Context: an optimization exercise on an open-source flow, tuned for small area, a short achievable clock period and few clock cycles per item. The choices shown serve that exercise and are no tape-out recipe. Function was checked by simulation only, so behaviour that the tests miss may differ from the original. The series may have gaps, and a smaller design here may also do less where the tests do not look. Power is estimated from default activity; no workload was simulated.

Figure 1. Floorplan with the power grid (run 1).
Pins as bars on the die edge. Tap cells in grey.
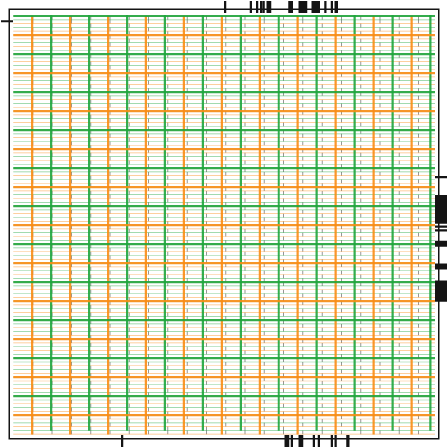
Figure 2. Placement by cell class (run 1).
Scale bar: 100 microns. Fill, decap, tap and diode cells in grey.
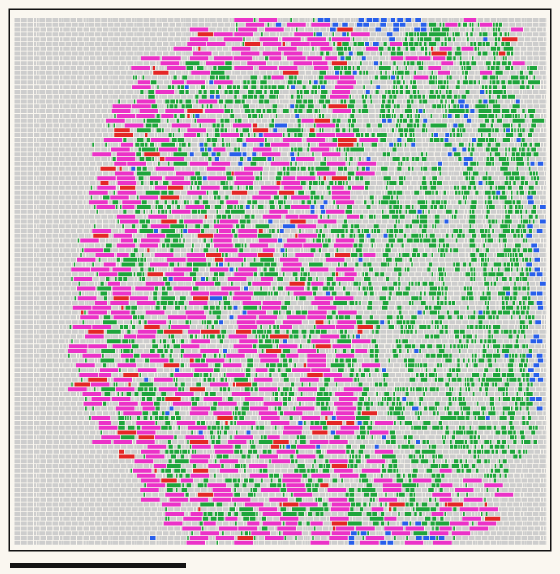
Figure 3. Clock wires, drivers and flops (run 1).
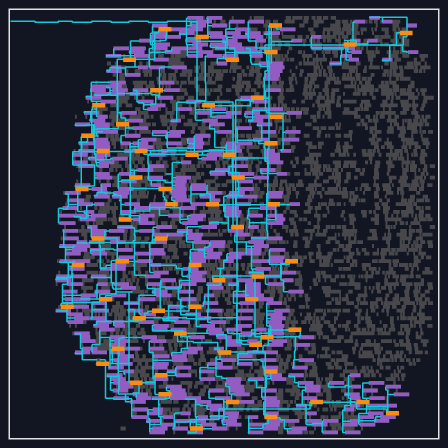
--- flow/config.mk ---
export PLATFORM = sky130hd
export DESIGN_NAME = main_file
export DESIGN_NICKNAME = main_file
export VERILOG_FILES = /design/flow/design.v
export SDC_FILE = /design/flow/constraint.sdc
export NUM_CORES = 4
export LEC_CHECK = 0
export CAP_MARGIN = 20
export CORE_MARGIN = 2
export CORE_UTILIZATION = 40
export SLEW_MARGIN = 20
--- flow/constraint.sdc ---
create_clock -name core_clock -period 10.0 [get_ports {clk}]
set_input_delay 2.0000 -clock core_clock [delete_from_list [all_inputs] [get_ports {clk}]]
set_output_delay 2.0000 -clock core_clock [all_outputs]
set_load 0.01 [all_outputs]
--- flow/design.v ---
module ALU
(
    input wire [31:0] A,
    input wire [31:0] B,
    input wire [3:0] ALUop,
    output reg [31:0] ALUout
);
always @(ALUop,A,B)
begin
    case(ALUop)
        4'b0000: ALUout = 32'b0;
        4'b0001: ALUout = A+B;
        4'b0010: ALUout = A-B;
        4'b0011: ALUout = A&B;
        4'b0100: ALUout = A|B;
        4'b0101: ALUout = A<<B;
        4'b0110: ALUout = A>>B;
        4'b0111: ALUout = (A==B);
        4'b1000: ALUout = (A<B);
        4'b1001: ALUout = (A>B);
        default : ALUout = 32'b0;
    endcase
end
endmodule 
module veda_Instruction
(address,data_out);
input [4:0]address;
output reg [31:0]data_out;
always@(*)
begin
    case(address)
    5'd0:  data_out = 32'b00100000000000100000000000000000;  
    5'd1:  data_out = 32'b01110100010010100000000000001110;  
    5'd2:  data_out = 32'b00100000000000110000000000000000;  
    5'd3:  data_out = 32'b01110100011010100000000000001010;  
    5'd4:  data_out = 32'b00000000000000110010000010000000;  
    5'd5:  data_out = 32'b00000001001001000010100000100000;  
    5'd6:  data_out = 32'b10001100101001100000000000000000;  
    5'd7:  data_out = 32'b10001100101001110000000000000100;  
    5'd8:  data_out = 32'b10101100110001110000000000000011;  
    5'd9:  data_out = 32'b10101000101001100000000000000100;  
    5'd10: data_out = 32'b10101000101001110000000000000000;  
    5'd11: data_out = 32'b00100000011000110000000000000001;  
    5'd12: data_out = 32'b00001000000000000000000000000011;  
    5'd13: data_out = 32'b00100000010000100000000000000001;  
    5'd14: data_out = 32'b00001000000000000000000000000001;  
    5'd15: data_out = 32'b00000000000000000000000000001000;  
    default: data_out = 32'b11111111111111111111111111111111;  
    endcase
end
endmodule
module main_file
(
    input  wire        clk,
    input  wire        rst,         
    input  wire        start,       
    output wire        done,        
    output reg  [7:0]  mem_addr,    
    output reg         mem_we,      
    output reg  [31:0] mem_wdata,   
    input  wire [31:0] mem_rdata    
);
reg [31:0] registers [31:0];  
wire [31:0] instruction;      
reg [4:0] PC;                 
reg running, finished;
wire [31:0] alu_output;       
reg [31:0] alu_A,alu_B;       
reg [3:0] alu_op;             
reg        wr_en;             
reg [4:0]  wr_idx;            
reg [31:0] wr_val;            
reg [4:0]  next_PC;
reg        halt;
wire [4:0]  rs  = instruction[25:21];
wire [4:0]  rt  = instruction[20:16];
wire [4:0]  rd  = instruction[15:11];
wire [31:0] imm = {16'd0, instruction[15:0]};
wire [31:0] shamt = {27'd0, instruction[10:6]};
assign done = finished;
ALU instance0(alu_A,alu_B,alu_op,alu_output);
veda_Instruction instance1(.address(PC),.data_out(instruction));
always @(*)
begin
    alu_A = 32'd0;
    alu_B = 32'd0;
    alu_op = 4'b0000;
    wr_en = 1'b0;
    wr_idx = rd;
    wr_val = alu_output;
    mem_addr = 8'd0;
    mem_we = 1'b0;
    mem_wdata = 32'd0;
    next_PC = PC + 5'd1;
    halt = 1'b0;
    case(instruction[31:26])
    6'd0: begin
        case(instruction[5:0])
        6'b000000: begin alu_A = registers[rt]; alu_B = shamt; alu_op = 4'b0101; wr_en = 1'b1; end  
        6'b100000,
        6'b100001: begin alu_A = registers[rt]; alu_B = registers[rs]; alu_op = 4'b0001; wr_en = 1'b1; end  
        6'b100010,
        6'b100011: begin alu_A = registers[rt]; alu_B = registers[rs]; alu_op = 4'b0010; wr_en = 1'b1; end  
        6'b100100: begin alu_A = registers[rt]; alu_B = registers[rs]; alu_op = 4'b0011; wr_en = 1'b1; end  
        6'b100101: begin alu_A = registers[rt]; alu_B = registers[rs]; alu_op = 4'b0100; wr_en = 1'b1; end  
        6'b011000: begin alu_A = registers[rt]; alu_B = registers[rs]; alu_op = 4'b1000; wr_en = 1'b1; end  
        6'd000010: begin alu_A = registers[rt]; alu_B = shamt; alu_op = 4'b0110; wr_en = 1'b1; end  
        default: begin end  
        endcase
    end
    6'b001000,
    6'b001001: begin alu_A = registers[rs]; alu_B = imm; alu_op = 4'b0001; wr_en = 1'b1; wr_idx = rt; end  
    6'b001100: begin alu_A = registers[rs]; alu_B = imm; alu_op = 4'b0011; wr_en = 1'b1; wr_idx = rt; end  
    6'b001101: begin alu_A = registers[rs]; alu_B = imm; alu_op = 4'b0100; wr_en = 1'b1; wr_idx = rt; end  
    6'b001010: begin alu_A = registers[rs]; alu_B = imm; alu_op = 4'b1000; wr_en = 1'b1; wr_idx = rt; end  
    6'b100011: begin  
        alu_A = registers[rs]; alu_B = imm; alu_op = 4'b0001;
        mem_addr = alu_output[7:0];
        wr_en = 1'b1; wr_idx = rt; wr_val = mem_rdata;
    end
    6'b101010: begin  
        alu_A = registers[rs]; alu_B = imm; alu_op = 4'b0001;
        mem_addr = alu_output[7:0];
        mem_we = running & ~rst;
        mem_wdata = registers[rt];
    end
    6'b000100: begin alu_A = registers[rs]; alu_B = registers[rt]; alu_op = 4'b0111;
        next_PC = alu_output[0] ? PC + instruction[4:0] : PC + 5'd1; end  
    6'b000101: begin alu_A = registers[rs]; alu_B = registers[rt]; alu_op = 4'b0111;
        next_PC = alu_output[0] ? PC + 5'd1 : PC + instruction[4:0]; end  
    6'b010111: begin alu_A = registers[rt]; alu_B = registers[rs]; alu_op = 4'b1000;
        next_PC = alu_output[0] ? PC + instruction[4:0] : PC + 5'd1; end  
    6'b011101: begin alu_A = registers[rs]; alu_B = registers[rt]; alu_op = 4'b1000;
        next_PC = alu_output[0] ? PC + 5'd1 : PC + instruction[4:0]; end  
    6'b101001: begin alu_A = registers[rs]; alu_B = registers[rt]; alu_op = 4'b1000;
        next_PC = alu_output[0] ? PC + instruction[4:0] : PC + 5'd1; end  
    6'b101011: begin alu_A = registers[rs]; alu_B = registers[rt]; alu_op = 4'b1001;
        next_PC = alu_output[0] ? PC + 5'd1 : PC + instruction[4:0]; end  
    6'b000010: begin next_PC = instruction[4:0]; end  
    6'd000011: begin wr_en = 1'b1; wr_idx = 5'd24; wr_val = {27'd0, PC + 5'd1}; next_PC = instruction[4:0]; end  
    default: begin next_PC = PC; halt = 1'b1; end
    endcase
end
always @(posedge clk)
begin
    if (rst) begin
        running <= 1'b0;
        finished <= 1'b0;
        PC <= 5'd0;
    end
    else if (!running) begin
        if (start) begin
            running <= 1'b1;
            finished <= 1'b0;
            PC <= 5'd0;
            registers[0] <= 32'd0;    
            registers[23] <= 32'd63;  
            registers[9] <= 32'd0;    
            registers[10] <= 32'd11;  
        end
    end
    else begin
        if (halt) begin
            running <= 1'b0;
            finished <= 1'b1;
        end
        PC <= next_PC;
        if (wr_en)
            registers[wr_idx] <= wr_val;
    end
end
endmodule
--- flow/run.sh ---
#!/bin/bash
# synth_recipe.tcl (not shown) runs the flow's synth.tcl, then flattens the netlist and writes it again
# the make line also repeats each setting of config.mk as NAME=value (left out here)
make -C /OpenROAD-flow-scripts/flow DESIGN_CONFIG=/design/flow/config.mk WORK_HOME=/design/flow/orfs CLKGATE_MAP_FILE= SYNTH_SCRIPT=/design/flow/synth_recipe.tcl finish
==> flow_metrics.tcl, run 1 <==
set metrics [dict create \
    crit_cells 17 \
    synth.distinct_cells 113 \
    path_class "reg -> out" \
    final_area_sq_um 41700 \
    met2_usage 0.477 \
    worstHoldEndpoint "registers[10][30]$_SDFFE_PP0P_" \
    clk_pin_slew_ps 60 \
    fin_total_pwr_mw 8.95 \
    clock_path_buffers 3 \
    top_usage_layer "met2" \
    initial_core_util 0.405 \
    yosysWarnings 3 \
    worstHoldStart "registers[10][30]$_SDFFE_PP0P_" \
    htree_levels 2 \
    pwr-share-clk 0.268 \
    core_area_sq_um 90300 \
    swShare 0.396 \
    vias 32400 \
    cts_made_buffers 60 \
    timing.rr.end "registers[13][31]$_DFFE_PP_" \
    detail_route.first_pass.iterations 8 \
    die-area_sq_um 93800 \
    netlist_instances 3520 \
    clock_skew_ps 30.0 \
    async_reset_ff_frac 0 \
    syn_area_sq_um 36500 \
    synthToLayoutAreaGrowth_pct 14.3 \
    r2r_start "PC[4]$_SDFFE_PP0P_" \
    synth-edff-count 480 \
    die-width_microns 306 \
    dpl.hpwl_mm 102 \
    critical-path-max-stage-delay_ps 800 \
    die_y_microns 306 \
    relSlewSlack 0.190 \
    switching_power_mw 3.55 \
    whs_ps 482 \
    synth_area_leader_cell "edfxtp_1" \
    worstMarginPinSlew_ps 1210 \
    dp_cells 4848 \
    place_congestion 0.996 \
    cts_tree "built" \
    hold_viol_final 0 \
    grt_usage 0.308 \
    fin_setup_tns_ps 0 \
    critical_path.top_delay_family "compound AO/OA/AOI/OAI gates" \
    cts.sinks 568 \
    drc_errors 0 \
    synthTopCellsByArea "edfxtp_1 (39%), dfxtp_1 (4.8%), mux2i_1 (4.5%), mux4_2 (4.5%), ha_1 (3.7%)" \
    synth_ff_type "edfxtp_1" \
    fin_crit_sh 0.939 \
    wl_per_cell_microns 29.8 \
    antenna_found_initial 3 \
    grt_pass1_vias 30400 \
    crit_required_ps 8000 \
    ir_worst_vdd_mv 0.136 \
    synth_top_family_by_area "compound AO/OA/AOI/OAI gates" \
    wirelength_mm 148 \
    synthAdderAreaFrac 0.0383 \
    path_buf_inv 4 \
    cts_hold_buf 0 \
    synth_xor_area_frac 0.00336 \
    worst_slack_ps 610 \
    synthTopCellsByCount "edfxtp_1 (480), nand2_1 (268), nor2_1 (247)" \
    grt_remaining_overflow 0 \
    cp-end-kind "primary output" \
    wl_met1_mm 58.3 \
    dpl_worst_slack_ps 1530 \
    multi_input_area_sq_um 19600 \
    utilization 0.462 \
    cts_resized 0 \
    regArea_sq_um 16200 \
    synth_compound_area_frac 0.227 \
    stdcell_count 4967 \
    synth_top_area_frac 0.395 \
    post_dp_cell_area_sq_um 39600 \
    holdPathStages 1 \
    ys_seq_area_frac 0.443 \
    yosys.cell_count.top_type "edfxtp_1" \
    wl_met3_mm 15.6 \
    drv_cap 0 \
    seqPwrFrac 0.319 \
    ios 77 \
    nets 3879 \
    finalSetupViolCount 0 \
    cts-root-buf "clkbuf_16" \
    min_path_type "reg -> reg" \
    viasPerCell 6.53 \
    min_period_ps 9390 \
    ff2ff_path_depth 19 \
    dr.first_iter.drc_count 4632 \
    critPathLaunch "PC[4]$_SDFFE_PP0P_" \
    static-leakage-power_nw 15.0 \
    status "complete, no violations" \
    grtUsageMet3 0.0596 \
    num_rows 110 \
    io_buffers 76 \
    max_freq_ghz 0.106 \
    muxShareOfSynthArea 0.109 \
    wl_met2_mm 65.6 \
    power.internal_mw 5.40 \
    use_met1 0.408 \
    synthSimpleGateAreaFrac 0.131 \
    fill_cells 8443 \
    cpMaxStageDelayCell "a222oi_1" \
    avgSynthCellArea_sq_um 10.4 \
    insertion_delay_ps 650 \
    postRouteAntennaNets 0 \
    rsz0062_at_grt "no" \
    cts_setup_buffers 0 \
    top_layer_used "met5" \
    cp-start-kind "register" \
    grt_pass1_wl_mm 213 \
    cp_max_fo 43 \
    combinationalPowerShare 0.413 \
    drive_gt1_frac 0.129 \
    cp.arrival_ps 7390 \
    slew_viol_final 0 \
    worst-r2r-setup-slack_ps 1620 \
    ys_seq_elements 568 \
    crit_end "mem_addr[0]" \
    path_cells "buf_4, nand2b_1, o22ai_1, mux4_2, a222oi_1, a22oi_1, ha_1, inv_1, nor2_1, nor2_1, a211o_1, a2111oi_0, buf_4, o21ai_0, and2_0, a21oi_1, clkdlybuf4s50_1" \
    grt_max_degree 71 \
    pwr_density_cell_nw_per_um2 214 \
]
Testbench counts for the RTL of run 1, summed over its fixed seeds: cycles 209,966, sorts 192.
## Picture notes: Figure 1
Key: orange = VSS; green = VDD
1176 tap cells. 111 met1 rails follow the rows.

## Picture notes: Figure 2
Key: green = remaining logic cells [cells 2892, share of their area 50%]; red = clock drivers and dummy loads [cells 114, share of their area 5.2%]; magenta = registers [cells 568, share of their area 40%]; blue = remaining buffers and delay cells [cells 212, share of their area 4.6%]

## Picture notes: Figure 3
Key: cyan = clock wires [length 7370 microns]; purple = flip-flops [count 568]; orange = clock-net drivers [count 60]
There are 61 routed clock nets.

[run 1: registers in the layout, summed over array words and instances (netlist names), named ones only]
register and count:
running 1, PC 5, finished 1, registers 544
[run 1: power groups by stage]
stage | Clock, mW | Sequential [mW] | Combinational [mW]
floorplan | 0 | 2.83 | 2.34
global placement | 0 | 2.90 | 3.56
detailed placement | 0 | 2.90 | 3.55
CTS | 2.42 | 2.85 | 3.56
global route | 2.51 | 2.87 | 3.90
finish | 2.39 | 2.85 | 3.70
[run 1: layout make-up]
cell class,count,area share
clock inverters,36,0.0109
clock buffers,78,0.0395
multi-input cells,2763,0.470
repair buffers,212,0.0442
inverters,129,0.0117
diodes,5,0.000300
well taps,1176,0.0352
flip-flops and latches,568,0.388
[run 1: layout by cell type (no fill, tap or decap), types with 67 or more instances in the layout]
master           instances
mux2i_1                166
ha_1                   107
a21oi_1                191
conb_1                 224
buf_4                  129
clkdlybuf4s50_1         76
nor2_1                 236
dfxtp_1                 80
a211oi_1                67
o21ai_0                165
o22ai_1                 75
mux4_2                  73
inv_1                  121
nor2b_1                132
edfxtp_1               480
nand2_1                268
a221oi_1                73
Figure 4. Top view of the die (run 1).
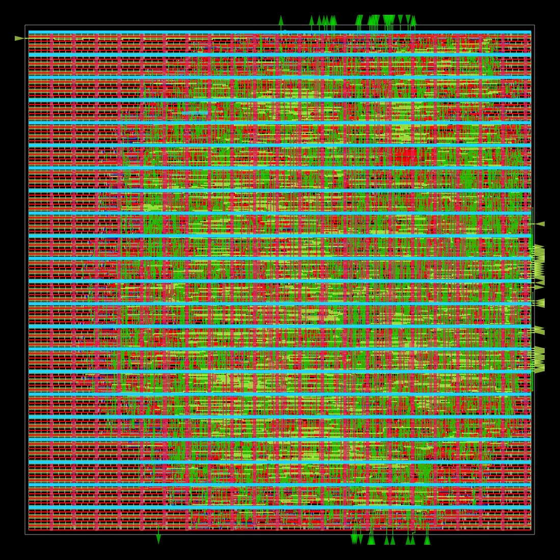

## Run 2: what changed since run 1
==> flow/design.v (replaced) <==
module main_file
(
    input  wire        clk,
    input  wire        rst,         
    input  wire        start,       
    output wire        done,        
    output wire [7:0]  mem_addr,    
    output wire        mem_we,      
    output wire [31:0] mem_wdata,   
    input  wire [31:0] mem_rdata    
);
reg        busy, fin;
reg        ph_a, ph_b;      
reg  [3:0] i, j, m;
reg        cv;              
reg        flag;
reg [31:0] R;
wire       lt  = mem_rdata < R;
wire [3:0] idx = ph_a ? i : ph_b ? (flag ? i : m) : j;
assign done      = fin;
assign mem_addr  = {2'b00, idx, 2'b00};
assign mem_wdata = R;
assign mem_we    = (ph_a | ph_b) & ~rst;
wire [3:0] jm1 = j - 4'd1;
wire [3:0] nj  = (cv && jm1 == m) ? j - 4'd2 : jm1;
wire       cv1 = ~flag && m != i;
wire [3:0] i1  = i + 4'd1;
wire [3:0] j0  = (cv1 && m == 4'd11) ? 4'd10 : 4'd11;
always @(posedge clk) begin
    if (rst) begin
        busy <= 1'b0;
        fin  <= 1'b0;
        ph_a <= 1'b0;
        ph_b <= 1'b0;
    end else if (!busy) begin
        if (start) begin
            busy <= 1'b1;
            fin  <= 1'b0;
            i    <= 4'd0;
            j    <= 4'd11;
            cv   <= 1'b0;
        end
    end else if (ph_a) begin
        R    <= mem_rdata;
        flag <= lt;
        ph_a <= 1'b0;
        ph_b <= 1'b1;
    end else if (ph_b) begin
        ph_b <= 1'b0;
        cv   <= cv1;
        i    <= i1;
        j    <= j0;
        if (i == 4'd10) begin
            busy <= 1'b0;
            fin  <= 1'b1;
        end else if (j0 <= i1) begin
            ph_a <= 1'b1;
        end
    end else begin
        if (!cv || lt) begin
            R  <= mem_rdata;
            m  <= j;
            cv <= 1'b1;
        end
        j <= nj;
        if (nj <= i)
            ph_a <= 1'b1;
    end
end
endmodule
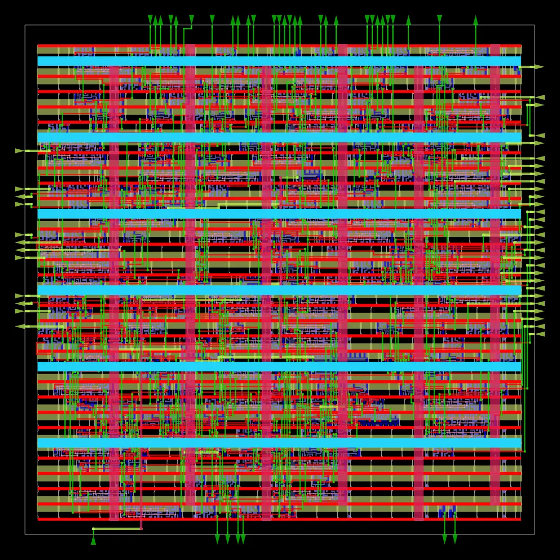
Figure 5: run 2, top view of the die.
Routed WL: 6.23 mm
die area: 8240 sq um

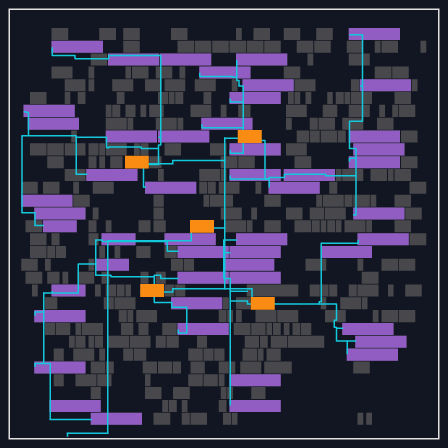
Figure 6: run 2, clock wires, drivers and flops.
Key: cyan = clock wires [length 662 microns]; orange = clock-net drivers [count 5]; purple = flip-flops [count 50]
There are 6 routed clock nets. Position of the flops: all over the die.

==> flow_metrics.tcl, run 2 <==
set metrics [dict create \
    cp.arrival_ps 3250 \
    synth_top_family_by_area "adder cells" \
    fin_setup_tns_ps 0 \
    cts_setup_buffers 0 \
    dpl.hpwl_mm 5.01 \
    ys_seq_elements 50 \
    grtUsageMet3 0.0351 \
    clock_path_buffers 2 \
    final_common_cell "clkdlybuf4s50_1" \
    synth_xor_area_frac 0.0403 \
    clk_pin_slew_ps 90 \
    min_period_ps 5250 \
    synth_compound_area_frac 0.104 \
    cts_resized 0 \
    insertion_delay_ps 310 \
    worstMarginPinSlew_ps 641 \
    synth_top_area_frac 0.459 \
    drive_gt1_frac 0.0339 \
    yosys.cell_count.top_type "edfxtp_1" \
    status "complete, no violations" \
    initial_core_util 0.415 \
    wl_met3_microns 260 \
    cts-root-buf "clkbuf_8" \
    dr.first_iter.drc_count 107 \
    relSlewSlack 0.573 \
    rsz0062_at_grt "no" \
    synthAdderAreaFrac 0.170 \
    stdcell_count 453 \
    ys_seq_area_frac 0.485 \
    grt_usage 0.158 \
    io_buffers 72 \
    top_layer_used "met4" \
    grt_max_degree 19 \
    synthTopCellsByCount "edfxtp_1 (46), ha_1 (41), inv_1 (39)" \
    dp_cells 445 \
    fin_total_pwr_uw 489 \
    slew_viol_final 0 \
    largest_reg_flops 32 \
    worst_slack_ps 4750 \
    place_congestion 0.767 \
    postRouteAntennaNets 0 \
    synth_area_leader_cell "edfxtp_1" \
    ios 77 \
    muxShareOfSynthArea 0.00998 \
    vias 2216 \
    post_dp_cell_area_sq_um 3820 \
    drv_cap 0 \
    path_class "in -> out" \
    regMostFlops "R" \
    num_rows 31 \
    synthToLayoutAreaGrowth_pct 30.7 \
    wl_met2_mm 2.86 \
    hold_viol_final 0 \
    wl_per_cell_microns 13.7 \
    viasPerCell 4.89 \
    met2_usage 0.261 \
    netlist_instances 279 \
    antenna_found_initial 0 \
    grt_pass1_vias 2177 \
    nets 429 \
    cp_max_fo 8 \
    die-width_microns 90.8 \
    yosysWarnings 1 \
    utilization 0.542 \
    grt_remaining_overflow 0 \
    synth-edff-count 46 \
    synth_ff_type "edfxtp_1" \
    top_usage_layer "met2" \
    max_freq_ghz 0.190 \
    clock_skew_ps 8.79 \
    cts.sinks 50 \
    cts_hold_buf 0 \
    core_area_sq_um 7250 \
    whs_ps 494 \
    final_area_sq_um 3930 \
    dpl_worst_slack_ps 4750 \
    cts_tree "built" \
    fin_crit_sh 0.525 \
    worst-r2r-setup-slack_ps 6950 \
    wl_met1_mm 3.01 \
    synth.distinct_cells 43 \
    synthSimpleGateAreaFrac 0.124 \
    cts_made_buffers 5 \
    num_antenna_cells 0 \
    final_cell_mix "clkdlybuf4s50_1 (72), edfxtp_1 (46), ha_1 (41), inv_1 (39), a21oi_1 (22)" \
    min_path_type "reg -> reg" \
    htree_levels 2 \
    cp-end-kind "primary output" \
    avgSynthCellArea_sq_um 10.8 \
    syn_area_sq_um 3010 \
    ir_worst_vdd_mv 0.0613 \
    die_y_microns 90.8 \
    detail_route.first_pass.iterations 4 \
    grt_pass1_wl_mm 10.5 \
    finalSetupViolCount 0 \
    async_reset_ff_frac 0 \
    use_met1 0.207 \
    cp-start-kind "input port" \
    synthTopCellsByArea "edfxtp_1 (46%), ha_1 (17%), inv_1 (4.9%), a21oi_1 (3.7%), dfxtp_1 (2.7%)" \
    crit_required_ps 8000 \
    pwr_density_cell_nw_per_um2 124 \
    drc_errors 0 \
    static-leakage-power_nw 1.60 \
]
Testbench counts for the RTL of run 2, summed over its fixed seeds: cycles 16,266, sorts 192.
-- run 2: changes by cell type after synthesis, sizes merged, moves of 126 or more --
cell,change
buf,-138
nor2b,-126
edfxtp,-434
mux2i,-164
nand2,-252
nor2,-227
clkbuf,-136
a21oi,-173
o21ai,-166
-- run 2: final timing paths --
path	start	to	cells past startpoint
max	rst	mem_we	3
max reg2reg	j[0]$_SDFFCE_PN1P_	ph_a$_SDFFE_PP0P_	13
min	fin$_SDFFE_PP0P_	fin$_SDFFE_PP0P_	2
min reg2reg	fin$_SDFFE_PP0P_	fin$_SDFFE_PP0P_	2
-- run 2: power by group --
part	leakage (nW)	switching [mW]	internal [mW]
combinational	1.09	0.0445	0.0500
sequential	0.454	0.00987	0.241
clock	0.0579	0.0693	0.0738
total	1.60	0.124	0.365
-- run 2: worst max-delay path: stages --
cell and delay, ps:
clkdlybuf4s50_1 550, nor2_1 160, clkdlybuf4s50_1 540
-- run 2: area by class of cell --
type                    count  area, sq um
clock inverters             3         40.0
multi-input cells         184         1370
clock buffers               5         68.8
well taps                  99          124
fillers                   638         3320
flip-flops and latches     50         1460
inverters                  39          146
repair buffers             73          728
Figure 7. Wiring by layer (run 2).
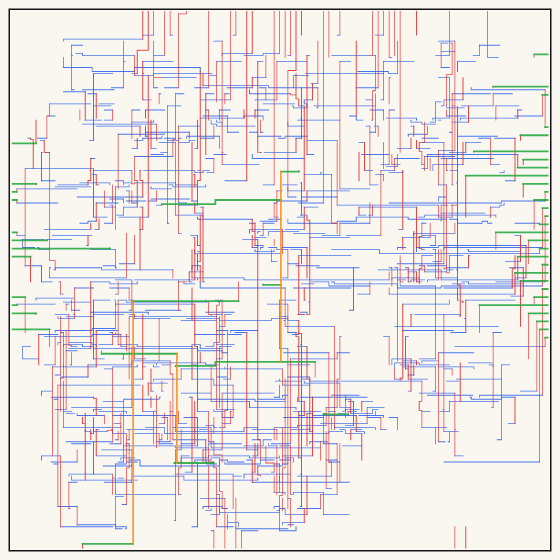

## Run 3: what changed since run 2
==> flow/design.v (replaced) <==
module main_file
(
    input  wire        clk,
    input  wire        rst,         
    input  wire        start,       
    output wire        done,        
    output wire [7:0]  mem_addr,    
    output wire        mem_we,      
    output wire [31:0] mem_wdata,   
    input  wire [31:0] mem_rdata    
);
reg        busy, fin;
reg        ph_b;            
reg  [3:0] i, j, m;
reg [31:0] R;
wire [31:0] g0 = ~mem_rdata & R;
wire [31:0] p0 = ~mem_rdata | R;
wire [7:0]  g1, p1;
wire [3:0]  g2, p2;
wire [1:0]  g3, p3;
genvar k;
generate
    for (k = 0; k < 8; k = k + 1) begin : c1
        assign g1[k] = g0[4*k+3] | p0[4*k+3] & (g0[4*k+2] | p0[4*k+2] & (g0[4*k+1] | p0[4*k+1] & g0[4*k]));
        assign p1[k] = &p0[4*k+3:4*k];
    end
    for (k = 0; k < 4; k = k + 1) begin : c2
        assign g2[k] = g1[2*k+1] | (p1[2*k+1] & g1[2*k]);
        assign p2[k] = p1[2*k+1] & p1[2*k];
    end
    for (k = 0; k < 2; k = k + 1) begin : c3
        assign g3[k] = g2[2*k+1] | (p2[2*k+1] & g2[2*k]);
        assign p3[k] = p2[2*k+1] & p2[2*k];
    end
endgenerate
wire       lt   = g3[1] | (p3[1] & g3[0]);
wire       ph_a = ~ph_b & (j == i);
assign done      = fin;
assign mem_addr  = {2'b00, j, 2'b00};
assign mem_wdata = R;
assign mem_we    = busy & (ph_a | ph_b) & ~rst;
always @(posedge clk) begin
    if (rst) begin
        busy <= 1'b0;
        fin  <= 1'b0;
        ph_b <= 1'b0;
    end else if (!busy) begin
        if (start) begin
            busy <= 1'b1;
            fin  <= 1'b0;
            i    <= 4'd0;
            j    <= 4'd11;
        end
    end else if (ph_b) begin
        ph_b <= 1'b0;
        i    <= i + 4'd1;
        j    <= 4'd11;
        if (i == 4'd10) begin
            busy <= 1'b0;
            fin  <= 1'b1;
        end
    end else if (ph_a) begin
        R    <= mem_rdata;
        ph_b <= 1'b1;
        if (!lt)
            j <= m;
    end else begin
        if (j == 4'd11 || lt) begin
            R  <= mem_rdata;
            m  <= j;
        end
        j <= j - 4'd1;
    end
end
endmodule
==> flow/flow/run.sh (new file) <==
#!/bin/bash
set -euo pipefail
bash standard.sh synth > synth.log 2>&1
bash standard.sh \
  BUFFER_PORTS_ARGS="-buffer_cell sky130_fd_sc_hd__buf_1" \
  SETUP_SLACK_MARGIN=5.7 \
  CTS_ARGS="-sink_clustering_enable -repair_clock_nets -dont_use_dummy_load -buf_list sky130_fd_sc_hd__clkbuf_8" \
  finish > layout.log 2>&1
==> flow/standard.sh (new file) <==
#!/bin/bash
# synth_recipe.tcl (not shown) runs the flow's synth.tcl, then flattens the netlist and writes it again
# the make line also repeats each setting of config.mk as NAME=value (left out here)
make -C /OpenROAD-flow-scripts/flow DESIGN_CONFIG=/design/flow/config.mk WORK_HOME=/design/flow/orfs CLKGATE_MAP_FILE= SYNTH_SCRIPT=/design/flow/synth_recipe.tcl "${@:-finish}"
removed: flow/run.sh
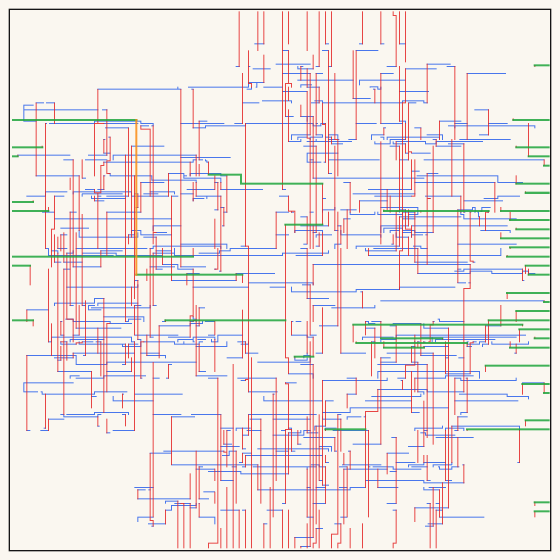
Figure 8: run 3, wiring by layer.
Key: orange = M4 [wire length 23.1 microns]; blue = M1 [wire length 2120 microns]; green = M3 [wire length 337 microns]; red = M2 [wire length 2270 microns]

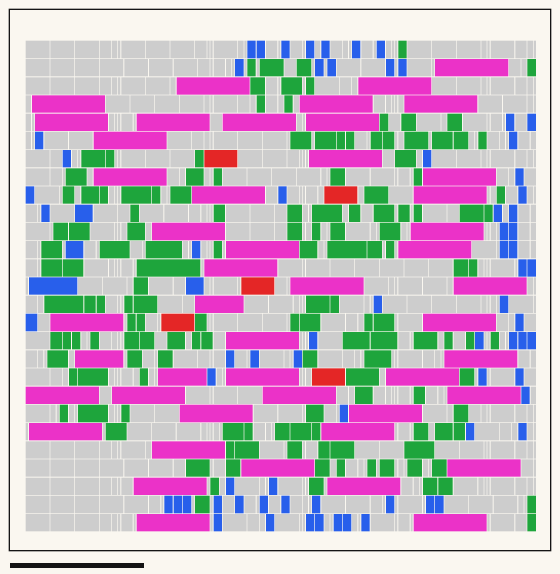
Figure 9: run 3, placement by cell class.
Scale bar: 20 microns. Fill, decap, tap and diode cells in grey.
Key: magenta = registers [cells 47, share of their area 50%]; blue = remaining buffers and delay cells [cells 75, share of their area 11%]; red = clock-net drivers [cells 5, share of their area 2.5%]; green = remaining logic cells [cells 147, share of their area 36%]

==> flow_metrics.tcl, run 3 <==
set metrics [dict create \
    fin_setup_tns_ps 0 \
    grt_max_degree 33 \
    dpl_worst_slack_ps 5430 \
    cp_max_fo 2 \
    place_congestion 0.758 \
    power.internal_uw 290 \
    worst_slack_ps 5670 \
    r2r_start "R[12]$_DFFE_PP_" \
    path_class "in -> out" \
    num_tap_cells 72 \
    finalSetupViolCount 0 \
    synth_ff_type "edfxtp_1" \
    detail_route.first_pass.iterations 6 \
    synth_compound_area_frac 0.126 \
    flops_and_latches 47 \
    top_usage_layer "met2" \
    dominant_cells "sequential cells" \
    min_path_type "reg -> reg" \
    pg_comb_uw 49.0 \
    wirelength_mm 4.75 \
    critical-path-max-stage-delay_ps 140 \
    muxShareOfSynthArea 0.00425 \
    postRouteAntennaNets 0 \
    grt_pass1_vias 1613 \
    dp_cells 340 \
    seqPwrFrac 0.604 \
    synth_xor_area_frac 0.0298 \
    max_freq_ghz 0.231 \
    cp.arrival_ps 2330 \
    drive_gt1_frac 0.0766 \
    synthToLayoutAreaGrowth_pct 20.5 \
    ys_seq_elements 47 \
    wl_per_cell_microns 13.7 \
    num_rows 27 \
    final_common_cell "buf_1" \
    rsz0062_at_grt "yes" \
    synthAdderAreaFrac 0.0564 \
    synth_top_family_by_area "simple AND/OR/NAND/NOR gates" \
    path_cells "buf_12, nor3_4, buf_2" \
    cts_tree "built" \
    min_period_ps 4330 \
    critical_path.top_delay_family "buffers and inverters" \
    clk_pin_slew_ps 80 \
    viasPerCell 4.95 \
    largest_reg_flops 32 \
    yosys.cell_count.top_type "edfxtp_1" \
    stdcell_count 346 \
    status "complete, no violations" \
    grt_usage 0.150 \
    critPathLaunch "rst" \
    pwr_density_cell_nw_per_um2 135 \
    met2_usage 0.253 \
    netlist_instances 196 \
    synth-edff-count 44 \
    num_antenna_cells 0 \
    vias 1713 \
    final_area_sq_um 2840 \
    fill_cells 558 \
    synthTopCellsByCount "edfxtp_1 (44), inv_1 (23), nand2b_1 (17)" \
    worst-r2r-setup-slack_ps 7340 \
    cts.sinks 47 \
    seq_share 0.487 \
    cp-end-kind "primary output" \
    fin_total_pwr_uw 382 \
    multi_input_area_sq_um 881 \
    slew_viol_final 0 \
    async_reset_ff_frac 0 \
    cpMaxStageDelayCell "buf_2" \
    fin_crit_sh 0.433 \
    die-width_microns 80.7 \
    yosysWarnings 1 \
    nets 315 \
    top_power_group "sequential cells" \
    synth_top_area_frac 0.561 \
    post_dp_cell_area_sq_um 2730 \
    synthSimpleGateAreaFrac 0.136 \
    powerClk_uw 102 \
    ir_worst_vdd_mv 0.0632 \
    grt_remaining_overflow 0 \
    cts_hold_buf 0 \
    drv_cap 0 \
    die-area_sq_um 6510 \
    holdPathStages 2 \
    insertion_delay_ps 290 \
    ys_seq_area_frac 0.587 \
    grtUsageMet3 0.0382 \
    initial_core_util 0.420 \
    syn_area_sq_um 2350 \
    clk_share 0.0243 \
    n_all_inverters 28 \
    drc_errors 0 \
    worstMarginPinSlew_ps 606 \
    final_cell_mix "buf_1 (70), edfxtp_1 (44), inv_1 (23), nand2b_1 (16), nor2_1 (12)" \
    synth_area_leader_cell "edfxtp_1" \
    antenna_found_initial 0 \
    relSlewSlack 0.595 \
    use_met1 0.190 \
    multi_input_area_share 0.311 \
    utilization 0.506 \
    nClkBuffers 5 \
]
Testbench counts for the RTL of run 3, summed over its fixed seeds: cycles 17,088, sorts 192.
## run 3: cell types whose count changed after synthesis, moves of 6 or more
cell	change
o21ai_0	-8
inv_1	-16
maj3_1	+6
ha_1	-37
nand2b_1	+12
a21oi_1	-16
nand2_1	-10
xnor2_1	-7
nor2_1	-8
## run 3: metal layers
metal	share of wire	routed length (microns)
met1	0.45	2120
met2	0.48	2270
met3	0.071	337
met4	0.0048	23
met5	0	0
## run 3: timing repair
action                                  in CTS  in global routing
endpoints found under the hold margin        0                  0
pin swaps                                    1                  0
gates resized for setup                      7                  1
buffers inserted                             1                  0
endpoints found under the setup margin       1                  1
gates cloned                                 0                  0
## run 3: worst paths after layout
check / end
max: mem_we
min: fin$_SDFFE_PP0P_
max reg2reg: R[6]$_DFFE_PP_
min reg2reg: fin$_SDFFE_PP0P_
## run 3: worst register-to-register path, cell delays in order (launching register included)
cell	delay, ps
edfxtp_1	440
nand2b_4	60
maj3_2	300
maj3_2	320
a21oi_2	140
a2111o_1	140
a41oi_2	190
a311oi_4	300
buf_4	420
Figure 10. Top view of the die (run 3).
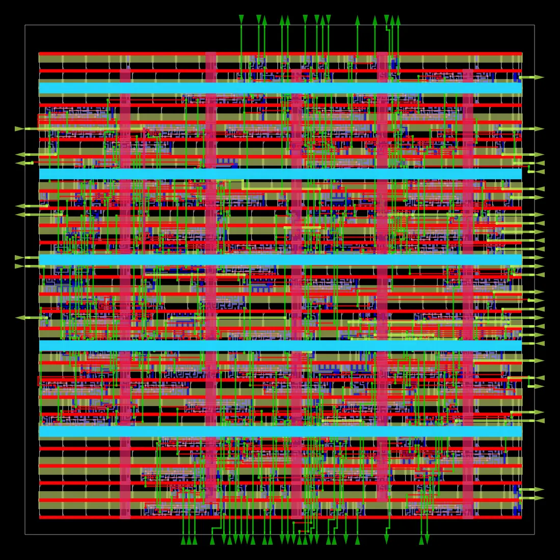

## Run 4: what changed since run 3
--- a/flow/design.v
+++ b/flow/design.v
@@ -11,6 +11,7 @@
 );
 reg        busy, fin;
 reg        ph_b;            
+reg        wr;              
 reg  [3:0] i, j, m;
 reg [31:0] R;
 wire [31:0] g0 = ~mem_rdata & R;
@@ -34,16 +35,17 @@
     end
 endgenerate
 wire       lt   = g3[1] | (p3[1] & g3[0]);
-wire       ph_a = ~ph_b & (j == i);
+wire       ph_a = wr & ~ph_b;
 assign done      = fin;
 assign mem_addr  = {2'b00, j, 2'b00};
 assign mem_wdata = R;
-assign mem_we    = busy & (ph_a | ph_b) & ~rst;
+assign mem_we    = wr & ~rst;
 always @(posedge clk) begin
     if (rst) begin
         busy <= 1'b0;
         fin  <= 1'b0;
         ph_b <= 1'b0;
+        wr   <= 1'b0;
     end else if (!busy) begin
         if (start) begin
             busy <= 1'b1;
@@ -53,6 +55,7 @@
         end
     end else if (ph_b) begin
         ph_b <= 1'b0;
+        wr   <= 1'b0;
         i    <= i + 4'd1;
         j    <= 4'd11;
         if (i == 4'd10) begin
@@ -70,6 +73,7 @@
             m  <= j;
         end
         j <= j - 4'd1;
+        wr <= (j - 4'd1 == i);
     end
 end
 endmodule
--- a/flow/flow/run.sh
+++ b/flow/flow/run.sh
@@ -1,6 +1,16 @@
 #!/bin/bash
+# Layout: the standard flow (standard.sh) with these changes:
+#  - after the standard synthesis, the gates between the registers are
+#    re-mapped by ABC for area (flow/resyn.tcl); registers keep their names
+#    and cells;
+#  - port buffers are buf_1 instead of the larger default;
+#  - the clock tree uses clkbuf_8 only, without dummy loads.
 set -euo pipefail
 bash standard.sh synth > synth.log 2>&1
+R=orfs/results/sky130hd/main_file/base
+cp $R/1_2_yosys.v standard_synth.v
+RESYN_IN=standard_synth.v RESYN_OUT=$R/1_2_yosys.v RESYN_SCRIPT=flow/resyn.abc \
+  yosys -c flow/resyn.tcl > resyn.log 2>&1
 bash standard.sh \
   BUFFER_PORTS_ARGS="-buffer_cell sky130_fd_sc_hd__buf_1" \
   SETUP_SLACK_MARGIN=5.7 \
==> flow/flow/resyn.abc (new file) <==
strash
dch -f
map -a
==> flow/flow/resyn.tcl (new file) <==
# Re-map the combinational logic of the standard synthesis netlist for area.
# Flip-flops (and tie cells) are kept as black boxes, so every register keeps
# its name and cell type; only the gates between them are re-mapped by ABC.
yosys -import
set lib $::env(FLOW_HOME)/platforms/sky130hd/lib/sky130_fd_sc_hd__tt_025C_1v80.lib
set dont_use {}
set f [open $::env(FLOW_HOME)/platforms/sky130hd/config.mk r]
foreach c [lsort -unique [regexp -all -inline {sky130_fd_sc_hd__[a-z0-9_]+} [read $f]]] {
  lappend dont_use -dont_use $c
}
close $f
read_liberty -ignore_miss_func -ignore_miss_data_latch $lib
read_verilog $::env(RESYN_IN)
hierarchy -top $::env(FLOW_TOP)
set seq {}
foreach c [regexp -all -inline {sky130_fd_sc_hd__[a-z0-9_]+} [exec grep -o {sky130_fd_sc_hd__[a-z0-9_]*} $::env(RESYN_IN)]] {
  if {[regexp {df|conb} $c]} { lappend seq $c }
}
yosys blackbox {*}[lsort -unique $seq]
flatten
# the flattened gates' pin wires get private names, so ports keep theirs
yosys rename -hide w:*.*
opt_clean -purge
abc -liberty $lib {*}$dont_use -script $::env(RESYN_SCRIPT)
opt_clean -purge
# cells as black boxes again, so checks see pin directions and only the top is written
read_liberty -lib -overwrite $lib
setundef -zero
hilomap -singleton -hicell sky130_fd_sc_hd__conb_1 HI -locell sky130_fd_sc_hd__conb_1 LO
splitnets
opt_clean -purge
# ports driven by a constant get a buffer each, as in the standard synthesis
insbuf -buf sky130_fd_sc_hd__buf_4 A X
opt_clean -purge
tee -o resyn_stat.txt stat -liberty $lib
check -assert -mapped
write_verilog -noattr -nohex -nodec $::env(RESYN_OUT)
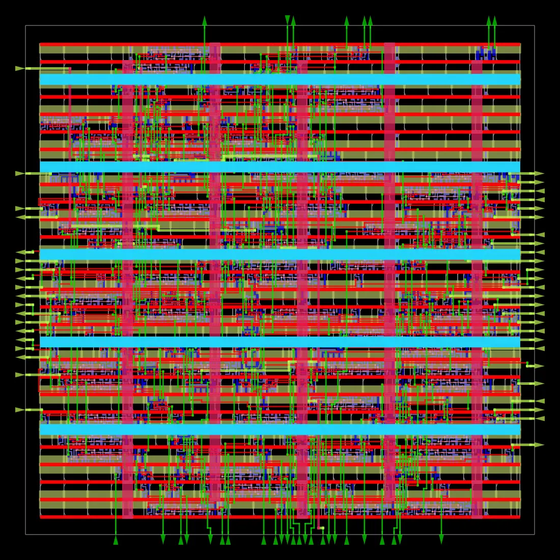
Figure 11: run 4, top view of the die.
Die Span Y: 79.1 microns
Design Area, Final: 2710 sq um
I/O pin total: 77
Routed WL: 4.71 mm

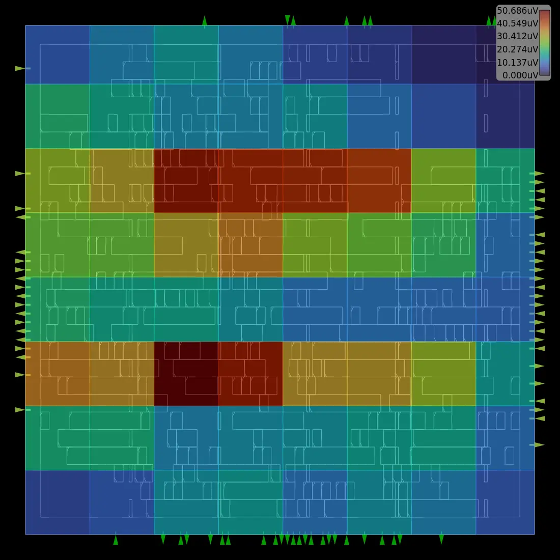
Figure 12: run 4, static IR drop.
Internal: 293 uW
PwrDens: 144 nW/um^2
Pwr Total: 389 uW
P_sw: 96.2 uW

==> flow_metrics.tcl, run 4 <==
set metrics [dict create \
    worstHoldEndpoint "fin$_SDFFE_PP0P_" \
    cts_made_buffers 5 \
    num_antenna_cells 0 \
    antenna_found_initial 0 \
    cp.arrival_ps 2300 \
    min_path_type "reg -> reg" \
    die-width_microns 79.1 \
    cp-end-kind "primary output" \
    drc_errors 0 \
    final_common_cell "buf_1" \
    drv_cap 0 \
    cts_resized 8 \
    clock_skew_ps 5.20 \
    viasPerCell 4.88 \
    grt_max_degree 33 \
    fin_crit_sh 0.430 \
    place_congestion 0.806 \
    synthToLayoutAreaGrowth_pct 20.0 \
    cts_hold_buf 0 \
    min_period_ps 4300 \
    finalSetupViolCount 0 \
    post_dp_cell_area_sq_um 2610 \
    cp_max_fo 2 \
    grt_pass1_wl_mm 7.60 \
    status "complete, no violations" \
    static-leakage-power_nw 0.900 \
    slew_viol_final 0 \
    cts_tree "built" \
    largest_reg_flops 32 \
    die-area_sq_um 6260 \
    utilization 0.495 \
    timing.rr.end "R[23]$_DFFE_PP_" \
    rsz0062_at_grt "yes" \
    worst-r2r-setup-slack_ps 7630 \
    fin_setup_tns_ps 0 \
    netlist_instances 223 \
    initial_core_util 0.412 \
    grt_usage 0.158 \
    nets 338 \
    cts.sinks 48 \
    dp_cells 367 \
    drive_gt1_frac 0.0432 \
    multi_input_area_sq_um 678 \
    holdPathStages 2 \
    max_freq_ghz 0.233 \
    yosysWarnings 1 \
    ir_worst_vdd_mv 0.0656 \
    hold_viol_final 0 \
    postRouteAntennaNets 0 \
    final_cell_mix "buf_1 (70), edfxtp_1 (44), clkinv_1 (44), nor2_1 (29), nand2_1 (27)" \
    fill_cells 527 \
    dr.first_iter.drc_count 68 \
    cp-start-kind "input port" \
    htree_levels 2 \
    worst_slack_ps 5700 \
    syn_area_sq_um 2260 \
    whs_ps 501 \
    cts_setup_buffers 1 \
    grt_pass1_vias 1693 \
    core_area_sq_um 5470 \
    wl_per_cell_microns 12.6 \
    r2r_start "R[30]$_DFFE_PP_" \
    io_buffers 72 \
    dpl_worst_slack_ps 5530 \
    stdcell_count 373 \
    path_class "in -> out" \
    num_rows 27 \
    clock_path_buffers 2 \
    detail_route.first_pass.iterations 4 \
    grt_remaining_overflow 0 \
    vias 1822 \
    insertion_delay_ps 300 \
    clk_pin_slew_ps 80 \
]
Testbench counts for the RTL of run 4, summed over its fixed seeds: cycles 17,088, sorts 192.
[run 4: area by class of cell]
cell class | count | share of cell area
repair buffers | 74 | 0.112
multi-input cells | 130 | 0.250
inverters | 44 | 0.0610
flip-flops and latches | 48 | 0.518
clock buffers | 5 | 0.0254
well taps | 72 | 0.0333
[run 4: critical path: stages]
cell    delay [ps]
buf_8          100
nor2_4          90
buf_6          110
[run 4: power by group]
part / total [mW] / leakage, nW / internal (mW) / switching [mW]
clock: 0.103 / 0.0359 / 0.0452 / 0.0583
combinational: 0.0479 / 0.430 / 0.0173 / 0.0306
sequential: 0.238 / 0.434 / 0.230 / 0.00733
[run 4: worst max path at each step]
stage / from / endpoint / cells after the start
2_1_floorplan: rst / mem_we / 1
3_3_place_gp: rst / mem_we / 3
3_5_place_dp: rst / mem_we / 3
4_1_cts: rst / mem_we / 3
5_1_grt: rst / mem_we / 3
6_report: rst / mem_we / 3
[run 4: per-layer routing]
metal	track usage	wire, microns	part of all wire	vias to the layer above
met2	0.242	2030	0.43	60
met5	0	0	0	-
met3	0.0443	263	0.056	9
met4	0.0586	94	0.020	0
met1	0.214	2320	0.49	817
li1	-	-	-	936
Figure 13. Wiring by layer (run 4).
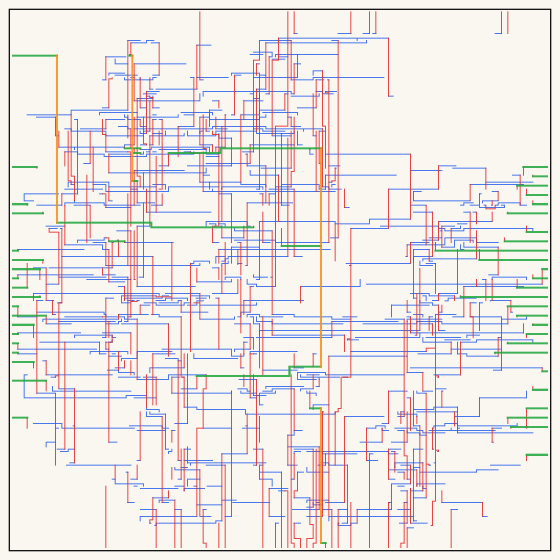

## Run 5: what changed since run 4
--- a/flow/design.v
+++ b/flow/design.v
@@ -9,10 +9,9 @@
     output wire [31:0] mem_wdata,   
     input  wire [31:0] mem_rdata    
 );
-reg        busy, fin;
+reg  [3:0] i, j, m;
 reg        ph_b;            
 reg        wr;              
-reg  [3:0] i, j, m;
 reg [31:0] R;
 wire [31:0] g0 = ~mem_rdata & R;
 wire [31:0] p0 = ~mem_rdata | R;
@@ -35,45 +34,42 @@
     end
 endgenerate
 wire       lt   = g3[1] | (p3[1] & g3[0]);
+wire       idle = i[3] & i[1] & i[0];       
 wire       ph_a = wr & ~ph_b;
-assign done      = fin;
+assign done      = idle & ~i[2];            
 assign mem_addr  = {2'b00, j, 2'b00};
 assign mem_wdata = R;
 assign mem_we    = wr & ~rst;
 always @(posedge clk) begin
     if (rst) begin
-        busy <= 1'b0;
-        fin  <= 1'b0;
+        i    <= 4'd15;
+        j    <= 4'd11;
         ph_b <= 1'b0;
         wr   <= 1'b0;
-    end else if (!busy) begin
-        if (start) begin
-            busy <= 1'b1;
-            fin  <= 1'b0;
-            i    <= 4'd0;
-            j    <= 4'd11;
-        end
+    end else if (idle) begin
+        j    <= 4'd11;
+        ph_b <= 1'b0;
+        wr   <= 1'b0;
+        if (start)
+            i <= 4'd0;
     end else if (ph_b) begin
         ph_b <= 1'b0;
         wr   <= 1'b0;
-        i    <= i + 4'd1;
+        i    <= i + 4'd1;             
         j    <= 4'd11;
-        if (i == 4'd10) begin
-            busy <= 1'b0;
-            fin  <= 1'b1;
-        end
     end else if (ph_a) begin
         R    <= mem_rdata;
         ph_b <= 1'b1;
-        if (!lt)
-            j <= m;
+        wr   <= 1'b1;
+        j    <= lt ? i : m;
     end else begin
         if (j == 4'd11 || lt) begin
             R  <= mem_rdata;
             m  <= j;
         end
-        j <= j - 4'd1;
-        wr <= (j - 4'd1 == i);
+        ph_b <= 1'b0;
+        j    <= j - 4'd1;
+        wr   <= (j - 4'd1 == i);
     end
 end
 endmodule
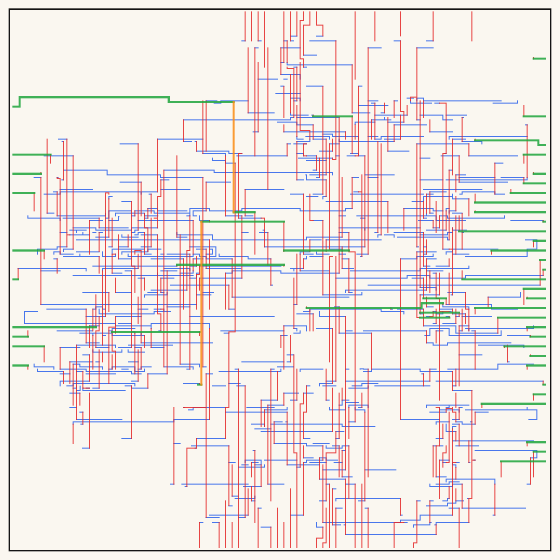
Figure 14: run 5, wiring by layer.
vias: 1767
Routed WL: 4.58 mm
DR WL/cell: 12.7 microns

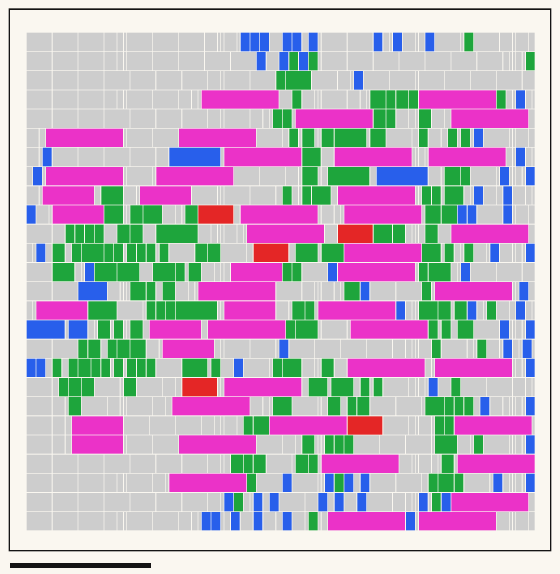
Figure 15: run 5, placement by cell class.
Scale bar: 20 microns. Fill, decap, tap and diode cells in grey.
Key: blue = remaining buffers and delay cells [cells 75, share of their area 13%]; green = remaining logic cells [cells 166, share of their area 34%]; magenta = registers [cells 46, share of their area 50%]; red = clock-net drivers [cells 5, share of their area 2.7%]

==> flow_metrics.tcl, run 5 <==
set metrics [dict create \
    switching_power_uw 146 \
    syn_area_sq_um 2110 \
    crit_required_ps 8000 \
    cts_made_buffers 5 \
    die-area_sq_um 5870 \
    avgSynthCellArea_sq_um 9.95 \
    clk_pin_slew_ps 70 \
    final_common_cell "buf_1" \
    num_antenna_cells 0 \
    regMostFlops "R" \
    combinationalPowerShare 0.243 \
    seqPwrFrac 0.544 \
    yosysWarnings 1 \
    pg_seq_uw 255 \
    cts_setup_buffers 1 \
    worst_slack_ps 5730 \
    pwr_density_cell_nw_per_um2 177 \
    dpl.hpwl_mm 3.40 \
    postRouteAntennaNets 0 \
    dp_cells 353 \
    insertion_delay_ps 290 \
    grt_usage 0.160 \
    hold_viol_final 0 \
    critical_path.top_delay_family "buffers and inverters" \
    critical-path-max-stage-delay_ps 100 \
    max_freq_ghz 0.234 \
    fin_total_pwr_uw 469 \
    powerClk_uw 100 \
    finalSetupViolCount 0 \
    cts-root-buf "clkbuf_8" \
    nets 329 \
    detail_route.first_pass.iterations 4 \
    die_y_microns 76.6 \
    path_class "in -> out" \
    dr.first_iter.drc_count 105 \
    initial_core_util 0.413 \
    synthToLayoutAreaGrowth_pct 25.3 \
    top_power_group "sequential cells" \
    min_path_type "reg -> reg" \
    dpl_worst_slack_ps 5270 \
    power.internal_uw 324 \
    pwr-share-clk 0.213 \
    cp-start-kind "input port" \
    largest_reg_flops 32 \
    final_area_sq_um 2640 \
    antenna_found_initial 0 \
    grt_pass1_vias 1658 \
    ios 77 \
    num_rows 26 \
    core_area_sq_um 5110 \
    cp-end-kind "primary output" \
    fin_crit_sh 0.427 \
    grt_remaining_overflow 0 \
    place_congestion 0.809 \
    cp_max_fo 2 \
    cts.sinks 46 \
    final_cell_mix "buf_1 (70), clkinv_1 (43), edfxtp_1 (36), nand2_1 (21), nor2_1 (19)" \
    htree_levels 2 \
    cpMaxStageDelayCell "buf_8" \
    utilization 0.518 \
    drive_gt1_frac 0.0651 \
    slew_viol_final 0 \
    drc_errors 0 \
    fin_setup_tns_ps 0 \
    ir_worst_vdd_mv 0.0939 \
    die-width_microns 76.6 \
    min_period_ps 4270 \
    pg_comb_uw 114 \
    worst-r2r-setup-slack_ps 7360 \
    static-leakage-power_nw 0.877 \
    whs_ps 524 \
    status "complete, no violations" \
    fill_cells 494 \
    io_buffers 72 \
    cts_hold_buf 0 \
    cp.arrival_ps 2270 \
    clock_path_buffers 2 \
    grt_max_degree 17 \
    viasPerCell 4.88 \
    stdcell_count 362 \
    rsz0062_at_grt "no" \
    grt_pass1_wl_mm 7.58 \
    clock_skew_ps 11.8 \
    netlist_instances 212 \
    path_cells "buf_8, nor2_4, buf_6" \
    swShare 0.310 \
    path_buf_inv 2 \
    post_dp_cell_area_sq_um 2460 \
    cts_resized 7 \
    cts_tree "built" \
    drv_cap 0 \
]
Testbench counts for the RTL of run 5, summed over its fixed seeds: cycles 17,088, sorts 192.
-- run 5: worst register-to-register path, stage by stage (launching register included) --
cell      delay, ps
edfxtp_1        430
nand2_1          90
o21ai_0         150
nor4_2          360
o31ai_1         130
o211ai_1        110
a41oi_1          80
nor2_2          250
clkinv_1        240
a21oi_4         280
o21ai_4         100
buf_12          160
-- run 5: area by class of cell --
type                    instances  area, sq um  area share
flip-flops and latches         46         1280       0.485
clock buffers                   5         68.8      0.0260
multi-input cells             123          708       0.268
repair buffers                 75          337       0.127
well taps                      70         87.6      0.0331
inverters                      43          161      0.0611
-- run 5: final timing paths --
path / depth (start not counted) / from / end
worst max register to register: 11 / R[19]$_DFFE_PP_ / R[11]$_DFFE_PP_
worst min register to register: 0 / j[1]$_SDFF_PP1_ / m[1]$_DFFE_PP_
worst min-delay path: 0 / j[1]$_SDFF_PP1_ / m[1]$_DFFE_PP_
worst max-delay path: 3 / rst / mem_we
-- run 5: metal layers --
metal | up-vias | wire, microns | global-route usage
li1 | 897 | - | -
met1 | 804 | 2060 | 0.211
met2 | 62 | 2180 | 0.256
met3 | 4 | 300 | 0.0509
met4 | 0 | 38 | 0.0418
met5 | - | 0 | 0
Figure 16. Floorplan with the power grid (run 5).
Pins as bars on the die edge. Tap cells in grey.
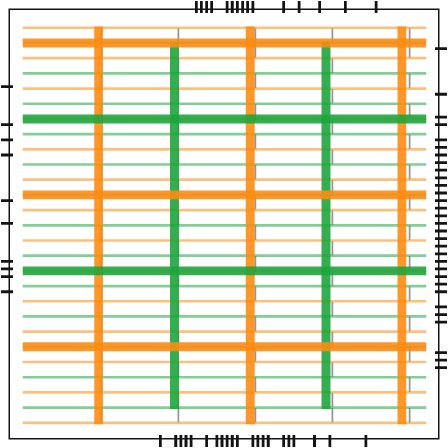

## Run 6: what changed since run 5
--- a/flow/config.mk
+++ b/flow/config.mk
@@ -7,5 +7,5 @@
 export LEC_CHECK = 0
 export CAP_MARGIN = 20
 export CORE_MARGIN = 2
-export CORE_UTILIZATION = 40
+export CORE_UTILIZATION = 60
 export SLEW_MARGIN = 20
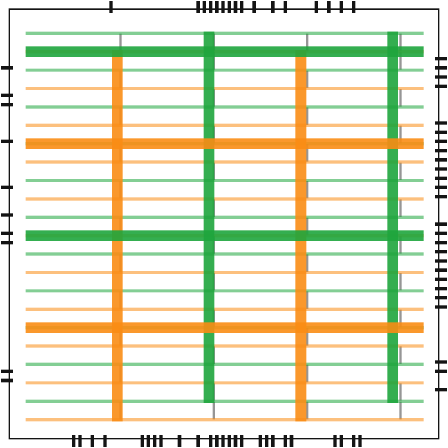
Figure 17: run 6, floorplan with the power grid.
Pins as bars on the die edge. Tap cells in grey.
Key: green = VDD; orange = VSS
22 met1 rails follow the rows. 77 signal pins sit on the boundary. 4 straps on met5.

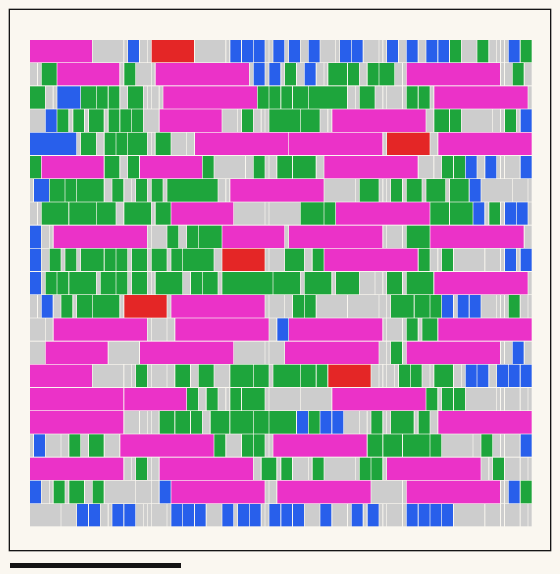
Figure 18: run 6, placement by cell class.
Scale bar: 20 microns. Fill, decap, tap and diode cells in grey.
Key: green = remaining logic cells [cells 166, share of their area 34%]; blue = remaining buffers and delay cells [cells 73, share of their area 12%]; magenta = registers [cells 46, share of their area 51%]; red = clock-net drivers [cells 5, share of their area 2.8%]

==> flow_metrics.tcl, run 6 <==
set metrics [dict create \
    status "complete, no violations" \
    die-area_sq_um 4010 \
    clock_path_buffers 2 \
    crit_required_ps 8000 \
    htree_levels 2 \
    hold_viol_final 0 \
    cts-root-buf "clkbuf_8" \
    regMostFlops "R" \
    pwr-share-clk 0.216 \
    largest_reg_flops 32 \
    grt_pass1_wl_mm 7.13 \
    pg_seq_uw 255 \
    viasPerCell 5.32 \
    yosysWarnings 1 \
    place_congestion 0.884 \
    wl_met2_mm 2.21 \
    top_power_group "sequential cells" \
    io_buffers 72 \
    met2_usage 0.406 \
    clock_skew_ps 3.85 \
    path_cells "buf_8, nor2_1, buf_2" \
    worst-r2r-setup-slack_ps 7320 \
    wl_met3_microns 235 \
    dp_cells 329 \
    ff2ff_path_depth 10 \
    seqPwrFrac 0.558 \
    netlist_instances 212 \
    cts_hold_buf 0 \
    timing.rr.end "R[18]$_DFFE_PP_" \
    holdPathStages 0 \
    drive_gt1_frac 0.0552 \
    r2r_start "R[19]$_DFFE_PP_" \
    min_path_type "reg -> reg" \
    cts.sinks 46 \
    nets 327 \
    worstHoldEndpoint "m[1]$_DFFE_PP_" \
    switching_power_uw 141 \
    num_rows 21 \
    powerClk_uw 98.9 \
    cpMaxStageDelayCell "buf_2" \
    fin_crit_sh 0.429 \
    cp.arrival_ps 2290 \
    cts_setup_buffers 1 \
    fin_setup_tns_ps 0 \
    max_freq_ghz 0.233 \
    pg_comb_uw 103 \
    worstHoldStart "j[1]$_SDFF_PP1_" \
    avgSynthCellArea_sq_um 9.95 \
    top_layer_used "met4" \
    drc_errors 0 \
    grtUsageMet3 0.0554 \
    cts_resized 7 \
    synthToLayoutAreaGrowth_pct 21.0 \
    grt_max_degree 17 \
    stdcell_count 336 \
    path_class "in -> out" \
    min_period_ps 4290 \
    core_area_sq_um 3360 \
    initial_core_util 0.627 \
    cp-start-kind "input port" \
    power.internal_uw 316 \
    static-leakage-power_nw 0.858 \
    wl_met1_mm 1.77 \
    cp-end-kind "primary output" \
    ir_worst_vdd_mv 0.103 \
    final_cell_mix "buf_1 (70), clkinv_1 (43), edfxtp_1 (36), nand2_1 (21), nor2_1 (20)" \
    drv_cap 0 \
    critical-path-max-stage-delay_ps 130 \
    top_usage_layer "met2" \
    slew_viol_final 0 \
    num_antenna_cells 0 \
    cts_tree "built" \
    wl_per_cell_microns 12.8 \
    insertion_delay_ps 290 \
]
==> run 6: worst max-delay path by stage <==
stage	startpoint	to
2_1_floorplan	rst	mem_we
3_5_place_dp	mem_rdata[29]	R[31]$_DFFE_PP_
6_report	rst	mem_we
4_1_cts	rst	mem_we
5_1_grt	mem_rdata[17]	R[14]$_DFFE_PP_
3_3_place_gp	mem_rdata[29]	R[31]$_DFFE_PP_
==> run 6: per-stage QoR <==
stage / util / instance area, sq um / hold slack, ps / setup WS [ps] / total power, mW
floorplan: - / 2130 / 469 / 5830 / 0.322
global placement: 0.722 / 2430 / 501 / 5370 / 0.355
detailed placement: 0.722 / 2430 / 503 / 5300 / 0.357
CTS: 0.754 / 2540 / 519 / 5710 / 0.457
global route: 0.759 / 2550 / 540 / 5670 / 0.482
finish: 0.759 / 2550 / 515 / 5710 / 0.457
==> run 6: layout make-up <==
type / instances / area (sq um)
Sequential cell: 46 / 1280
Fill cell: 268 / 811
Multi-Input combinational cell: 123 / 693
Timing Repair Buffer: 73 / 290
Inverter: 43 / 161
Clock buffer: 5 / 68.8
Tap cell: 46 / 57.6
==> run 6: critical path, delay by kind of cell <==
kind	cells	cell delay (ps)
simple gates	1	70
buf+inv	2	220
Figure 19. Clock wires, drivers and flops (run 6).
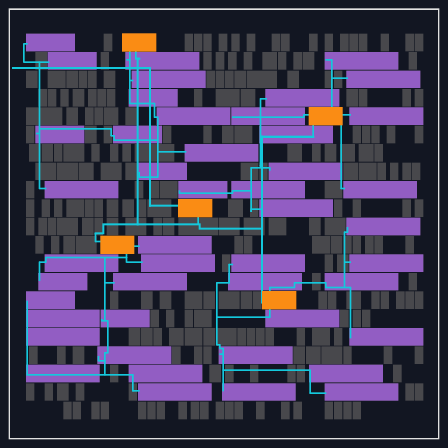

## Run 7: what changed since run 6
--- a/flow/flow/run.sh
+++ b/flow/flow/run.sh
@@ -14,5 +14,5 @@
 bash standard.sh \
   BUFFER_PORTS_ARGS="-buffer_cell sky130_fd_sc_hd__buf_1" \
   SETUP_SLACK_MARGIN=5.7 \
-  CTS_ARGS="-sink_clustering_enable -repair_clock_nets -dont_use_dummy_load -buf_list sky130_fd_sc_hd__clkbuf_8" \
+  CTS_ARGS="-sink_clustering_enable -repair_clock_nets -dont_use_dummy_load -buf_list sky130_fd_sc_hd__clkbuf_4" \
   finish > layout.log 2>&1
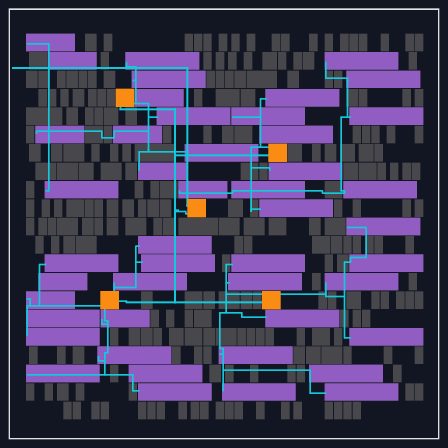
Figure 20: run 7, clock wires, drivers and flops.
Key: purple = flip-flops [count 46]; cyan = clock wires [length 442 microns]; orange = clock-net drivers [count 5]
There are 6 routed clock nets. Position of the flops: all over the die.

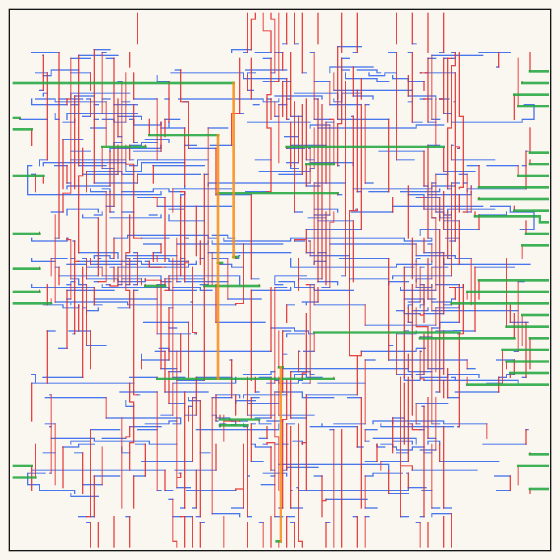
Figure 21: run 7, wiring by layer.
Key: red = M2 [wire length 2160 microns]; blue = M1 [wire length 1720 microns]; green = M3 [wire length 290 microns]; orange = M4 [wire length 69.4 microns]

==> flow_metrics.tcl, run 7 <==
set metrics [dict create \
    status "complete, no violations" \
    grt_max_degree 17 \
    relSlewSlack 0.608 \
    static-leakage-power_nw 0.850 \
    insertion_delay_ps 340 \
    final_common_cell "buf_1" \
    top_layer_used "met4" \
    core_area_sq_um 3360 \
    critPathLaunch "rst" \
    wl_met3_microns 289 \
    postRouteAntennaNets 0 \
    clock_path_buffers 2 \
    io_buffers 72 \
    grt_usage 0.224 \
    final_cell_mix "buf_1 (70), clkinv_1 (43), edfxtp_1 (36), nand2_1 (21), nor2_1 (20)" \
    worstHoldStart "j[1]$_SDFF_PP1_" \
    cts-root-buf "clkbuf_4" \
    num_antenna_cells 0 \
    wl_met2_mm 2.16 \
    cp-start-kind "input port" \
    top_usage_layer "met2" \
    largest_reg_flops 32 \
    place_congestion 0.884 \
    clock_skew_ps 9.50 \
    clk_pin_slew_ps 110 \
    combinationalPowerShare 0.238 \
    met2_usage 0.395 \
    cts_setup_buffers 0 \
    synthToLayoutAreaGrowth_pct 19.6 \
    htree_levels 2 \
    cp-end-kind "primary output" \
    grtUsageMet3 0.0625 \
    hold_viol_final 0 \
    switching_power_uw 137 \
    regMostFlops "R" \
    ir_worst_vdd_mv 0.127 \
    drc_errors 0 \
    cts_hold_buf 0 \
    die-area_sq_um 4010 \
    yosysWarnings 1 \
    cp.arrival_ps 2300 \
    grt_pass1_wl_mm 6.96 \
    rsz0062_at_grt "yes" \
    detail_route.first_pass.iterations 4 \
    crit_end "mem_we" \
    viasPerCell 5.30 \
    min_period_ps 4300 \
    nets 328 \
    timing.rr.end "R[11]$_DFFE_PP_" \
    whs_ps 522 \
    seqPwrFrac 0.590 \
    fin_setup_tns_ps 0 \
    fin_crit_sh 0.430 \
    fin_total_pwr_uw 432 \
    die_y_microns 63.3 \
    crit_required_ps 8000 \
    r2r_start "R[19]$_DFFE_PP_" \
    worst-r2r-setup-slack_ps 7370 \
    cts.sinks 46 \
    initial_core_util 0.627 \
    syn_area_sq_um 2110 \
    die-width_microns 63.3 \
    dr.first_iter.drc_count 152 \
    antenna_found_initial 0 \
    cts_tree "built" \
    cp_max_fo 3 \
    max_freq_ghz 0.232 \
    cts_resized 3 \
    min_path_type "reg -> reg" \
    finalSetupViolCount 0 \
    wirelength_mm 4.23 \
    wl_per_cell_microns 12.6 \
    ff2ff_path_depth 10 \
    ios 77 \
    swShare 0.317 \
    avgSynthCellArea_sq_um 9.95 \
    grt_remaining_overflow 0 \
    worstHoldEndpoint "m[1]$_DFFE_PP_" \
    path_class "in -> out" \
    wl_met1_mm 1.72 \
    use_met1 0.262 \
    pwr_density_cell_nw_per_um2 171 \
    pwr-share-clk 0.172 \
    num_rows 21 \
    power.internal_uw 295 \
    vias 1787 \
    grt_pass1_vias 1646 \
    holdPathStages 0 \
    worstMarginPinSlew_ps 583 \
    cts_made_buffers 5 \
    drive_gt1_frac 0.0550 \
    dpl.hpwl_mm 3.27 \
    drv_cap 0 \
    netlist_instances 212 \
    slew_viol_final 0 \
]
==> run 7: cell type report <==
| class | count | area (sq um) |
|---|---|---|
| clock buffer | 5 | 37.5 |
| fill | 270 | 840 |
| inverter | 43 | 161 |
| multi-input combinational | 123 | 688 |
| sequential | 46 | 1280 |
| tap | 46 | 57.6 |
| timing repair buffer | 74 | 298 |
==> run 7: stage by stage <==
| step | instances | area [sq um] | utilization | setup WS (ps) |
|---|---|---|---|---|
| after floorplan | 215 | 2130 | - | 5830 |
| after global placement | 329 | 2430 | 0.722 | 5370 |
| after detailed placement | 329 | 2430 | 0.722 | 5300 |
| after CTS | 335 | 2480 | 0.738 | 5660 |
| after global routing | 337 | 2520 | 0.750 | 5680 |
| final | 337 | 2520 | 0.750 | 5700 |
==> run 7: power groups by stage <==
stage                     Clock, mW  Combinational (mW)  Sequential, mW
after floorplan                   0              0.0568           0.265
after global placement            0              0.0959           0.259
after detailed placement          0              0.0973           0.260
after CTS                    0.0752              0.0999           0.255
after global routing         0.0829               0.116           0.258
final                        0.0743               0.103           0.255
==> run 7: critical path, cell delays in order <==
cell and delay, ps:
buf_8 100, nor2_1 80, buf_2 130

==> screenshots <==
Static IR drop.
shot_01.png
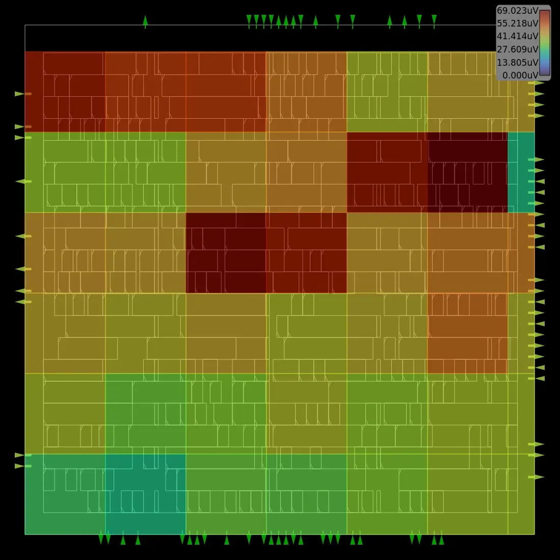
shot_02.png
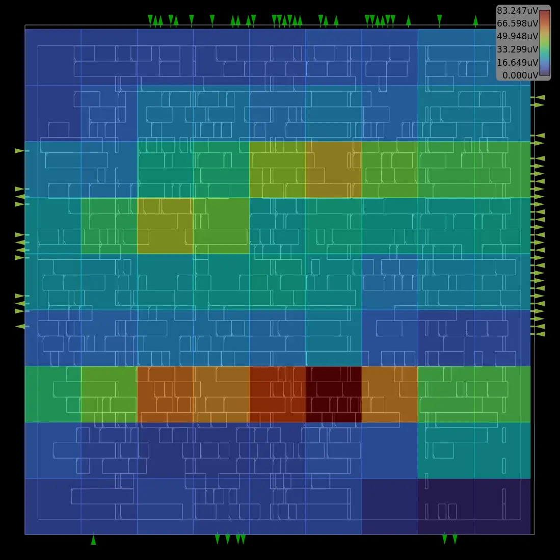
shot_03.png
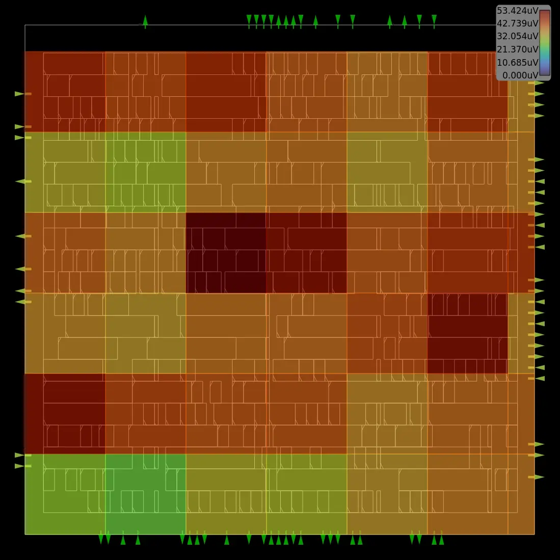
shot_04.png
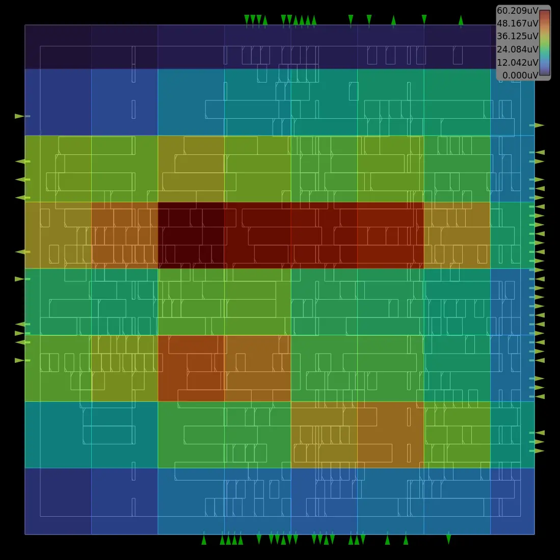
shot_05.png
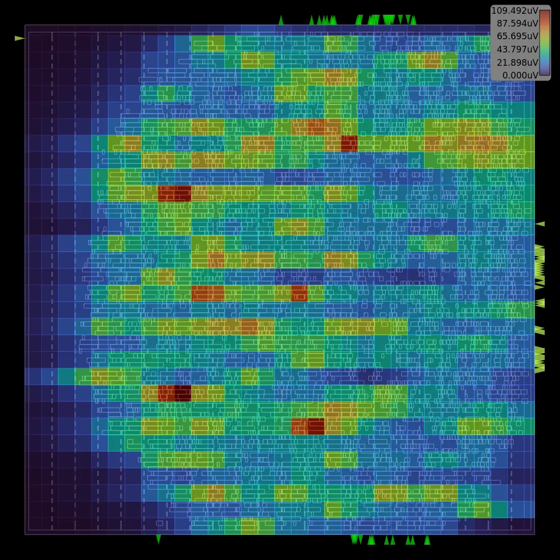
shot_06.png
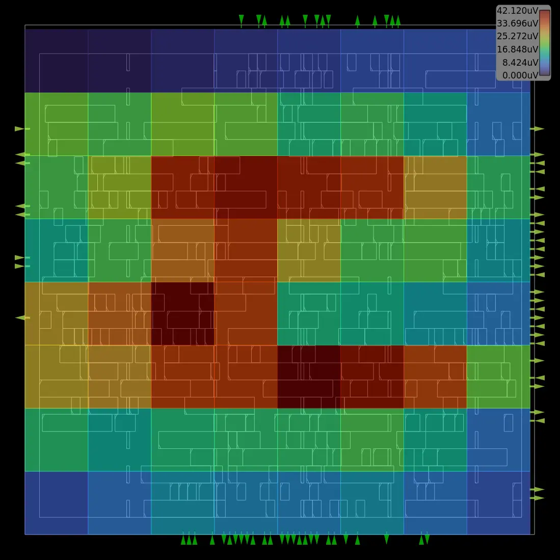
For run 7, see shot_03.png.
For run 3, see shot_06.png.
For run 2, see shot_02.png.
For run 1, see shot_05.png.
For run 6, see shot_01.png.
For run 5, see shot_04.png.


==> screenshots <==
Floorplan with the power grid.
Pins as bars on the die edge. Tap cells in grey.
picture 1
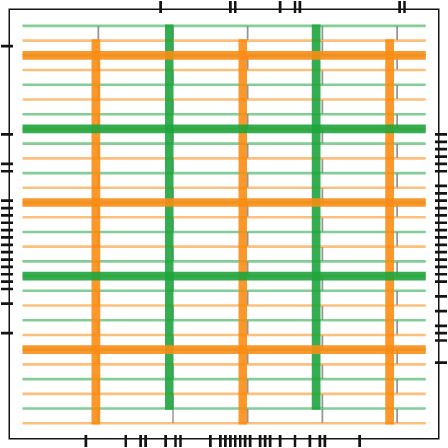
picture 2
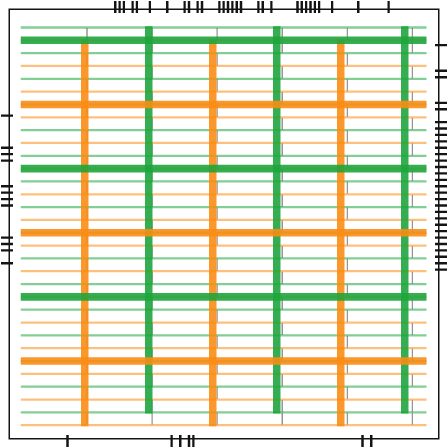
- run 2 = picture 2
- run 4 = picture 1
The one with the largest die is picture 2.

## what the ideal ports hide
The results above use ideal ports. As a check the final layouts listed here were re-extracted and re-timed, cells and wires unchanged. Step 1 sets driving cells, clkbuf_16 on the clock port and buf_2 on the other inputs (assumed; they add their load-dependent delay and slew). Step 2, shift: input delay + t, output delay - t, t = (earliest + latest rising clock arrival at the registers) / 2. This alone moves slack from input paths to output paths. a / b / c = no drivers / after step 1 / after step 2; a / b = the first two.
run	t (ns)	setup slack, ns	worst data-port slew with drivers (ns)
run 1	0.708	0.610 / 0.540 / 1.248	0.05
run 2	0.331	4.747 / 4.725 / 4.725	0.06
run 3	0.314	5.669 / 5.623 / 5.589	0.06
run 4	0.321	5.701 / 5.664 / 5.664	0.05
run 5	0.312	5.728 / 5.690 / 5.598	0.05
run 6	0.316	5.714 / 5.676 / 5.570	0.05
run 7	0.362	5.695 / 5.657 / 5.625	0.05
After both steps setup and hold are still met in every run listed. For run 6, which loses most, drivers alone change the setup slack by -0.038 ns; drivers and shift together by -0.144 ns.
